This is an optimization exercise on Yosys and OpenROAD, whose aim is small area, not a production implementation. At most, simulation tests tie the RTL to the original design; equivalence was not proved. Not every run is shown, and edits may drop behaviour that the tests do not exercise. Function not checked in run 1: the RTL went through the layout flow alone. The flow treats the clock pin as an ideal source, which a real chip does not have. Power figures rest on the tool's default switching activity, not on a simulated workload.

===== flow/design.v =====
module SERDESDECODE_1(
    input [64*NSLOT-1:0] DATA,
    output [24:0] WFMSUM,
    output ANYNOTPED,
    output [3:0] MAXID,
    output [20:0] MAXWAVEFORM,
    output [7:0] TDCSUM,
    output [4:0] TDCNUM,
    output [15:0] TDCHIT,
    output [3*16-1:0] TDCVAL,
    output [15:0] DISCRSTATE
    );
    parameter SLOT=0;
    parameter NSLOT=1;
    assign WFMSUM = DATA[64*SLOT+:25];
    assign ANYNOTPED = DATA[64*SLOT+63];
    assign MAXID = DATA[64*SLOT+25+:4];
    assign MAXWAVEFORM = DATA[64*SLOT+29+:21];
    assign TDCSUM = DATA[64*SLOT+50+:8];    
    assign TDCNUM = DATA[64*SLOT+58+:5];    
    assign TDCHIT = DATA[64*SLOT+:16];    
    assign TDCVAL = DATA[64*SLOT+16+:3*16];
    assign DISCRSTATE = DATA[64*SLOT+29+:16];
endmodule
module LYCALOBLOCK(
    input CLK,
    input [1023:0] DATA,
    input signed [31:0] LYCALOTHR,
    input [255:0] LYCALOMASK,
    output reg LYCALOTRG,
    output reg LYCALOORTRG,
    output reg signed [(25+4)-1:0] LYCALOQSUM
    );
  reg r1_0_0;
  reg r1_1_0;
  reg r1_2_0;
  reg r1_3_0;
  reg r1_3_1;
  reg r1_4_0;
  reg r1_4_1;
  reg r1_5_0;
  reg r1_5_1;
  reg r1_6_0;
  reg r1_6_1;
  reg r1_7_0;
  reg r1_7_1;
  reg r1_8_0;
  reg r1_8_1;
  reg r1_9_0;
  reg r1_9_1;
  reg r1_10_0;
  reg r1_10_1;
  reg r1_11_0;
  reg r1_11_1;
  reg r1_12_0;
  reg r1_12_1;
  reg r1_13_0;
  reg r1_13_1;
  reg r1_14_0;
  reg r1_14_1;
  reg r1_15_0;
  reg r1_15_1;
  reg r1_16_0;
  reg r1_16_1;
  reg r1_17_0;
  reg r1_17_1;
  reg r1_18_0;
  reg r1_18_1;
  reg r1_19_0;
  reg r1_19_1;
  reg r1_20_0;
  reg r1_20_1;
  reg r1_21_0;
  reg r1_21_1;
  reg r1_22_0;
  reg r1_22_1;
  reg r1_23_0;
  reg r1_23_1;
  reg r1_24_0;
  reg r1_24_1;
  reg r1_25_0;
  reg r1_25_1;
  reg r1_26_0;
  reg r1_26_1;
  reg r1_27_0;
  reg r1_27_1;
  reg r2_0_0;
  reg r2_1_0;
  reg r2_2_0;
  reg r2_3_0;
  reg r2_4_0;
  reg r2_5_0;
  reg r2_6_0;
  reg r2_7_0;
  reg r2_8_0;
  reg r2_9_0;
  reg r2_10_0;
  reg r2_11_0;
  reg r2_12_0;
  reg r2_13_0;
  reg r2_13_1;
  reg r2_14_0;
  reg r2_15_0;
  reg r2_16_0;
  reg r2_17_0;
  reg r2_18_0;
  reg r2_19_0;
  reg r2_20_0;
  reg r2_21_0;
  reg r2_22_0;
  reg r2_23_0;
  reg r2_23_1;
  reg r2_24_0;
  reg r2_25_0;
  reg r2_26_0;
  reg r2_27_0;
  reg r2_28_0;
  reg r3_0_0;
  reg r3_1_0;
  reg r3_2_0;
  reg r3_3_0;
  reg r3_4_0;
  reg r3_5_0;
  reg r3_6_0;
  reg r3_7_0;
  reg r3_8_0;
  reg r3_9_0;
  reg r3_10_0;
  reg r3_11_0;
  reg r3_12_0;
  reg r3_13_0;
  reg r3_14_0;
  reg r3_15_0;
  reg r3_16_0;
  reg r3_17_0;
  reg r3_18_0;
  reg r3_19_0;
  reg r3_20_0;
  reg r3_21_0;
  reg r3_22_0;
  reg r3_23_0;
  reg r3_24_0;
  reg r3_25_0;
  reg r3_26_0;
  reg r3_26_1;
  reg r3_27_0;
  reg r3_28_0;
  wire s1, c2;
  LYFA us1 (.a(DATA[0]), .b(DATA[64]), .c(DATA[128]), .s(s1), .co(c2));
  wire s3, c4;
  LYFA us3 (.a(DATA[192]), .b(DATA[256]), .c(DATA[320]), .s(s3), .co(c4));
  wire s5, c6;
  LYFA us5 (.a(DATA[384]), .b(DATA[448]), .c(DATA[512]), .s(s5), .co(c6));
  wire s7, c8;
  LYFA us7 (.a(DATA[576]), .b(DATA[640]), .c(DATA[704]), .s(s7), .co(c8));
  wire s9, c10;
  LYFA us9 (.a(DATA[768]), .b(DATA[832]), .c(DATA[896]), .s(s9), .co(c10));
  wire s11, c12;
  LYFA us11 (.a(DATA[960]), .b(s1), .c(s3), .s(s11), .co(c12));
  wire s13, c14;
  LYFA us13 (.a(s5), .b(s7), .c(s9), .s(s13), .co(c14));
  wire s15, c16;
  LYFA us15 (.a(DATA[1]), .b(DATA[65]), .c(DATA[129]), .s(s15), .co(c16));
  wire s17, c18;
  LYFA us17 (.a(DATA[193]), .b(DATA[257]), .c(DATA[321]), .s(s17), .co(c18));
  wire s19, c20;
  LYFA us19 (.a(DATA[385]), .b(DATA[449]), .c(DATA[513]), .s(s19), .co(c20));
  wire s21, c22;
  LYFA us21 (.a(DATA[577]), .b(DATA[641]), .c(DATA[705]), .s(s21), .co(c22));
  wire s23, c24;
  LYFA us23 (.a(DATA[769]), .b(DATA[833]), .c(DATA[897]), .s(s23), .co(c24));
  wire s25, c26;
  LYFA us25 (.a(DATA[961]), .b(c2), .c(c4), .s(s25), .co(c26));
  wire s27, c28;
  LYFA us27 (.a(c6), .b(c8), .c(c10), .s(s27), .co(c28));
  wire s29, c30;
  LYFA us29 (.a(s15), .b(s17), .c(s19), .s(s29), .co(c30));
  wire s31, c32;
  LYFA us31 (.a(s21), .b(s23), .c(c12), .s(s31), .co(c32));
  wire s33, c34;
  LYFA us33 (.a(s25), .b(c14), .c(s27), .s(s33), .co(c34));
  wire s35, c36;
  LYFA us35 (.a(s29), .b(s31), .c(s33), .s(s35), .co(c36));
  wire s37, c38;
  LYFA us37 (.a(DATA[2]), .b(DATA[66]), .c(DATA[130]), .s(s37), .co(c38));
  wire s39, c40;
  LYFA us39 (.a(DATA[194]), .b(DATA[258]), .c(DATA[322]), .s(s39), .co(c40));
  wire s41, c42;
  LYFA us41 (.a(DATA[386]), .b(DATA[450]), .c(DATA[514]), .s(s41), .co(c42));
  wire s43, c44;
  LYFA us43 (.a(DATA[578]), .b(DATA[642]), .c(DATA[706]), .s(s43), .co(c44));
  wire s45, c46;
  LYFA us45 (.a(DATA[770]), .b(DATA[834]), .c(DATA[898]), .s(s45), .co(c46));
  wire s47, c48;
  LYFA us47 (.a(DATA[962]), .b(c16), .c(c18), .s(s47), .co(c48));
  wire s49, c50;
  LYFA us49 (.a(c20), .b(c22), .c(c24), .s(s49), .co(c50));
  wire s51, c52;
  LYFA us51 (.a(s37), .b(s39), .c(s41), .s(s51), .co(c52));
  wire s53, c54;
  LYFA us53 (.a(s43), .b(s45), .c(c26), .s(s53), .co(c54));
  wire s55, c56;
  LYFA us55 (.a(c28), .b(s47), .c(c30), .s(s55), .co(c56));
  wire s57, c58;
  LYFA us57 (.a(s49), .b(s51), .c(c32), .s(s57), .co(c58));
  wire s59, c60;
  LYFA us59 (.a(s53), .b(c34), .c(s55), .s(s59), .co(c60));
  wire s61, c62;
  LYFA us61 (.a(s57), .b(c36), .c(s59), .s(s61), .co(c62));
  wire s63, c64;
  LYFA us63 (.a(DATA[3]), .b(DATA[67]), .c(DATA[131]), .s(s63), .co(c64));
  wire s65, c66;
  LYFA us65 (.a(DATA[195]), .b(DATA[259]), .c(DATA[323]), .s(s65), .co(c66));
  wire s67, c68;
  LYFA us67 (.a(DATA[387]), .b(DATA[451]), .c(DATA[515]), .s(s67), .co(c68));
  wire s69, c70;
  LYFA us69 (.a(DATA[579]), .b(DATA[643]), .c(DATA[707]), .s(s69), .co(c70));
  wire s71, c72;
  LYFA us71 (.a(DATA[771]), .b(DATA[835]), .c(DATA[899]), .s(s71), .co(c72));
  wire s73, c74;
  LYFA us73 (.a(DATA[963]), .b(c38), .c(c40), .s(s73), .co(c74));
  wire s75, c76;
  LYFA us75 (.a(c42), .b(c44), .c(c46), .s(s75), .co(c76));
  wire s77, c78;
  LYFA us77 (.a(s63), .b(s65), .c(s67), .s(s77), .co(c78));
  wire s79, c80;
  LYFA us79 (.a(s69), .b(s71), .c(c48), .s(s79), .co(c80));
  wire s81, c82;
  LYFA us81 (.a(c50), .b(s73), .c(c52), .s(s81), .co(c82));
  wire s83, c84;
  LYFA us83 (.a(s75), .b(s77), .c(c54), .s(s83), .co(c84));
  wire s85, c86;
  LYFA us85 (.a(s79), .b(c56), .c(s81), .s(s85), .co(c86));
  wire s87, c88;
  LYFA us87 (.a(c58), .b(s83), .c(c60), .s(s87), .co(c88));
  wire s89, c90;
  LYFA us89 (.a(s85), .b(c62), .c(s87), .s(s89), .co(c90));
  wire s91, c92;
  LYFA us91 (.a(DATA[4]), .b(DATA[68]), .c(DATA[132]), .s(s91), .co(c92));
  wire s93, c94;
  LYFA us93 (.a(DATA[196]), .b(DATA[260]), .c(DATA[324]), .s(s93), .co(c94));
  wire s95, c96;
  LYFA us95 (.a(DATA[388]), .b(DATA[452]), .c(DATA[516]), .s(s95), .co(c96));
  wire s97, c98;
  LYFA us97 (.a(DATA[580]), .b(DATA[644]), .c(DATA[708]), .s(s97), .co(c98));
  wire s99, c100;
  LYFA us99 (.a(DATA[772]), .b(DATA[836]), .c(DATA[900]), .s(s99), .co(c100));
  wire s101, c102;
  LYFA us101 (.a(DATA[964]), .b(c64), .c(c66), .s(s101), .co(c102));
  wire s103, c104;
  LYFA us103 (.a(c68), .b(c70), .c(c72), .s(s103), .co(c104));
  wire s105, c106;
  LYFA us105 (.a(s91), .b(s93), .c(s95), .s(s105), .co(c106));
  wire s107, c108;
  LYFA us107 (.a(s97), .b(s99), .c(c74), .s(s107), .co(c108));
  wire s109, c110;
  LYFA us109 (.a(c76), .b(s101), .c(c78), .s(s109), .co(c110));
  wire s111, c112;
  LYFA us111 (.a(s103), .b(s105), .c(c80), .s(s111), .co(c112));
  wire s113, c114;
  LYFA us113 (.a(s107), .b(c82), .c(s109), .s(s113), .co(c114));
  wire s115, c116;
  LYFA us115 (.a(c84), .b(s111), .c(c86), .s(s115), .co(c116));
  wire s117, c118;
  LYFA us117 (.a(s113), .b(c88), .c(s115), .s(s117), .co(c118));
  wire s119, c120;
  LYFA us119 (.a(DATA[5]), .b(DATA[69]), .c(DATA[133]), .s(s119), .co(c120));
  wire s121, c122;
  LYFA us121 (.a(DATA[197]), .b(DATA[261]), .c(DATA[325]), .s(s121), .co(c122));
  wire s123, c124;
  LYFA us123 (.a(DATA[389]), .b(DATA[453]), .c(DATA[517]), .s(s123), .co(c124));
  wire s125, c126;
  LYFA us125 (.a(DATA[581]), .b(DATA[645]), .c(DATA[709]), .s(s125), .co(c126));
  wire s127, c128;
  LYFA us127 (.a(DATA[773]), .b(DATA[837]), .c(DATA[901]), .s(s127), .co(c128));
  wire s129, c130;
  LYFA us129 (.a(DATA[965]), .b(c92), .c(c94), .s(s129), .co(c130));
  wire s131, c132;
  LYFA us131 (.a(c96), .b(c98), .c(c100), .s(s131), .co(c132));
  wire s133, c134;
  LYFA us133 (.a(s119), .b(s121), .c(s123), .s(s133), .co(c134));
  wire s135, c136;
  LYFA us135 (.a(s125), .b(s127), .c(c102), .s(s135), .co(c136));
  wire s137, c138;
  LYFA us137 (.a(c104), .b(s129), .c(c106), .s(s137), .co(c138));
  wire s139, c140;
  LYFA us139 (.a(s131), .b(s133), .c(c108), .s(s139), .co(c140));
  wire s141, c142;
  LYFA us141 (.a(s135), .b(c110), .c(s137), .s(s141), .co(c142));
  wire s143, c144;
  LYFA us143 (.a(c112), .b(s139), .c(c114), .s(s143), .co(c144));
  wire s145, c146;
  LYFA us145 (.a(s141), .b(c116), .c(s143), .s(s145), .co(c146));
  wire s147, c148;
  LYFA us147 (.a(DATA[6]), .b(DATA[70]), .c(DATA[134]), .s(s147), .co(c148));
  wire s149, c150;
  LYFA us149 (.a(DATA[198]), .b(DATA[262]), .c(DATA[326]), .s(s149), .co(c150));
  wire s151, c152;
  LYFA us151 (.a(DATA[390]), .b(DATA[454]), .c(DATA[518]), .s(s151), .co(c152));
  wire s153, c154;
  LYFA us153 (.a(DATA[582]), .b(DATA[646]), .c(DATA[710]), .s(s153), .co(c154));
  wire s155, c156;
  LYFA us155 (.a(DATA[774]), .b(DATA[838]), .c(DATA[902]), .s(s155), .co(c156));
  wire s157, c158;
  LYFA us157 (.a(DATA[966]), .b(c120), .c(c122), .s(s157), .co(c158));
  wire s159, c160;
  LYFA us159 (.a(c124), .b(c126), .c(c128), .s(s159), .co(c160));
  wire s161, c162;
  LYFA us161 (.a(s147), .b(s149), .c(s151), .s(s161), .co(c162));
  wire s163, c164;
  LYFA us163 (.a(s153), .b(s155), .c(c130), .s(s163), .co(c164));
  wire s165, c166;
  LYFA us165 (.a(c132), .b(s157), .c(c134), .s(s165), .co(c166));
  wire s167, c168;
  LYFA us167 (.a(s159), .b(s161), .c(c136), .s(s167), .co(c168));
  wire s169, c170;
  LYFA us169 (.a(s163), .b(c138), .c(s165), .s(s169), .co(c170));
  wire s171, c172;
  LYFA us171 (.a(c140), .b(s167), .c(c142), .s(s171), .co(c172));
  wire s173, c174;
  LYFA us173 (.a(s169), .b(c144), .c(s171), .s(s173), .co(c174));
  wire s175, c176;
  LYFA us175 (.a(DATA[7]), .b(DATA[71]), .c(DATA[135]), .s(s175), .co(c176));
  wire s177, c178;
  LYFA us177 (.a(DATA[199]), .b(DATA[263]), .c(DATA[327]), .s(s177), .co(c178));
  wire s179, c180;
  LYFA us179 (.a(DATA[391]), .b(DATA[455]), .c(DATA[519]), .s(s179), .co(c180));
  wire s181, c182;
  LYFA us181 (.a(DATA[583]), .b(DATA[647]), .c(DATA[711]), .s(s181), .co(c182));
  wire s183, c184;
  LYFA us183 (.a(DATA[775]), .b(DATA[839]), .c(DATA[903]), .s(s183), .co(c184));
  wire s185, c186;
  LYFA us185 (.a(DATA[967]), .b(c148), .c(c150), .s(s185), .co(c186));
  wire s187, c188;
  LYFA us187 (.a(c152), .b(c154), .c(c156), .s(s187), .co(c188));
  wire s189, c190;
  LYFA us189 (.a(s175), .b(s177), .c(s179), .s(s189), .co(c190));
  wire s191, c192;
  LYFA us191 (.a(s181), .b(s183), .c(c158), .s(s191), .co(c192));
  wire s193, c194;
  LYFA us193 (.a(c160), .b(s185), .c(c162), .s(s193), .co(c194));
  wire s195, c196;
  LYFA us195 (.a(s187), .b(s189), .c(c164), .s(s195), .co(c196));
  wire s197, c198;
  LYFA us197 (.a(s191), .b(c166), .c(s193), .s(s197), .co(c198));
  wire s199, c200;
  LYFA us199 (.a(c168), .b(s195), .c(c170), .s(s199), .co(c200));
  wire s201, c202;
  LYFA us201 (.a(s197), .b(c172), .c(s199), .s(s201), .co(c202));
  wire s203, c204;
  LYFA us203 (.a(DATA[8]), .b(DATA[72]), .c(DATA[136]), .s(s203), .co(c204));
  wire s205, c206;
  LYFA us205 (.a(DATA[200]), .b(DATA[264]), .c(DATA[328]), .s(s205), .co(c206));
  wire s207, c208;
  LYFA us207 (.a(DATA[392]), .b(DATA[456]), .c(DATA[520]), .s(s207), .co(c208));
  wire s209, c210;
  LYFA us209 (.a(DATA[584]), .b(DATA[648]), .c(DATA[712]), .s(s209), .co(c210));
  wire s211, c212;
  LYFA us211 (.a(DATA[776]), .b(DATA[840]), .c(DATA[904]), .s(s211), .co(c212));
  wire s213, c214;
  LYFA us213 (.a(DATA[968]), .b(c176), .c(c178), .s(s213), .co(c214));
  wire s215, c216;
  LYFA us215 (.a(c180), .b(c182), .c(c184), .s(s215), .co(c216));
  wire s217, c218;
  LYFA us217 (.a(s203), .b(s205), .c(s207), .s(s217), .co(c218));
  wire s219, c220;
  LYFA us219 (.a(s209), .b(s211), .c(c186), .s(s219), .co(c220));
  wire s221, c222;
  LYFA us221 (.a(c188), .b(s213), .c(c190), .s(s221), .co(c222));
  wire s223, c224;
  LYFA us223 (.a(s215), .b(s217), .c(c192), .s(s223), .co(c224));
  wire s225, c226;
  LYFA us225 (.a(s219), .b(c194), .c(s221), .s(s225), .co(c226));
  wire s227, c228;
  LYFA us227 (.a(c196), .b(s223), .c(c198), .s(s227), .co(c228));
  wire s229, c230;
  LYFA us229 (.a(s225), .b(c200), .c(s227), .s(s229), .co(c230));
  wire s231, c232;
  LYFA us231 (.a(DATA[9]), .b(DATA[73]), .c(DATA[137]), .s(s231), .co(c232));
  wire s233, c234;
  LYFA us233 (.a(DATA[201]), .b(DATA[265]), .c(DATA[329]), .s(s233), .co(c234));
  wire s235, c236;
  LYFA us235 (.a(DATA[393]), .b(DATA[457]), .c(DATA[521]), .s(s235), .co(c236));
  wire s237, c238;
  LYFA us237 (.a(DATA[585]), .b(DATA[649]), .c(DATA[713]), .s(s237), .co(c238));
  wire s239, c240;
  LYFA us239 (.a(DATA[777]), .b(DATA[841]), .c(DATA[905]), .s(s239), .co(c240));
  wire s241, c242;
  LYFA us241 (.a(DATA[969]), .b(c204), .c(c206), .s(s241), .co(c242));
  wire s243, c244;
  LYFA us243 (.a(c208), .b(c210), .c(c212), .s(s243), .co(c244));
  wire s245, c246;
  LYFA us245 (.a(s231), .b(s233), .c(s235), .s(s245), .co(c246));
  wire s247, c248;
  LYFA us247 (.a(s237), .b(s239), .c(c214), .s(s247), .co(c248));
  wire s249, c250;
  LYFA us249 (.a(c216), .b(s241), .c(c218), .s(s249), .co(c250));
  wire s251, c252;
  LYFA us251 (.a(s243), .b(s245), .c(c220), .s(s251), .co(c252));
  wire s253, c254;
  LYFA us253 (.a(s247), .b(c222), .c(s249), .s(s253), .co(c254));
  wire s255, c256;
  LYFA us255 (.a(c224), .b(s251), .c(c226), .s(s255), .co(c256));
  wire s257, c258;
  LYFA us257 (.a(s253), .b(c228), .c(s255), .s(s257), .co(c258));
  wire s259, c260;
  LYFA us259 (.a(DATA[10]), .b(DATA[74]), .c(DATA[138]), .s(s259), .co(c260));
  wire s261, c262;
  LYFA us261 (.a(DATA[202]), .b(DATA[266]), .c(DATA[330]), .s(s261), .co(c262));
  wire s263, c264;
  LYFA us263 (.a(DATA[394]), .b(DATA[458]), .c(DATA[522]), .s(s263), .co(c264));
  wire s265, c266;
  LYFA us265 (.a(DATA[586]), .b(DATA[650]), .c(DATA[714]), .s(s265), .co(c266));
  wire s267, c268;
  LYFA us267 (.a(DATA[778]), .b(DATA[842]), .c(DATA[906]), .s(s267), .co(c268));
  wire s269, c270;
  LYFA us269 (.a(DATA[970]), .b(c232), .c(c234), .s(s269), .co(c270));
  wire s271, c272;
  LYFA us271 (.a(c236), .b(c238), .c(c240), .s(s271), .co(c272));
  wire s273, c274;
  LYFA us273 (.a(s259), .b(s261), .c(s263), .s(s273), .co(c274));
  wire s275, c276;
  LYFA us275 (.a(s265), .b(s267), .c(c242), .s(s275), .co(c276));
  wire s277, c278;
  LYFA us277 (.a(c244), .b(s269), .c(c246), .s(s277), .co(c278));
  wire s279, c280;
  LYFA us279 (.a(s271), .b(s273), .c(c248), .s(s279), .co(c280));
  wire s281, c282;
  LYFA us281 (.a(s275), .b(c250), .c(s277), .s(s281), .co(c282));
  wire s283, c284;
  LYFA us283 (.a(c252), .b(s279), .c(c254), .s(s283), .co(c284));
  wire s285, c286;
  LYFA us285 (.a(s281), .b(c256), .c(s283), .s(s285), .co(c286));
  wire s287, c288;
  LYFA us287 (.a(DATA[11]), .b(DATA[75]), .c(DATA[139]), .s(s287), .co(c288));
  wire s289, c290;
  LYFA us289 (.a(DATA[203]), .b(DATA[267]), .c(DATA[331]), .s(s289), .co(c290));
  wire s291, c292;
  LYFA us291 (.a(DATA[395]), .b(DATA[459]), .c(DATA[523]), .s(s291), .co(c292));
  wire s293, c294;
  LYFA us293 (.a(DATA[587]), .b(DATA[651]), .c(DATA[715]), .s(s293), .co(c294));
  wire s295, c296;
  LYFA us295 (.a(DATA[779]), .b(DATA[843]), .c(DATA[907]), .s(s295), .co(c296));
  wire s297, c298;
  LYFA us297 (.a(DATA[971]), .b(c260), .c(c262), .s(s297), .co(c298));
  wire s299, c300;
  LYFA us299 (.a(c264), .b(c266), .c(c268), .s(s299), .co(c300));
  wire s301, c302;
  LYFA us301 (.a(s287), .b(s289), .c(s291), .s(s301), .co(c302));
  wire s303, c304;
  LYFA us303 (.a(s293), .b(s295), .c(c270), .s(s303), .co(c304));
  wire s305, c306;
  LYFA us305 (.a(c272), .b(s297), .c(c274), .s(s305), .co(c306));
  wire s307, c308;
  LYFA us307 (.a(s299), .b(s301), .c(c276), .s(s307), .co(c308));
  wire s309, c310;
  LYFA us309 (.a(s303), .b(c278), .c(s305), .s(s309), .co(c310));
  wire s311, c312;
  LYFA us311 (.a(c280), .b(s307), .c(c282), .s(s311), .co(c312));
  wire s313, c314;
  LYFA us313 (.a(s309), .b(c284), .c(s311), .s(s313), .co(c314));
  wire s315, c316;
  LYFA us315 (.a(DATA[12]), .b(DATA[76]), .c(DATA[140]), .s(s315), .co(c316));
  wire s317, c318;
  LYFA us317 (.a(DATA[204]), .b(DATA[268]), .c(DATA[332]), .s(s317), .co(c318));
  wire s319, c320;
  LYFA us319 (.a(DATA[396]), .b(DATA[460]), .c(DATA[524]), .s(s319), .co(c320));
  wire s321, c322;
  LYFA us321 (.a(DATA[588]), .b(DATA[652]), .c(DATA[716]), .s(s321), .co(c322));
  wire s323, c324;
  LYFA us323 (.a(DATA[780]), .b(DATA[844]), .c(DATA[908]), .s(s323), .co(c324));
  wire s325, c326;
  LYFA us325 (.a(DATA[972]), .b(c288), .c(c290), .s(s325), .co(c326));
  wire s327, c328;
  LYFA us327 (.a(c292), .b(c294), .c(c296), .s(s327), .co(c328));
  wire s329, c330;
  LYFA us329 (.a(s315), .b(s317), .c(s319), .s(s329), .co(c330));
  wire s331, c332;
  LYFA us331 (.a(s321), .b(s323), .c(c298), .s(s331), .co(c332));
  wire s333, c334;
  LYFA us333 (.a(c300), .b(s325), .c(c302), .s(s333), .co(c334));
  wire s335, c336;
  LYFA us335 (.a(s327), .b(s329), .c(c304), .s(s335), .co(c336));
  wire s337, c338;
  LYFA us337 (.a(s331), .b(c306), .c(s333), .s(s337), .co(c338));
  wire s339, c340;
  LYFA us339 (.a(c308), .b(s335), .c(c310), .s(s339), .co(c340));
  wire s341, c342;
  LYFA us341 (.a(s337), .b(c312), .c(s339), .s(s341), .co(c342));
  wire s343, c344;
  LYFA us343 (.a(DATA[13]), .b(DATA[77]), .c(DATA[141]), .s(s343), .co(c344));
  wire s345, c346;
  LYFA us345 (.a(DATA[205]), .b(DATA[269]), .c(DATA[333]), .s(s345), .co(c346));
  wire s347, c348;
  LYFA us347 (.a(DATA[397]), .b(DATA[461]), .c(DATA[525]), .s(s347), .co(c348));
  wire s349, c350;
  LYFA us349 (.a(DATA[589]), .b(DATA[653]), .c(DATA[717]), .s(s349), .co(c350));
  wire s351, c352;
  LYFA us351 (.a(DATA[781]), .b(DATA[845]), .c(DATA[909]), .s(s351), .co(c352));
  wire s353, c354;
  LYFA us353 (.a(DATA[973]), .b(c316), .c(c318), .s(s353), .co(c354));
  wire s355, c356;
  LYFA us355 (.a(c320), .b(c322), .c(c324), .s(s355), .co(c356));
  wire s357, c358;
  LYFA us357 (.a(s343), .b(s345), .c(s347), .s(s357), .co(c358));
  wire s359, c360;
  LYFA us359 (.a(s349), .b(s351), .c(c326), .s(s359), .co(c360));
  wire s361, c362;
  LYFA us361 (.a(c328), .b(s353), .c(c330), .s(s361), .co(c362));
  wire s363, c364;
  LYFA us363 (.a(s355), .b(s357), .c(c332), .s(s363), .co(c364));
  wire s365, c366;
  LYFA us365 (.a(s359), .b(c334), .c(s361), .s(s365), .co(c366));
  wire s367, c368;
  LYFA us367 (.a(c336), .b(s363), .c(c338), .s(s367), .co(c368));
  wire s369, c370;
  LYFA us369 (.a(s365), .b(c340), .c(s367), .s(s369), .co(c370));
  wire s371, c372;
  LYFA us371 (.a(DATA[14]), .b(DATA[78]), .c(DATA[142]), .s(s371), .co(c372));
  wire s373, c374;
  LYFA us373 (.a(DATA[206]), .b(DATA[270]), .c(DATA[334]), .s(s373), .co(c374));
  wire s375, c376;
  LYFA us375 (.a(DATA[398]), .b(DATA[462]), .c(DATA[526]), .s(s375), .co(c376));
  wire s377, c378;
  LYFA us377 (.a(DATA[590]), .b(DATA[654]), .c(DATA[718]), .s(s377), .co(c378));
  wire s379, c380;
  LYFA us379 (.a(DATA[782]), .b(DATA[846]), .c(DATA[910]), .s(s379), .co(c380));
  wire s381, c382;
  LYFA us381 (.a(DATA[974]), .b(c344), .c(c346), .s(s381), .co(c382));
  wire s383, c384;
  LYFA us383 (.a(c348), .b(c350), .c(c352), .s(s383), .co(c384));
  wire s385, c386;
  LYFA us385 (.a(s371), .b(s373), .c(s375), .s(s385), .co(c386));
  wire s387, c388;
  LYFA us387 (.a(s377), .b(s379), .c(c354), .s(s387), .co(c388));
  wire s389, c390;
  LYFA us389 (.a(c356), .b(s381), .c(c358), .s(s389), .co(c390));
  wire s391, c392;
  LYFA us391 (.a(s383), .b(s385), .c(c360), .s(s391), .co(c392));
  wire s393, c394;
  LYFA us393 (.a(s387), .b(c362), .c(s389), .s(s393), .co(c394));
  wire s395, c396;
  LYFA us395 (.a(c364), .b(s391), .c(c366), .s(s395), .co(c396));
  wire s397, c398;
  LYFA us397 (.a(s393), .b(c368), .c(s395), .s(s397), .co(c398));
  wire s399, c400;
  LYFA us399 (.a(DATA[15]), .b(DATA[79]), .c(DATA[143]), .s(s399), .co(c400));
  wire s401, c402;
  LYFA us401 (.a(DATA[207]), .b(DATA[271]), .c(DATA[335]), .s(s401), .co(c402));
  wire s403, c404;
  LYFA us403 (.a(DATA[399]), .b(DATA[463]), .c(DATA[527]), .s(s403), .co(c404));
  wire s405, c406;
  LYFA us405 (.a(DATA[591]), .b(DATA[655]), .c(DATA[719]), .s(s405), .co(c406));
  wire s407, c408;
  LYFA us407 (.a(DATA[783]), .b(DATA[847]), .c(DATA[911]), .s(s407), .co(c408));
  wire s409, c410;
  LYFA us409 (.a(DATA[975]), .b(c372), .c(c374), .s(s409), .co(c410));
  wire s411, c412;
  LYFA us411 (.a(c376), .b(c378), .c(c380), .s(s411), .co(c412));
  wire s413, c414;
  LYFA us413 (.a(s399), .b(s401), .c(s403), .s(s413), .co(c414));
  wire s415, c416;
  LYFA us415 (.a(s405), .b(s407), .c(c382), .s(s415), .co(c416));
  wire s417, c418;
  LYFA us417 (.a(c384), .b(s409), .c(c386), .s(s417), .co(c418));
  wire s419, c420;
  LYFA us419 (.a(s411), .b(s413), .c(c388), .s(s419), .co(c420));
  wire s421, c422;
  LYFA us421 (.a(s415), .b(c390), .c(s417), .s(s421), .co(c422));
  wire s423, c424;
  LYFA us423 (.a(c392), .b(s419), .c(c394), .s(s423), .co(c424));
  wire s425, c426;
  LYFA us425 (.a(s421), .b(c396), .c(s423), .s(s425), .co(c426));
  wire s427, c428;
  LYFA us427 (.a(DATA[16]), .b(DATA[80]), .c(DATA[144]), .s(s427), .co(c428));
  wire s429, c430;
  LYFA us429 (.a(DATA[208]), .b(DATA[272]), .c(DATA[336]), .s(s429), .co(c430));
  wire s431, c432;
  LYFA us431 (.a(DATA[400]), .b(DATA[464]), .c(DATA[528]), .s(s431), .co(c432));
  wire s433, c434;
  LYFA us433 (.a(DATA[592]), .b(DATA[656]), .c(DATA[720]), .s(s433), .co(c434));
  wire s435, c436;
  LYFA us435 (.a(DATA[784]), .b(DATA[848]), .c(DATA[912]), .s(s435), .co(c436));
  wire s437, c438;
  LYFA us437 (.a(DATA[976]), .b(c400), .c(c402), .s(s437), .co(c438));
  wire s439, c440;
  LYFA us439 (.a(c404), .b(c406), .c(c408), .s(s439), .co(c440));
  wire s441, c442;
  LYFA us441 (.a(s427), .b(s429), .c(s431), .s(s441), .co(c442));
  wire s443, c444;
  LYFA us443 (.a(s433), .b(s435), .c(c410), .s(s443), .co(c444));
  wire s445, c446;
  LYFA us445 (.a(c412), .b(s437), .c(c414), .s(s445), .co(c446));
  wire s447, c448;
  LYFA us447 (.a(s439), .b(s441), .c(c416), .s(s447), .co(c448));
  wire s449, c450;
  LYFA us449 (.a(s443), .b(c418), .c(s445), .s(s449), .co(c450));
  wire s451, c452;
  LYFA us451 (.a(c420), .b(s447), .c(c422), .s(s451), .co(c452));
  wire s453, c454;
  LYFA us453 (.a(s449), .b(c424), .c(s451), .s(s453), .co(c454));
  wire s455, c456;
  LYFA us455 (.a(DATA[17]), .b(DATA[81]), .c(DATA[145]), .s(s455), .co(c456));
  wire s457, c458;
  LYFA us457 (.a(DATA[209]), .b(DATA[273]), .c(DATA[337]), .s(s457), .co(c458));
  wire s459, c460;
  LYFA us459 (.a(DATA[401]), .b(DATA[465]), .c(DATA[529]), .s(s459), .co(c460));
  wire s461, c462;
  LYFA us461 (.a(DATA[593]), .b(DATA[657]), .c(DATA[721]), .s(s461), .co(c462));
  wire s463, c464;
  LYFA us463 (.a(DATA[785]), .b(DATA[849]), .c(DATA[913]), .s(s463), .co(c464));
  wire s465, c466;
  LYFA us465 (.a(DATA[977]), .b(c428), .c(c430), .s(s465), .co(c466));
  wire s467, c468;
  LYFA us467 (.a(c432), .b(c434), .c(c436), .s(s467), .co(c468));
  wire s469, c470;
  LYFA us469 (.a(s455), .b(s457), .c(s459), .s(s469), .co(c470));
  wire s471, c472;
  LYFA us471 (.a(s461), .b(s463), .c(c438), .s(s471), .co(c472));
  wire s473, c474;
  LYFA us473 (.a(c440), .b(s465), .c(c442), .s(s473), .co(c474));
  wire s475, c476;
  LYFA us475 (.a(s467), .b(s469), .c(c444), .s(s475), .co(c476));
  wire s477, c478;
  LYFA us477 (.a(s471), .b(c446), .c(s473), .s(s477), .co(c478));
  wire s479, c480;
  LYFA us479 (.a(c448), .b(s475), .c(c450), .s(s479), .co(c480));
  wire s481, c482;
  LYFA us481 (.a(s477), .b(c452), .c(s479), .s(s481), .co(c482));
  wire s483, c484;
  LYFA us483 (.a(DATA[18]), .b(DATA[82]), .c(DATA[146]), .s(s483), .co(c484));
  wire s485, c486;
  LYFA us485 (.a(DATA[210]), .b(DATA[274]), .c(DATA[338]), .s(s485), .co(c486));
  wire s487, c488;
  LYFA us487 (.a(DATA[402]), .b(DATA[466]), .c(DATA[530]), .s(s487), .co(c488));
  wire s489, c490;
  LYFA us489 (.a(DATA[594]), .b(DATA[658]), .c(DATA[722]), .s(s489), .co(c490));
  wire s491, c492;
  LYFA us491 (.a(DATA[786]), .b(DATA[850]), .c(DATA[914]), .s(s491), .co(c492));
  wire s493, c494;
  LYFA us493 (.a(DATA[978]), .b(c456), .c(c458), .s(s493), .co(c494));
  wire s495, c496;
  LYFA us495 (.a(c460), .b(c462), .c(c464), .s(s495), .co(c496));
  wire s497, c498;
  LYFA us497 (.a(s483), .b(s485), .c(s487), .s(s497), .co(c498));
  wire s499, c500;
  LYFA us499 (.a(s489), .b(s491), .c(c466), .s(s499), .co(c500));
  wire s501, c502;
  LYFA us501 (.a(c468), .b(s493), .c(c470), .s(s501), .co(c502));
  wire s503, c504;
  LYFA us503 (.a(s495), .b(s497), .c(c472), .s(s503), .co(c504));
  wire s505, c506;
  LYFA us505 (.a(s499), .b(c474), .c(s501), .s(s505), .co(c506));
  wire s507, c508;
  LYFA us507 (.a(c476), .b(s503), .c(c478), .s(s507), .co(c508));
  wire s509, c510;
  LYFA us509 (.a(s505), .b(c480), .c(s507), .s(s509), .co(c510));
  wire s511, c512;
  LYFA us511 (.a(DATA[19]), .b(DATA[83]), .c(DATA[147]), .s(s511), .co(c512));
  wire s513, c514;
  LYFA us513 (.a(DATA[211]), .b(DATA[275]), .c(DATA[339]), .s(s513), .co(c514));
  wire s515, c516;
  LYFA us515 (.a(DATA[403]), .b(DATA[467]), .c(DATA[531]), .s(s515), .co(c516));
  wire s517, c518;
  LYFA us517 (.a(DATA[595]), .b(DATA[659]), .c(DATA[723]), .s(s517), .co(c518));
  wire s519, c520;
  LYFA us519 (.a(DATA[787]), .b(DATA[851]), .c(DATA[915]), .s(s519), .co(c520));
  wire s521, c522;
  LYFA us521 (.a(DATA[979]), .b(c484), .c(c486), .s(s521), .co(c522));
  wire s523, c524;
  LYFA us523 (.a(c488), .b(c490), .c(c492), .s(s523), .co(c524));
  wire s525, c526;
  LYFA us525 (.a(s511), .b(s513), .c(s515), .s(s525), .co(c526));
  wire s527, c528;
  LYFA us527 (.a(s517), .b(s519), .c(c494), .s(s527), .co(c528));
  wire s529, c530;
  LYFA us529 (.a(c496), .b(s521), .c(c498), .s(s529), .co(c530));
  wire s531, c532;
  LYFA us531 (.a(s523), .b(s525), .c(c500), .s(s531), .co(c532));
  wire s533, c534;
  LYFA us533 (.a(s527), .b(c502), .c(s529), .s(s533), .co(c534));
  wire s535, c536;
  LYFA us535 (.a(c504), .b(s531), .c(c506), .s(s535), .co(c536));
  wire s537, c538;
  LYFA us537 (.a(s533), .b(c508), .c(s535), .s(s537), .co(c538));
  wire s539, c540;
  LYFA us539 (.a(DATA[20]), .b(DATA[84]), .c(DATA[148]), .s(s539), .co(c540));
  wire s541, c542;
  LYFA us541 (.a(DATA[212]), .b(DATA[276]), .c(DATA[340]), .s(s541), .co(c542));
  wire s543, c544;
  LYFA us543 (.a(DATA[404]), .b(DATA[468]), .c(DATA[532]), .s(s543), .co(c544));
  wire s545, c546;
  LYFA us545 (.a(DATA[596]), .b(DATA[660]), .c(DATA[724]), .s(s545), .co(c546));
  wire s547, c548;
  LYFA us547 (.a(DATA[788]), .b(DATA[852]), .c(DATA[916]), .s(s547), .co(c548));
  wire s549, c550;
  LYFA us549 (.a(DATA[980]), .b(c512), .c(c514), .s(s549), .co(c550));
  wire s551, c552;
  LYFA us551 (.a(c516), .b(c518), .c(c520), .s(s551), .co(c552));
  wire s553, c554;
  LYFA us553 (.a(s539), .b(s541), .c(s543), .s(s553), .co(c554));
  wire s555, c556;
  LYFA us555 (.a(s545), .b(s547), .c(c522), .s(s555), .co(c556));
  wire s557, c558;
  LYFA us557 (.a(c524), .b(s549), .c(c526), .s(s557), .co(c558));
  wire s559, c560;
  LYFA us559 (.a(s551), .b(s553), .c(c528), .s(s559), .co(c560));
  wire s561, c562;
  LYFA us561 (.a(s555), .b(c530), .c(s557), .s(s561), .co(c562));
  wire s563, c564;
  LYFA us563 (.a(c532), .b(s559), .c(c534), .s(s563), .co(c564));
  wire s565, c566;
  LYFA us565 (.a(s561), .b(c536), .c(s563), .s(s565), .co(c566));
  wire s567, c568;
  LYFA us567 (.a(DATA[21]), .b(DATA[85]), .c(DATA[149]), .s(s567), .co(c568));
  wire s569, c570;
  LYFA us569 (.a(DATA[213]), .b(DATA[277]), .c(DATA[341]), .s(s569), .co(c570));
  wire s571, c572;
  LYFA us571 (.a(DATA[405]), .b(DATA[469]), .c(DATA[533]), .s(s571), .co(c572));
  wire s573, c574;
  LYFA us573 (.a(DATA[597]), .b(DATA[661]), .c(DATA[725]), .s(s573), .co(c574));
  wire s575, c576;
  LYFA us575 (.a(DATA[789]), .b(DATA[853]), .c(DATA[917]), .s(s575), .co(c576));
  wire s577, c578;
  LYFA us577 (.a(DATA[981]), .b(c540), .c(c542), .s(s577), .co(c578));
  wire s579, c580;
  LYFA us579 (.a(c544), .b(c546), .c(c548), .s(s579), .co(c580));
  wire s581, c582;
  LYFA us581 (.a(s567), .b(s569), .c(s571), .s(s581), .co(c582));
  wire s583, c584;
  LYFA us583 (.a(s573), .b(s575), .c(c550), .s(s583), .co(c584));
  wire s585, c586;
  LYFA us585 (.a(c552), .b(s577), .c(c554), .s(s585), .co(c586));
  wire s587, c588;
  LYFA us587 (.a(s579), .b(s581), .c(c556), .s(s587), .co(c588));
  wire s589, c590;
  LYFA us589 (.a(s583), .b(c558), .c(s585), .s(s589), .co(c590));
  wire s591, c592;
  LYFA us591 (.a(c560), .b(s587), .c(c562), .s(s591), .co(c592));
  wire s593, c594;
  LYFA us593 (.a(s589), .b(c564), .c(s591), .s(s593), .co(c594));
  wire s595, c596;
  LYFA us595 (.a(DATA[22]), .b(DATA[86]), .c(DATA[150]), .s(s595), .co(c596));
  wire s597, c598;
  LYFA us597 (.a(DATA[214]), .b(DATA[278]), .c(DATA[342]), .s(s597), .co(c598));
  wire s599, c600;
  LYFA us599 (.a(DATA[406]), .b(DATA[470]), .c(DATA[534]), .s(s599), .co(c600));
  wire s601, c602;
  LYFA us601 (.a(DATA[598]), .b(DATA[662]), .c(DATA[726]), .s(s601), .co(c602));
  wire s603, c604;
  LYFA us603 (.a(DATA[790]), .b(DATA[854]), .c(DATA[918]), .s(s603), .co(c604));
  wire s605, c606;
  LYFA us605 (.a(DATA[982]), .b(c568), .c(c570), .s(s605), .co(c606));
  wire s607, c608;
  LYFA us607 (.a(c572), .b(c574), .c(c576), .s(s607), .co(c608));
  wire s609, c610;
  LYFA us609 (.a(s595), .b(s597), .c(s599), .s(s609), .co(c610));
  wire s611, c612;
  LYFA us611 (.a(s601), .b(s603), .c(c578), .s(s611), .co(c612));
  wire s613, c614;
  LYFA us613 (.a(c580), .b(s605), .c(c582), .s(s613), .co(c614));
  wire s615, c616;
  LYFA us615 (.a(s607), .b(s609), .c(c584), .s(s615), .co(c616));
  wire s617, c618;
  LYFA us617 (.a(s611), .b(c586), .c(s613), .s(s617), .co(c618));
  wire s619, c620;
  LYFA us619 (.a(c588), .b(s615), .c(c590), .s(s619), .co(c620));
  wire s621, c622;
  LYFA us621 (.a(s617), .b(c592), .c(s619), .s(s621), .co(c622));
  wire s623, c624;
  LYFA us623 (.a(DATA[23]), .b(DATA[87]), .c(DATA[151]), .s(s623), .co(c624));
  wire s625, c626;
  LYFA us625 (.a(DATA[215]), .b(DATA[279]), .c(DATA[343]), .s(s625), .co(c626));
  wire s627, c628;
  LYFA us627 (.a(DATA[407]), .b(DATA[471]), .c(DATA[535]), .s(s627), .co(c628));
  wire s629, c630;
  LYFA us629 (.a(DATA[599]), .b(DATA[663]), .c(DATA[727]), .s(s629), .co(c630));
  wire s631, c632;
  LYFA us631 (.a(DATA[791]), .b(DATA[855]), .c(DATA[919]), .s(s631), .co(c632));
  wire s633, c634;
  LYFA us633 (.a(DATA[983]), .b(c596), .c(c598), .s(s633), .co(c634));
  wire s635, c636;
  LYFA us635 (.a(c600), .b(c602), .c(c604), .s(s635), .co(c636));
  wire s637, c638;
  LYFA us637 (.a(s623), .b(s625), .c(s627), .s(s637), .co(c638));
  wire s639, c640;
  LYFA us639 (.a(s629), .b(s631), .c(c606), .s(s639), .co(c640));
  wire s641, c642;
  LYFA us641 (.a(c608), .b(s633), .c(c610), .s(s641), .co(c642));
  wire s643, c644;
  LYFA us643 (.a(s635), .b(s637), .c(c612), .s(s643), .co(c644));
  wire s645, c646;
  LYFA us645 (.a(s639), .b(c614), .c(s641), .s(s645), .co(c646));
  wire s647, c648;
  LYFA us647 (.a(c616), .b(s643), .c(c618), .s(s647), .co(c648));
  wire s649, c650;
  LYFA us649 (.a(s645), .b(c620), .c(s647), .s(s649), .co(c650));
  wire s651, c652;
  LYFA us651 (.a(DATA[24]), .b(DATA[88]), .c(DATA[152]), .s(s651), .co(c652));
  wire s653, c654;
  LYFA us653 (.a(DATA[216]), .b(DATA[280]), .c(DATA[344]), .s(s653), .co(c654));
  wire s655, c656;
  LYFA us655 (.a(DATA[408]), .b(DATA[472]), .c(DATA[536]), .s(s655), .co(c656));
  wire s657, c658;
  LYFA us657 (.a(DATA[600]), .b(DATA[664]), .c(DATA[728]), .s(s657), .co(c658));
  wire s659, c660;
  LYFA us659 (.a(DATA[792]), .b(DATA[856]), .c(DATA[920]), .s(s659), .co(c660));
  wire s661, c662;
  LYFA us661 (.a(c624), .b(c626), .c(c628), .s(s661), .co(c662));
  wire s663, c664;
  LYFA us663 (.a(DATA[984]), .b(s651), .c(s653), .s(s663), .co(c664));
  wire s665, c666;
  LYFA us665 (.a(s655), .b(s657), .c(s659), .s(s665), .co(c666));
  wire s667, c668;
  LYFA us667 (.a(c630), .b(c632), .c(c634), .s(s667), .co(c668));
  wire s669, c670;
  LYFA us669 (.a(c636), .b(c638), .c(s661), .s(s669), .co(c670));
  wire s671, c672;
  LYFA us671 (.a(c640), .b(s667), .c(c642), .s(s671), .co(c672));
  wire s673, c674;
  LYFA us673 (.a(s669), .b(c644), .c(c646), .s(s673), .co(c674));
  wire s675, c676;
  LYFA us675 (.a(s671), .b(c648), .c(s673), .s(s675), .co(c676));
  wire s677, c678;
  LYFA us677 (.a(s663), .b(s665), .c(~c650), .s(s677), .co(c678));
  wire s679, c680;
  LYFA us679 (.a(c652), .b(c654), .c(c656), .s(s679), .co(c680));
  wire s681, c682;
  LYFA us681 (.a(c658), .b(c660), .c(c664), .s(s681), .co(c682));
  wire s683, c684;
  LYFA us683 (.a(c662), .b(c668), .c(c670), .s(s683), .co(c684));
  wire s685, c686;
  LYFA us685 (.a(c666), .b(s679), .c(s681), .s(s685), .co(c686));
  wire s687, c688;
  LYFA us687 (.a(c672), .b(s683), .c(c674), .s(s687), .co(c688));
  wire s689, c690;
  LYFA us689 (.a(~s685), .b(c676), .c(s687), .s(s689), .co(c690));
  wire s691, c692;
  LYFA us691 (.a(c680), .b(c682), .c(c686), .s(s691), .co(c692));
  wire s693, c694;
  LYFA us693 (.a(c684), .b(~s691), .c(c688), .s(s693), .co(c694));
  wire s695, c696;
  LYHA us695 (.a(s11), .b(s13), .s(s695), .co(c696));
  wire s697, c698;
  LYHA us697 (.a(c696), .b(s35), .s(s697), .co(c698));
  wire s699, c700;
  LYHA us699 (.a(c698), .b(s61), .s(s699), .co(c700));
  wire s701, c702;
  LYHA us701 (.a(r1_3_0), .b(r1_3_1), .s(s701), .co(c702));
  wire s703, c704;
  LYFA us703 (.a(r1_4_0), .b(r1_4_1), .c(c702), .s(s703), .co(c704));
  wire s705, c706;
  LYFA us705 (.a(r1_5_0), .b(r1_5_1), .c(c704), .s(s705), .co(c706));
  wire s707, c708;
  LYFA us707 (.a(r1_6_0), .b(r1_6_1), .c(c706), .s(s707), .co(c708));
  wire s709, c710;
  LYFA us709 (.a(r1_7_0), .b(r1_7_1), .c(c708), .s(s709), .co(c710));
  wire s711, c712;
  LYFA us711 (.a(r1_8_0), .b(r1_8_1), .c(c710), .s(s711), .co(c712));
  wire s713, c714;
  LYFA us713 (.a(r1_9_0), .b(r1_9_1), .c(c712), .s(s713), .co(c714));
  wire s715, c716;
  LYFA us715 (.a(r1_10_0), .b(r1_10_1), .c(c714), .s(s715), .co(c716));
  wire s717, c718;
  LYFA us717 (.a(r1_11_0), .b(r1_11_1), .c(c716), .s(s717), .co(c718));
  wire s719, c720;
  LYFA us719 (.a(r1_12_0), .b(r1_12_1), .c(c718), .s(s719), .co(c720));
  wire s721, c722;
  LYHA us721 (.a(r1_13_0), .b(r1_13_1), .s(s721), .co(c722));
  wire s723, c724;
  LYFA us723 (.a(r1_14_0), .b(r1_14_1), .c(c722), .s(s723), .co(c724));
  wire s725, c726;
  LYFA us725 (.a(r1_15_0), .b(r1_15_1), .c(c724), .s(s725), .co(c726));
  wire s727, c728;
  LYFA us727 (.a(r1_16_0), .b(r1_16_1), .c(c726), .s(s727), .co(c728));
  wire s729, c730;
  LYFA us729 (.a(r1_17_0), .b(r1_17_1), .c(c728), .s(s729), .co(c730));
  wire s731, c732;
  LYFA us731 (.a(r1_18_0), .b(r1_18_1), .c(c730), .s(s731), .co(c732));
  wire s733, c734;
  LYFA us733 (.a(r1_19_0), .b(r1_19_1), .c(c732), .s(s733), .co(c734));
  wire s735, c736;
  LYFA us735 (.a(r1_20_0), .b(r1_20_1), .c(c734), .s(s735), .co(c736));
  wire s737, c738;
  LYFA us737 (.a(r1_21_0), .b(r1_21_1), .c(c736), .s(s737), .co(c738));
  wire s739, c740;
  LYFA us739 (.a(r1_22_0), .b(r1_22_1), .c(c738), .s(s739), .co(c740));
  wire s741, c742;
  LYHA us741 (.a(r1_23_0), .b(r1_23_1), .s(s741), .co(c742));
  wire s743, c744;
  LYFA us743 (.a(r1_24_0), .b(~r1_24_1), .c(c742), .s(s743), .co(c744));
  wire s745, c746;
  LYFA us745 (.a(~r1_25_0), .b(r1_25_1), .c(c744), .s(s745), .co(c746));
  wire s747, c748;
  LYFA us747 (.a(r1_26_0), .b(r1_26_1), .c(c746), .s(s747), .co(c748));
  wire s749, c750;
  LYFA us749 (.a(~r1_27_0), .b(r1_27_1), .c(c748), .s(s749), .co(c750));
  wire s751, c752;
  LYHA us751 (.a(r2_13_0), .b(r2_13_1), .s(s751), .co(c752));
  wire s753, c754;
  LYHA us753 (.a(r2_14_0), .b(c752), .s(s753), .co(c754));
  wire s755, c756;
  LYHA us755 (.a(r2_15_0), .b(c754), .s(s755), .co(c756));
  wire s757, c758;
  LYHA us757 (.a(r2_16_0), .b(c756), .s(s757), .co(c758));
  wire s759, c760;
  LYHA us759 (.a(r2_17_0), .b(c758), .s(s759), .co(c760));
  wire s761, c762;
  LYHA us761 (.a(r2_18_0), .b(c760), .s(s761), .co(c762));
  wire s763, c764;
  LYHA us763 (.a(r2_19_0), .b(c762), .s(s763), .co(c764));
  wire s765, c766;
  LYHA us765 (.a(r2_20_0), .b(c764), .s(s765), .co(c766));
  wire s767, c768;
  LYHA us767 (.a(r2_21_0), .b(c766), .s(s767), .co(c768));
  wire s769, c770;
  LYHA us769 (.a(r2_22_0), .b(c768), .s(s769), .co(c770));
  wire s771, c772;
  LYFA us771 (.a(r2_23_0), .b(r2_23_1), .c(c770), .s(s771), .co(c772));
  wire s773, c774;
  LYHA us773 (.a(r2_24_0), .b(c772), .s(s773), .co(c774));
  wire s775, c776;
  LYHA us775 (.a(r2_25_0), .b(c774), .s(s775), .co(c776));
  wire s777, c778;
  LYHA us777 (.a(r3_26_0), .b(r3_26_1), .s(s777), .co(c778));
  wire s779, c780;
  LYHA us779 (.a(r3_27_0), .b(c778), .s(s779), .co(c780));
  wire x781;
  assign x781 = r3_28_0 ^ c780;
  wire [255:0] DISCR;
  genvar g;
  generate
    for (g = 0; g < 16; g = g + 1) begin : discr
      assign DISCR[16*g +: 16] = DATA[64*g+29 +: 16];
    end
  endgenerate
  wire [85:0] ORN;
  generate
    for (g = 0; g < 85; g = g + 1) begin : aoi
      LYAOI3 u (.a1(DISCR[3*g]), .a2(LYCALOMASK[3*g]), .b1(DISCR[3*g+1]), .b2(LYCALOMASK[3*g+1]),
                .c1(DISCR[3*g+2]), .c2(LYCALOMASK[3*g+2]), .y(ORN[g]));
    end
  endgenerate
  assign ORN[85] = ~(DISCR[255] & LYCALOMASK[255]);
  wire [31:0] CA = {~LYCALOQSUM[28], {3{LYCALOQSUM[28]}}, LYCALOQSUM[27:0]};
  wire [31:0] CB = ~{~LYCALOTHR[31], LYCALOTHR[30:0]};
  wire [32:0] CC;
  assign CC[0] = 1'b0;
  generate
    for (g = 0; g < 32; g = g + 1) begin : cmp
      assign CC[g+1] = (CA[g] & CB[g]) | (CA[g] & CC[g]) | (CB[g] & CC[g]);
    end
  endgenerate
  always @(posedge CLK) begin
    r1_0_0 <= s695;
    r1_1_0 <= s697;
    r1_2_0 <= s699;
    r1_3_0 <= c700;
    r1_3_1 <= s89;
    r1_4_0 <= c90;
    r1_4_1 <= s117;
    r1_5_0 <= c118;
    r1_5_1 <= s145;
    r1_6_0 <= c146;
    r1_6_1 <= s173;
    r1_7_0 <= c174;
    r1_7_1 <= s201;
    r1_8_0 <= c202;
    r1_8_1 <= s229;
    r1_9_0 <= c230;
    r1_9_1 <= s257;
    r1_10_0 <= c258;
    r1_10_1 <= s285;
    r1_11_0 <= c286;
    r1_11_1 <= s313;
    r1_12_0 <= c314;
    r1_12_1 <= s341;
    r1_13_0 <= c342;
    r1_13_1 <= s369;
    r1_14_0 <= c370;
    r1_14_1 <= s397;
    r1_15_0 <= c398;
    r1_15_1 <= s425;
    r1_16_0 <= c426;
    r1_16_1 <= s453;
    r1_17_0 <= c454;
    r1_17_1 <= s481;
    r1_18_0 <= c482;
    r1_18_1 <= s509;
    r1_19_0 <= c510;
    r1_19_1 <= s537;
    r1_20_0 <= c538;
    r1_20_1 <= s565;
    r1_21_0 <= c566;
    r1_21_1 <= s593;
    r1_22_0 <= c594;
    r1_22_1 <= s621;
    r1_23_0 <= c622;
    r1_23_1 <= s649;
    r1_24_0 <= s675;
    r1_24_1 <= s677;
    r1_25_0 <= c678;
    r1_25_1 <= s689;
    r1_26_0 <= s693;
    r1_26_1 <= c690;
    r1_27_0 <= c692;
    r1_27_1 <= c694;
    r2_0_0 <= r1_0_0;
    r2_1_0 <= r1_1_0;
    r2_2_0 <= r1_2_0;
    r2_3_0 <= s701;
    r2_4_0 <= s703;
    r2_5_0 <= s705;
    r2_6_0 <= s707;
    r2_7_0 <= s709;
    r2_8_0 <= s711;
    r2_9_0 <= s713;
    r2_10_0 <= s715;
    r2_11_0 <= s717;
    r2_12_0 <= s719;
    r2_13_0 <= s721;
    r2_13_1 <= c720;
    r2_14_0 <= s723;
    r2_15_0 <= s725;
    r2_16_0 <= s727;
    r2_17_0 <= s729;
    r2_18_0 <= s731;
    r2_19_0 <= s733;
    r2_20_0 <= s735;
    r2_21_0 <= s737;
    r2_22_0 <= s739;
    r2_23_0 <= s741;
    r2_23_1 <= c740;
    r2_24_0 <= s743;
    r2_25_0 <= s745;
    r2_26_0 <= s747;
    r2_27_0 <= s749;
    r2_28_0 <= c750;
    r3_0_0 <= r2_0_0;
    r3_1_0 <= r2_1_0;
    r3_2_0 <= r2_2_0;
    r3_3_0 <= r2_3_0;
    r3_4_0 <= r2_4_0;
    r3_5_0 <= r2_5_0;
    r3_6_0 <= r2_6_0;
    r3_7_0 <= r2_7_0;
    r3_8_0 <= r2_8_0;
    r3_9_0 <= r2_9_0;
    r3_10_0 <= r2_10_0;
    r3_11_0 <= r2_11_0;
    r3_12_0 <= r2_12_0;
    r3_13_0 <= s751;
    r3_14_0 <= s753;
    r3_15_0 <= s755;
    r3_16_0 <= s757;
    r3_17_0 <= s759;
    r3_18_0 <= s761;
    r3_19_0 <= s763;
    r3_20_0 <= s765;
    r3_21_0 <= s767;
    r3_22_0 <= s769;
    r3_23_0 <= s771;
    r3_24_0 <= s773;
    r3_25_0 <= s775;
    r3_26_0 <= r2_26_0;
    r3_26_1 <= c776;
    r3_27_0 <= r2_27_0;
    r3_28_0 <= r2_28_0;
    LYCALOQSUM[0] <= r3_0_0;
    LYCALOQSUM[1] <= r3_1_0;
    LYCALOQSUM[2] <= r3_2_0;
    LYCALOQSUM[3] <= r3_3_0;
    LYCALOQSUM[4] <= r3_4_0;
    LYCALOQSUM[5] <= r3_5_0;
    LYCALOQSUM[6] <= r3_6_0;
    LYCALOQSUM[7] <= r3_7_0;
    LYCALOQSUM[8] <= r3_8_0;
    LYCALOQSUM[9] <= r3_9_0;
    LYCALOQSUM[10] <= r3_10_0;
    LYCALOQSUM[11] <= r3_11_0;
    LYCALOQSUM[12] <= r3_12_0;
    LYCALOQSUM[13] <= r3_13_0;
    LYCALOQSUM[14] <= r3_14_0;
    LYCALOQSUM[15] <= r3_15_0;
    LYCALOQSUM[16] <= r3_16_0;
    LYCALOQSUM[17] <= r3_17_0;
    LYCALOQSUM[18] <= r3_18_0;
    LYCALOQSUM[19] <= r3_19_0;
    LYCALOQSUM[20] <= r3_20_0;
    LYCALOQSUM[21] <= r3_21_0;
    LYCALOQSUM[22] <= r3_22_0;
    LYCALOQSUM[23] <= r3_23_0;
    LYCALOQSUM[24] <= r3_24_0;
    LYCALOQSUM[25] <= r3_25_0;
    LYCALOQSUM[26] <= s777;
    LYCALOQSUM[27] <= s779;
    LYCALOQSUM[28] <= ~x781;
    LYCALOTRG <= CC[32];
    LYCALOORTRG <= ~&ORN;
  end
endmodule
module LYFA(input a, input b, input c, output s, output co);
  assign s = a ^ b ^ c;
  assign co = (a & b) | (a & c) | (b & c);
endmodule
module LYHA(input a, input b, output s, output co);
  assign s = a ^ b;
  assign co = a & b;
endmodule
module LYHO(input a, input b, output s, output co);
  assign s = a ^ b;
  assign co = a | b;
endmodule
module LYAOI3(input a1, input a2, input b1, input b2, input c1, input c2, output y);
  assign y = ~((a1 & a2) | (b1 & b2) | (c1 & c2));
endmodule

===== flow/flow/run.sh =====
#!/bin/bash
# Standard ORFS layout, with single-strength port buffers, pins one track apart
# (the clock pin alone in the middle of the left edge), and a clock tree
# without dummy loads.
set -o pipefail
bash standard.sh \
  "BUFFER_PORTS_ARGS=-buffer_cell sky130_fd_sc_hd__buf_1" \
  "PRE_IO_PLACEMENT_TCL=$PWD/flow/pre_io.tcl" \
  "PLACE_PINS_ARGS=-min_distance 1 -min_distance_in_tracks -exclude left:96.5-108.5" \
  "CTS_ARGS=-sink_clustering_enable -repair_clock_nets -dont_use_dummy_load -buf_list sky130_fd_sc_hd__clkbuf_8" \
  finish > standard.log 2>&1

===== flow/flow/pre_io.tcl =====
# Put the clock pin in the middle of the left edge; the other pins keep clear of it.
place_pin -pin_name CLK -layer met3 -location {0 102.5} -pin_size {0.8 0.3} -force_to_die_boundary

===== flow/standard.sh =====
#!/bin/bash
# synth_recipe.tcl (not shown) runs the flow's synth.tcl, then flattens the netlist and writes it again
# the make line also repeats each setting of config.mk as NAME=value (left out here)
make -C /OpenROAD-flow-scripts/flow DESIGN_CONFIG=/design/flow/config.mk WORK_HOME=/design/flow/orfs CLKGATE_MAP_FILE= SYNTH_SCRIPT=/design/flow/synth_recipe.tcl "${@:-finish}"

===== flow/config.mk =====
export PLATFORM = sky130hd
export DESIGN_NAME = LYCALOBLOCK
export DESIGN_NICKNAME = LYCALOBLOCK
export VERILOG_FILES = /design/flow/design.v
export SDC_FILE = /design/flow/constraint.sdc
export NUM_CORES = 4
export LEC_CHECK = 0
export CAP_MARGIN = 20
export CORE_AREA = 2 2 203 203
export DIE_AREA = 0 0 205 205
export SLEW_MARGIN = 20
export SYNTH_HIERARCHICAL = 1
export SYNTH_MINIMUM_KEEP_SIZE = 0

===== flow/constraint.sdc =====
create_clock -name core_clock -period 4.5 [get_ports {CLK}]
set_input_delay 0.9000 -clock core_clock [delete_from_list [all_inputs] [get_ports {CLK}]]
set_output_delay 0.9000 -clock core_clock [all_outputs]
set_load 0.01 [all_outputs]

Run 1, metal 2:
The bar under the picture is 50 um long.
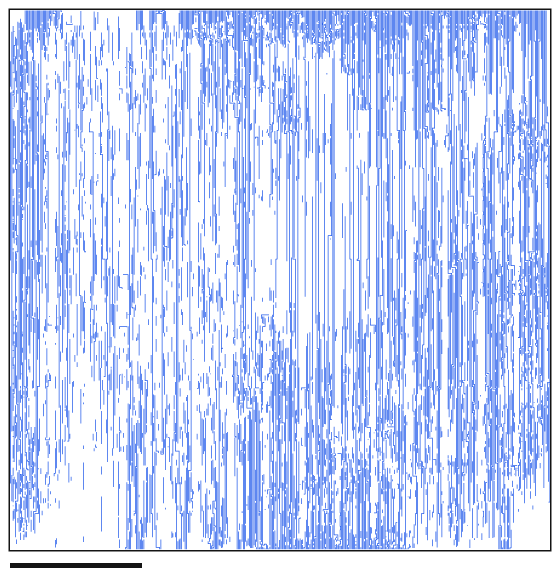
- share of all routed wire: 46%
- main direction: vertical
- longest straight run: 143 um
- nets with wire on the layer: 2758
- wire length on this layer: 38.0 mm

Run 1, CTS result over the die:
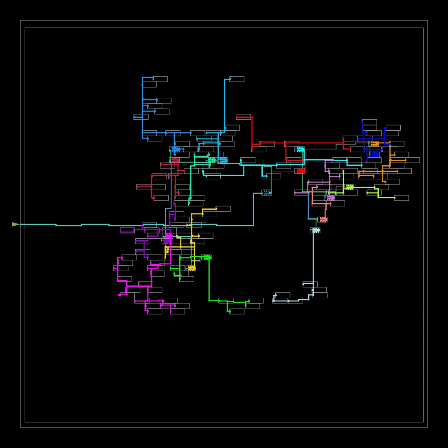
clock sinks: 145
flip-flop and latch count: 145
CTS H-tree lvls: 4

==> results.json, run 1 <==
{
  "whs_ns": 0.3065,
  "ant_nets": 0,
  "worstMarginPinSlew_ns": 0.7860,
  "place_area_um2": 16530,
  "grt_pass1_vias": 13200,
  "drc": 0,
  "wirelength_mm": 83.34,
  "top_register": "LYCALOQSUM",
  "peakVddDrop_mv": 0.2068,
  "start_kind": "register",
  "seq_area_um2": 2903,
  "cts_tree": "done",
  "gr-usage-met1_pct": 36.14,
  "netlist_top_cells_count": "fa_1, dfxtp_1, a222oi_1",
  "cp_max_fo": 1,
  "fp.dieH_um": 205,
  "synth-edff-count": 0,
  "ios": 1343,
  "fin_crit_ns": 4.317,
  "grt_util_met3_pct": 22.27,
  "finClkSkew_ns": 0.05761,
  "first_iter_violations": 1768,
  "end_kind": "register",
  "hp-start": "r2_8_0$_DFF_P_",
  "final_area_um2": 17050,
  "slew_headroom_pct": 47.12,
  "cellPowerDensity_nw_per_um2": 485.3,
  "cts_inserted_buffers": 17,
  "post-cts-setup-buffer-count": 0,
  "grt_max_degree": 19,
  "grt_pass1_wl_mm": 105.7,
  "crit_type": "reg2reg",
  "wl_per_cell_um": 35.06,
  "portBuffers": 975,
  "antenna_found_initial": 162,
  "die_x_um": 205,
  "status": "timing/DRC/antenna clean"
}
Run 1, the metal 3 layer:
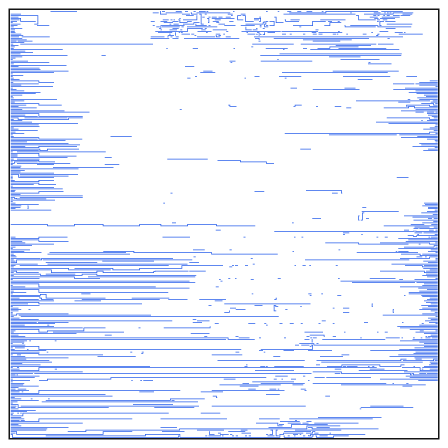
- nets with wire on the layer: 742
- longest straight run: 162 um
- share of all routed wire: 14%
- wire length on this layer: 11800 um

run 1: kinds of logic after synthesis:
group / after synthesis / share of synthesized area, %
buffers and inverters: 31 / 0.9528
AND/OR/NAND/NOR: 57 / 2.848
flip-flops: 145 / 23.77
AO/OA/AOI/OAI: 112 / 9.005
adder cells (fa/ha/maj): 398 / 63.35
XOR/XNOR: 1 / 0.07173
run 1: worst max path at each step:
stage | endpoint | slack, ns | cells past startpoint
after floorplan | r1_25_1$_DFF_P_ | 0.41 | 7
after global placement | r1_25_1$_DFF_P_ | 0.15 | 8
after detailed placement | r1_25_1$_DFF_P_ | 0.13 | 8
after CTS | r2_12_0$_DFF_P_ | 0.16 | 10
after global routing | r2_12_0$_DFF_P_ | 0.08 | 10
final | r2_12_0$_DFF_P_ | 0.18 | 10
run 1: report_power, final:
group,internal [mW],switching [mW]
combinational,2.37,2.67
clock,0.332,0.406
sequential,2.14,0.365
run 1: per-module statistics from Yosys, one instance, submodules excluded:
module | flip-flops and latches | area, um^2 | times used | cells inside
LYHA | 0 | 12.51 | 20 | 1
LYFA | 0 | 20.02 | 370 | 1
LYAOI3 | 0 | 10.01 | 85 | 1
LYCALOBLOCK | 145 | 3705 | 1 | 269
run 1: cell type report:
class	count	share of cell area, %
diodes	116	1.702
repair buffers	975	21.46
well taps	525	3.852
multi-input cells	568	53.91
flip-flops and latches	145	17.02
inverters	31	0.6823
clock buffers	17	1.372
run 1: cell usage in the layout, fill, tap and decap left out, types with 6 or more instances in the layout:
cell type / netlist / final
maj3_1: 8 / 8
nor4_1: 6 / 6
a222oi_1: 85 / 85
clkbuf_8: 0 / 17
buf_1: 0 / 975
nand2b_1: 7 / 7
ha_1: 20 / 20
nand4_1: 20 / 20
dfxtp_1: 145 / 145
fa_1: 370 / 370
diode_2: 0 / 116
inv_1: 31 / 31
run 1: per-stage QoR:
step                      power, mW  setup WS (ns)
after global routing          9.156        0.07990
final                         8.277         0.1834
after global placement        7.516         0.1526
after CTS                     8.391         0.1611
after floorplan               5.496         0.4126
after detailed placement      7.648         0.1320
run 1: critical path, stage by stage (launching register included):
cell and delay [ns]:
dfxtp_1 0.30, ha_1 0.20, fa_1 0.38, fa_1 0.39, fa_1 0.43, fa_1 0.40, fa_1 0.38, fa_1 0.39
fa_1 0.39, fa_1 0.42, fa_1 0.48
run 1: metal layers:
layer	wire length, um	vias up	share of wire (%)
met4	8767	34	11
met2	37980	1185	46
met3	11810	434	14
met5	236	-	0.28
li1	-	4820	-
met1	24540	5919	29
==> run 1 -> run 2 <==
--- a/flow/design.v
+++ b/flow/design.v
@@ -97,8 +97,8 @@
   reg r2_10_0;
   reg r2_11_0;
   reg r2_12_0;
+  reg r2_12_1;
   reg r2_13_0;
-  reg r2_13_1;
   reg r2_14_0;
   reg r2_15_0;
   reg r2_16_0;
@@ -107,9 +107,9 @@
   reg r2_19_0;
   reg r2_20_0;
   reg r2_21_0;
+  reg r2_21_1;
   reg r2_22_0;
   reg r2_23_0;
-  reg r2_23_1;
   reg r2_24_0;
   reg r2_25_0;
   reg r2_26_0;
@@ -140,9 +140,9 @@
   reg r3_22_0;
   reg r3_23_0;
   reg r3_24_0;
+  reg r3_24_1;
   reg r3_25_0;
   reg r3_26_0;
-  reg r3_26_1;
   reg r3_27_0;
   reg r3_28_0;
   wire s1, c2;
@@ -864,9 +864,9 @@
   wire s717, c718;
   LYFA us717 (.a(r1_11_0), .b(r1_11_1), .c(c716), .s(s717), .co(c718));
   wire s719, c720;
-  LYFA us719 (.a(r1_12_0), .b(r1_12_1), .c(c718), .s(s719), .co(c720));
+  LYHA us719 (.a(r1_12_0), .b(r1_12_1), .s(s719), .co(c720));
   wire s721, c722;
-  LYHA us721 (.a(r1_13_0), .b(r1_13_1), .s(s721), .co(c722));
+  LYFA us721 (.a(r1_13_0), .b(r1_13_1), .c(c720), .s(s721), .co(c722));
   wire s723, c724;
   LYFA us723 (.a(r1_14_0), .b(r1_14_1), .c(c722), .s(s723), .co(c724));
   wire s725, c726;
@@ -882,11 +882,11 @@
   wire s735, c736;
   LYFA us735 (.a(r1_20_0), .b(r1_20_1), .c(c734), .s(s735), .co(c736));
   wire s737, c738;
-  LYFA us737 (.a(r1_21_0), .b(r1_21_1), .c(c736), .s(s737), .co(c738));
+  LYHA us737 (.a(r1_21_0), .b(r1_21_1), .s(s737), .co(c738));
   wire s739, c740;
   LYFA us739 (.a(r1_22_0), .b(r1_22_1), .c(c738), .s(s739), .co(c740));
   wire s741, c742;
-  LYHA us741 (.a(r1_23_0), .b(r1_23_1), .s(s741), .co(c742));
+  LYFA us741 (.a(r1_23_0), .b(r1_23_1), .c(c740), .s(s741), .co(c742));
   wire s743, c744;
   LYFA us743 (.a(r1_24_0), .b(~r1_24_1), .c(c742), .s(s743), .co(c744));
   wire s745, c746;
@@ -896,37 +896,39 @@
   wire s749, c750;
   LYFA us749 (.a(~r1_27_0), .b(r1_27_1), .c(c748), .s(s749), .co(c750));
   wire s751, c752;
-  LYHA us751 (.a(r2_13_0), .b(r2_13_1), .s(s751), .co(c752));
+  LYHA us751 (.a(r2_12_0), .b(r2_12_1), .s(s751), .co(c752));
   wire s753, c754;
-  LYHA us753 (.a(r2_14_0), .b(c752), .s(s753), .co(c754));
+  LYHA us753 (.a(r2_13_0), .b(c752), .s(s753), .co(c754));
   wire s755, c756;
-  LYHA us755 (.a(r2_15_0), .b(c754), .s(s755), .co(c756));
+  LYHA us755 (.a(r2_14_0), .b(c754), .s(s755), .co(c756));
   wire s757, c758;
-  LYHA us757 (.a(r2_16_0), .b(c756), .s(s757), .co(c758));
+  LYHA us757 (.a(r2_15_0), .b(c756), .s(s757), .co(c758));
   wire s759, c760;
-  LYHA us759 (.a(r2_17_0), .b(c758), .s(s759), .co(c760));
+  LYHA us759 (.a(r2_16_0), .b(c758), .s(s759), .co(c760));
   wire s761, c762;
-  LYHA us761 (.a(r2_18_0), .b(c760), .s(s761), .co(c762));
+  LYHA us761 (.a(r2_17_0), .b(c760), .s(s761), .co(c762));
   wire s763, c764;
-  LYHA us763 (.a(r2_19_0), .b(c762), .s(s763), .co(c764));
+  LYHA us763 (.a(r2_18_0), .b(c762), .s(s763), .co(c764));
   wire s765, c766;
-  LYHA us765 (.a(r2_20_0), .b(c764), .s(s765), .co(c766));
+  LYHA us765 (.a(r2_19_0), .b(c764), .s(s765), .co(c766));
   wire s767, c768;
-  LYHA us767 (.a(r2_21_0), .b(c766), .s(s767), .co(c768));
+  LYHA us767 (.a(r2_20_0), .b(c766), .s(s767), .co(c768));
   wire s769, c770;
-  LYHA us769 (.a(r2_22_0), .b(c768), .s(s769), .co(c770));
+  LYFA us769 (.a(r2_21_0), .b(r2_21_1), .c(c768), .s(s769), .co(c770));
   wire s771, c772;
-  LYFA us771 (.a(r2_23_0), .b(r2_23_1), .c(c770), .s(s771), .co(c772));
+  LYHA us771 (.a(r2_22_0), .b(c770), .s(s771), .co(c772));
   wire s773, c774;
-  LYHA us773 (.a(r2_24_0), .b(c772), .s(s773), .co(c774));
+  LYHA us773 (.a(r2_23_0), .b(c772), .s(s773), .co(c774));
   wire s775, c776;
-  LYHA us775 (.a(r2_25_0), .b(c774), .s(s775), .co(c776));
+  LYHA us775 (.a(r3_24_0), .b(r3_24_1), .s(s775), .co(c776));
   wire s777, c778;
-  LYHA us777 (.a(r3_26_0), .b(r3_26_1), .s(s777), .co(c778));
+  LYHA us777 (.a(r3_25_0), .b(c776), .s(s777), .co(c778));
   wire s779, c780;
-  LYHA us779 (.a(r3_27_0), .b(c778), .s(s779), .co(c780));
-  wire x781;
-  assign x781 = r3_28_0 ^ c780;
+  LYHA us779 (.a(r3_26_0), .b(c778), .s(s779), .co(c780));
+  wire s781, c782;
+  LYHA us781 (.a(r3_27_0), .b(c780), .s(s781), .co(c782));
+  wire x783;
+  assign x783 = r3_28_0 ^ c782;
   wire [255:0] DISCR;
   genvar g;
   generate
@@ -1018,8 +1020,8 @@
     r2_10_0 <= s715;
     r2_11_0 <= s717;
     r2_12_0 <= s719;
+    r2_12_1 <= c718;
     r2_13_0 <= s721;
-    r2_13_1 <= c720;
     r2_14_0 <= s723;
     r2_15_0 <= s725;
     r2_16_0 <= s727;
@@ -1028,9 +1030,9 @@
     r2_19_0 <= s733;
     r2_20_0 <= s735;
     r2_21_0 <= s737;
+    r2_21_1 <= c736;
     r2_22_0 <= s739;
     r2_23_0 <= s741;
-    r2_23_1 <= c740;
     r2_24_0 <= s743;
     r2_25_0 <= s745;
     r2_26_0 <= s747;
@@ -1048,22 +1050,22 @@
     r3_9_0 <= r2_9_0;
     r3_10_0 <= r2_10_0;
     r3_11_0 <= r2_11_0;
-    r3_12_0 <= r2_12_0;
-    r3_13_0 <= s751;
-    r3_14_0 <= s753;
-    r3_15_0 <= s755;
-    r3_16_0 <= s757;
-    r3_17_0 <= s759;
-    r3_18_0 <= s761;
-    r3_19_0 <= s763;
-    r3_20_0 <= s765;
-    r3_21_0 <= s767;
-    r3_22_0 <= s769;
-    r3_23_0 <= s771;
-    r3_24_0 <= s773;
-    r3_25_0 <= s775;
+    r3_12_0 <= s751;
+    r3_13_0 <= s753;
+    r3_14_0 <= s755;
+    r3_15_0 <= s757;
+    r3_16_0 <= s759;
+    r3_17_0 <= s761;
+    r3_18_0 <= s763;
+    r3_19_0 <= s765;
+    r3_20_0 <= s767;
+    r3_21_0 <= s769;
+    r3_22_0 <= s771;
+    r3_23_0 <= s773;
+    r3_24_0 <= r2_24_0;
+    r3_24_1 <= c774;
+    r3_25_0 <= r2_25_0;
     r3_26_0 <= r2_26_0;
-    r3_26_1 <= c776;
     r3_27_0 <= r2_27_0;
     r3_28_0 <= r2_28_0;
     LYCALOQSUM[0] <= r3_0_0;
@@ -1090,11 +1092,11 @@
     LYCALOQSUM[21] <= r3_21_0;
     LYCALOQSUM[22] <= r3_22_0;
     LYCALOQSUM[23] <= r3_23_0;
-    LYCALOQSUM[24] <= r3_24_0;
-    LYCALOQSUM[25] <= r3_25_0;
-    LYCALOQSUM[26] <= s777;
-    LYCALOQSUM[27] <= s779;
-    LYCALOQSUM[28] <= ~x781;
+    LYCALOQSUM[24] <= s775;
+    LYCALOQSUM[25] <= s777;
+    LYCALOQSUM[26] <= s779;
+    LYCALOQSUM[27] <= s781;
+    LYCALOQSUM[28] <= ~x783;
     LYCALOTRG <= CC[32];
     LYCALOORTRG <= ~&ORN;
   end
==> flow/flow/run.sh (replaced) <==
#!/bin/bash
# Standard ORFS layout, with single-strength port buffers, pins one track apart
# (the clock pin alone in the middle of the left edge), a clock tree without
# dummy loads, and clock buffers downsized where the clock slew allows.
set -o pipefail
bash standard.sh \
  "BUFFER_PORTS_ARGS=-buffer_cell sky130_fd_sc_hd__buf_1" \
  "PRE_IO_PLACEMENT_TCL=$PWD/flow/pre_io.tcl" \
  "PLACE_PINS_ARGS=-min_distance 1 -min_distance_in_tracks -exclude left:96.5-108.5" \
  "CTS_ARGS=-sink_clustering_enable -repair_clock_nets -dont_use_dummy_load -buf_list sky130_fd_sc_hd__clkbuf_8" \
  "POST_CTS_TCL=$PWD/flow/post_cts.tcl" \
  finish > standard.log 2>&1
==> flow/flow/post_cts.tcl (new file) <==
# Downsize clock buffers whose flip-flops keep a clock slew below 110 ps with
# the smaller buffer.
proc lyc_worst_sink_slew {inst} {
  set worst 0
  set out [get_nets -of_objects [get_pins -of_objects $inst -filter "direction==output"]]
  foreach p [get_pins -of_objects $out -filter "direction==input"] {
    set s [get_property $p slew_max]
    if {$s > $worst} { set worst $s }
  }
  return $worst
}
estimate_parasitics -placement
set lyc_n 0
foreach inst [get_cells -filter "ref_name == sky130_fd_sc_hd__clkbuf_8"] {
  replace_cell $inst sky130_fd_sc_hd__clkbuf_4
  estimate_parasitics -placement
  if {[lyc_worst_sink_slew $inst] > 0.110} {
    replace_cell $inst sky130_fd_sc_hd__clkbuf_8
    estimate_parasitics -placement
  } else {
    incr lyc_n
  }
}
puts "post_cts: downsized $lyc_n clock buffers"
detailed_placement
check_placement -verbose
estimate_parasitics -placement
==> run 2 against run 1 <==
Net effect: the run now fails in global routing; synthesized cell count increased by 0.13%; area after synthesis increased by 0.10%.
==> results.json, run 2 <==
{
  "status": "stopped before the end",
  "failing_step": "global routing",
  "error": "[ERROR GRT-0116] Global routing finished with congestion. Check the congestion regions in the DRC Viewer.",
  "yosys.area_share.simple_pct": 2.845,
  "grt_max_degree": 17,
  "synth-async-reset-ratio_pct": 0,
  "synth_cell_types": 31,
  "netlist_top_cells_count": "fa_1, dfxtp_1, a222oi_1",
  "fp.dieH_um": 205,
  "grt_pass1_vias": 13960,
  "die_x_um": 205,
  "synth_top_family_by_area": "adder cells",
  "muxShareOfSynthArea_pct": 0,
  "ios": 1343,
  "cts_sinks": 145,
  "grt_overflow": 3,
  "synth-compound-area-share_pct": 8.996,
  "synth-edff-count": 0,
  "placedCellCount": 2248,
  "rows": 73,
  "synth_xor_area_share_pct": 0.07164,
  "pre_cts_ws_ns": 0.1128,
  "portBuffers": 975,
  "grt_pass1_wl_mm": 111.3,
  "synth_flop_cell": "dfxtp_1",
  "synthAdderAreaFrac_pct": 63.39
}
## run 2: cell count changes after synthesis, sizes merged
| cell | delta |
|---|---|
| ha | +1 |
## run 2: per-layer routing
metal	global-route usage, %	overflow
met5	5.357	0
met4	43.53	0
met3	22.48	0
met2	64.36	3
met1	35.75	0
## run 2: cells by family after synthesis
group                    after synthesis
AND/OR/NAND/NOR                       57
XOR/XNOR                               1
AO/OA/AOI/OAI                        112
buffers and inverters                 31
flip-flops                           145
adder cells (fa/ha/maj)              399
## run 2: how the worst max path moves through the flow
stage | slack [ns] | depth (start not counted) | start | endpoint
after floorplan | 0.41 | 7 | DATA[22] | r1_25_1$_DFF_P_
after detailed placement | 0.11 | 8 | DATA[405] | r1_25_1$_DFF_P_
after global placement | 0.12 | 8 | DATA[22] | r1_25_1$_DFF_P_
## run 2: Yosys stat by module (local to each module, per instance)
module	flip-flops and latches	cell area (um^2)	times used	cells
LYHA	0	12.51	21	1
LYAOI3	0	10.01	85	1
LYFA	0	20.02	370	1
LYCALOBLOCK	145	3705	1	269
## run 2: per-stage QoR
stage,hold slack (ns),cell area [um^2]
after detailed placement,0.3121,16560
after global placement,0.3113,16560
after floorplan,0.3096,12230
## run 2: power groups by stage
stage | Sequential [mW] | Clock (mW) | Combinational, mW
after floorplan | 2.48 | 0 | 3.02
after global placement | 2.62 | 0 | 5.14
after detailed placement | 2.64 | 0 | 5.23
==> run 2 -> run 3 <==
--- a/flow/design.v
+++ b/flow/design.v
@@ -944,12 +944,13 @@
     end
   endgenerate
   assign ORN[85] = ~(DISCR[255] & LYCALOMASK[255]);
-  wire [31:0] CA = {~LYCALOQSUM[28], {3{LYCALOQSUM[28]}}, LYCALOQSUM[27:0]};
-  wire [31:0] CB = ~{~LYCALOTHR[31], LYCALOTHR[30:0]};
-  wire [32:0] CC;
+  wire THRIN = (LYCALOTHR[31:28] == 4'b0000) | (LYCALOTHR[31:28] == 4'b1111);
+  wire [28:0] CA = {~LYCALOQSUM[28], LYCALOQSUM[27:0]};
+  wire [28:0] CB = ~{~LYCALOTHR[28], LYCALOTHR[27:0]};
+  wire [29:0] CC;
   assign CC[0] = 1'b0;
   generate
-    for (g = 0; g < 32; g = g + 1) begin : cmp
+    for (g = 0; g < 29; g = g + 1) begin : cmp
       assign CC[g+1] = (CA[g] & CB[g]) | (CA[g] & CC[g]) | (CB[g] & CC[g]);
     end
   endgenerate
@@ -1097,7 +1098,7 @@
     LYCALOQSUM[26] <= s779;
     LYCALOQSUM[27] <= s781;
     LYCALOQSUM[28] <= ~x783;
-    LYCALOTRG <= CC[32];
+    LYCALOTRG <= THRIN ? CC[29] : LYCALOTHR[31];
     LYCALOORTRG <= ~&ORN;
   end
 endmodule
==> flow/flow/run.sh (replaced) <==
#!/bin/bash
# Standard ORFS layout with:
#  - single-strength (buf_1) port buffers,
#  - pins one routing track apart, the clock pin alone in the middle of the
#    left edge,
#  - a clock tree without dummy loads, with clock buffers downsized after CTS
#    where the flip-flops' clock slew stays below 110 ps.
# The die is square; if the layout fails (routing congestion), it is retried
# on a larger die.  Each attempt's ORFS folder and log are kept.
set -o pipefail
for d in 220 240 260; do
  lo=$(awk -v d=$d 'BEGIN{print d/2-6}'); hi=$(awk -v d=$d 'BEGIN{print d/2+6}')
  bash standard.sh \
    "DIE_AREA=0 0 $d $d" "CORE_AREA=2 2 $((d-2)) $((d-2))" \
    "BUFFER_PORTS_ARGS=-buffer_cell sky130_fd_sc_hd__buf_1" \
    "PRE_IO_PLACEMENT_TCL=$PWD/flow/pre_io.tcl" \
    "PLACE_PINS_ARGS=-min_distance 1 -min_distance_in_tracks -exclude left:$lo-$hi" \
    "CTS_ARGS=-sink_clustering_enable -repair_clock_nets -dont_use_dummy_load -buf_list sky130_fd_sc_hd__clkbuf_8" \
    "POST_CTS_TCL=$PWD/flow/post_cts.tcl" \
    finish > standard_$d.log 2>&1 && [[ -f out/final.def ]] &&
    ! grep -q 'violation type' orfs/reports/sky130hd/LYCALOBLOCK/base/5_route_drc.rpt 2>/dev/null && exit 0
  mv orfs orfs_failed_$d
  rm -f out/final.def
done
exit 1
==> flow/flow/post_cts.tcl (replaced) <==
# Downsize clock buffers: each one takes the smallest of clkbuf_2/clkbuf_4
# that keeps the clock slew at the pins it drives below 110 ps.
proc lyc_worst_sink_slew {inst} {
  set worst 0
  set out [get_nets -of_objects [get_pins -of_objects $inst -filter "direction==output"]]
  foreach p [get_pins -of_objects $out -filter "direction==input"] {
    set s [get_property $p slew_max]
    if {$s > $worst} { set worst $s }
  }
  return $worst
}
estimate_parasitics -placement
set lyc_n 0
foreach inst [get_cells -filter "ref_name == sky130_fd_sc_hd__clkbuf_8"] {
  foreach small {sky130_fd_sc_hd__clkbuf_2 sky130_fd_sc_hd__clkbuf_4} {
    replace_cell $inst $small
    estimate_parasitics -placement
    if {[lyc_worst_sink_slew $inst] <= 0.110} { incr lyc_n; break }
    replace_cell $inst sky130_fd_sc_hd__clkbuf_8
    estimate_parasitics -placement
  }
}
puts "post_cts: downsized $lyc_n clock buffers"
detailed_placement
check_placement -verbose
estimate_parasitics -placement
==> flow/flow/pre_io.tcl (replaced) <==
# Put the clock pin in the middle of the left edge; place_pins keeps the other
# pins clear of it (PLACE_PINS_ARGS excludes that stretch of the edge).
set lyc_die [[ord::get_db_block] getDieArea]
set lyc_ymid [expr {([$lyc_die yMin] + [$lyc_die yMax]) / 2000.0}]
place_pin -pin_name CLK -layer met3 -location [list 0 $lyc_ymid] -pin_size {0.8 0.3} -force_to_die_boundary
--- a/flow/config.mk
+++ b/flow/config.mk
@@ -6,8 +6,8 @@
 export NUM_CORES = 4
 export LEC_CHECK = 0
 export CAP_MARGIN = 20
-export CORE_AREA = 2 2 203 203
-export DIE_AREA = 0 0 205 205
+export CORE_AREA = 2 2 218 218
+export DIE_AREA = 0 0 220 220
 export SLEW_MARGIN = 20
 export SYNTH_HIERARCHICAL = 1
 export SYNTH_MINIMUM_KEEP_SIZE = 0
==> run 3 against run 2 <==
Net effect: now clean on timing, DRC and antenna; area after synthesis shrank 0.31%; synthesized cell count grew 0.13%.
==> results.json, run 3 <==
{
  "peakVddDrop_mv": 0.1858,
  "pre_cts_ws_ns": -0.01849,
  "cts_tree": "done",
  "synth_flop_cell": "dfxtp_1",
  "synth-async-reset-ratio_pct": 0,
  "drc": 0,
  "critPathMostFrequentCell": "fa_1",
  "portBuffers": 975,
  "critPathSlowestCell": "fa_1",
  "setup_ws_ns": 0.4348,
  "worstMarginPinSlew_ns": 0.8967,
  "status": "timing/DRC/antenna clean",
  "seqPwrFrac_pct": 30.3,
  "final_common_cell": "buf_1",
  "synth_cells": 746,
  "grt_pass1_wl_mm": 110.6,
  "crit_type": "in2reg",
  "synth_cell_types": 35,
  "switchingPower_mw": 3.552,
  "cp.depth": 9,
  "slew_headroom_pct": 40.22,
  "synth-edff-count": 0,
  "top_register": "LYCALOQSUM",
  "crit_path_max_incr_delay_ns": 0.54,
  "wl_per_cell_um": 34.07,
  "power.internal_mw": 4.739,
  "final_cell_mix": "buf_1, fa_1, dfxtp_1",
  "antenna_found_initial": 97,
  "ant_nets": 0,
  "grt_overflow": 0,
  "first_iter_violations": 1490,
  "grt_pass1_vias": 13380,
  "start_kind": "input port",
  "end_kind": "register",
  "pwr-share-comb_pct": 62.3,
  "yosysTopAreaCellShare_pct": 60.77,
  "ios": 1343,
  "netlist_top_cells_count": "fa_1, dfxtp_1, a222oi_1",
  "fin_crit_ns": 4.065,
  "finClkSkew_ns": 0.03108,
  "rows": 86
}
[run 3: final timing paths]
path | end | from
setup / recovery | r1_24_1$_DFF_P_ | DATA[466]
setup reg to reg | r2_20_0$_DFF_P_ | r1_12_0$_DFF_P_
hold / removal | r3_27_0$_DFF_P_ | r2_27_0$_DFF_P_
hold reg to reg | r3_27_0$_DFF_P_ | r2_27_0$_DFF_P_
[run 3: logic make-up (layout without fill, tap and decap cells)]
group           count (synthesis)  after routing  synth area share [%]
fa+ha+maj                     397            397                 63.44
simple gates                   60             60                 2.967
flops                         145            145                 23.82
xor+xnor                        1              1               0.07187
other cells                     0             59                     0
compound gates                113            113                 8.777
buf+inv                        30           1023                0.9239
[run 3: power by group through the flow]
stage	Sequential, mW	Combinational [mW]	Clock, mW
after global routing	2.60	6.00	0.693
final	2.51	5.17	0.609
after detailed placement	2.56	5.28	0
after global placement	2.54	5.23	0
after floorplan	2.47	3.01	0
[run 3: area by class of cell]
class,count,area (um^2)
Antenna cell,59,147.6
Clock buffer,17,158.9
Fill cell,5895,38000
Inverter,30,112.6
Multi-Input combinational cell,571,9173
Sequential cell,145,2903
Tap cell,748,935.9
Timing Repair Buffer,976,3667
[run 3: Yosys stat by module (local to each module, per instance)]
module | area, um^2 | times used | flops+latches
LYAOI3 | 10.01 | 85 | 0
LYFA | 20.02 | 370 | 0
LYHA | 12.51 | 21 | 0
LYCALOBLOCK | 3667 | 1 | 145
[run 3: metrics by stage]
stage          hold WS, ns  instances  cell area [um^2]  setup TNS, ns
5_1_grt             0.3328       2518             17030              0
2_1_floorplan       0.3096        746             12190              0
3_5_place_dp        0.3121       2470             16790       -0.01849
6_report            0.3295       2546             17100              0
3_3_place_gp        0.3106       2470             16790              0
[run 3: layer usage]
| layer | vias to the layer above | global-route usage [%] | routed length, um |
|---|---|---|---|
| met1 | 5813 | 34.43 | 32630 |
| met5 | - | 4.502 | 307 |
| met2 | 1156 | 43.02 | 35750 |
| met4 | 46 | 16.11 | 5473 |
| li1 | 4771 | - | - |
| met3 | 261 | 15.33 | 12580 |
Run 3, metal 2:
The bar under the picture is 50 um long.
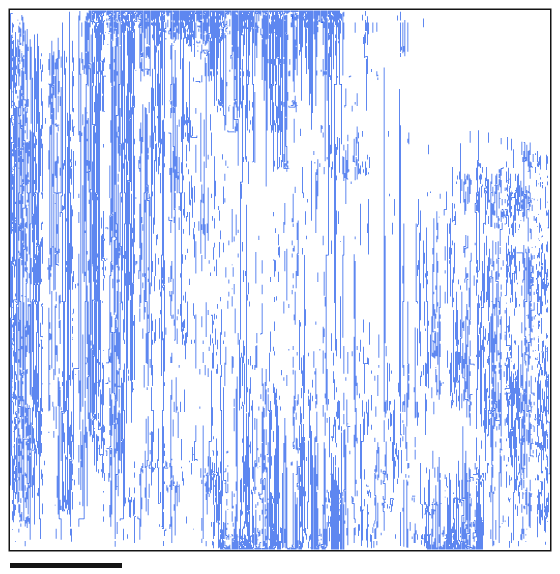
GR Util met2: 43.02%
total routed wirelength: 86.74 mm
total number of vias: 12050

Run 3, the metal 3 layer:
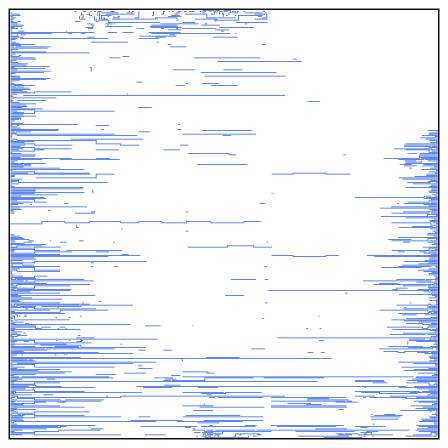
- wire length on this layer: 12600 um
- longest straight run: 180 um
- nets with wire on the layer: 813
- share of all routed wire: 15%
- main direction: horizontal

Run 3, wiring by layer:
The bar under the picture is 50 um long.
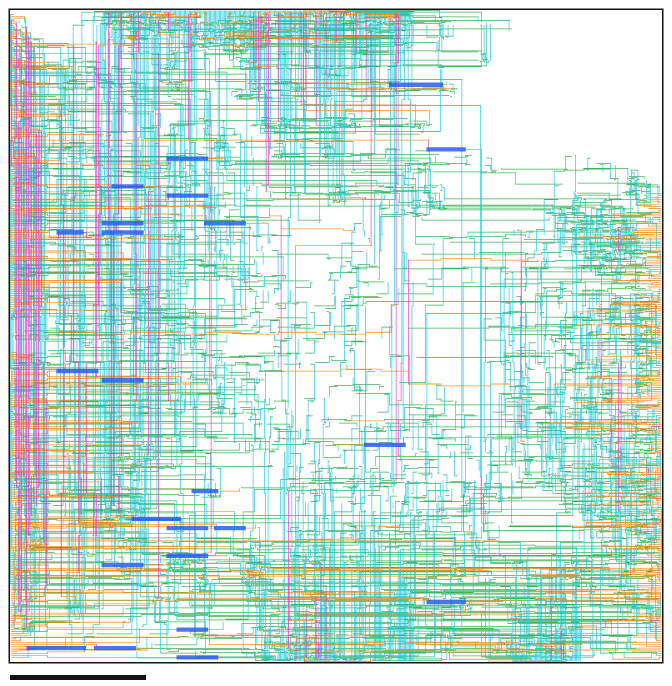
- green: met1 (wire length 32.6 mm)
- blue: met5 (wire length 307 um)
- orange: met3 (wire length 12600 um)
- cyan: met2 (wire length 35.8 mm)
- magenta: met4 (wire length 5470 um)

-- what the ideal ports hide --
The results above use ideal ports. As a check the final layouts listed here were re-extracted and re-timed, cells and wires unchanged.
Step 1 sets driving cells, clkbuf_16 on the clock port and buf_2 on the other inputs (assumed; they add their load-dependent delay and slew).
Step 2 adds t to the input delays and takes it off the output delays; t is the mean of the earliest and latest rising clock arrival at the registers after step 1. Input paths then give back, and output paths get back, about the clock's delay inside the block.
a / b / c = ideal ports / drivers / drivers and shift; a / b = the first two.
run	t (ns)	slack for setup (ns)	worst hold slack (ns)
run 1	0.467	0.183 / 0.183 / 0.119	0.306 / 0.306 / 0.306
run 3	0.448	0.435 / 0.459 / 0.011	0.330 / 0.330 / 0.330
After both steps setup and hold are still met in every run listed. For run 3, which loses most, drivers alone change the setup slack by +0.024 ns; drivers and shift together by -0.424 ns.
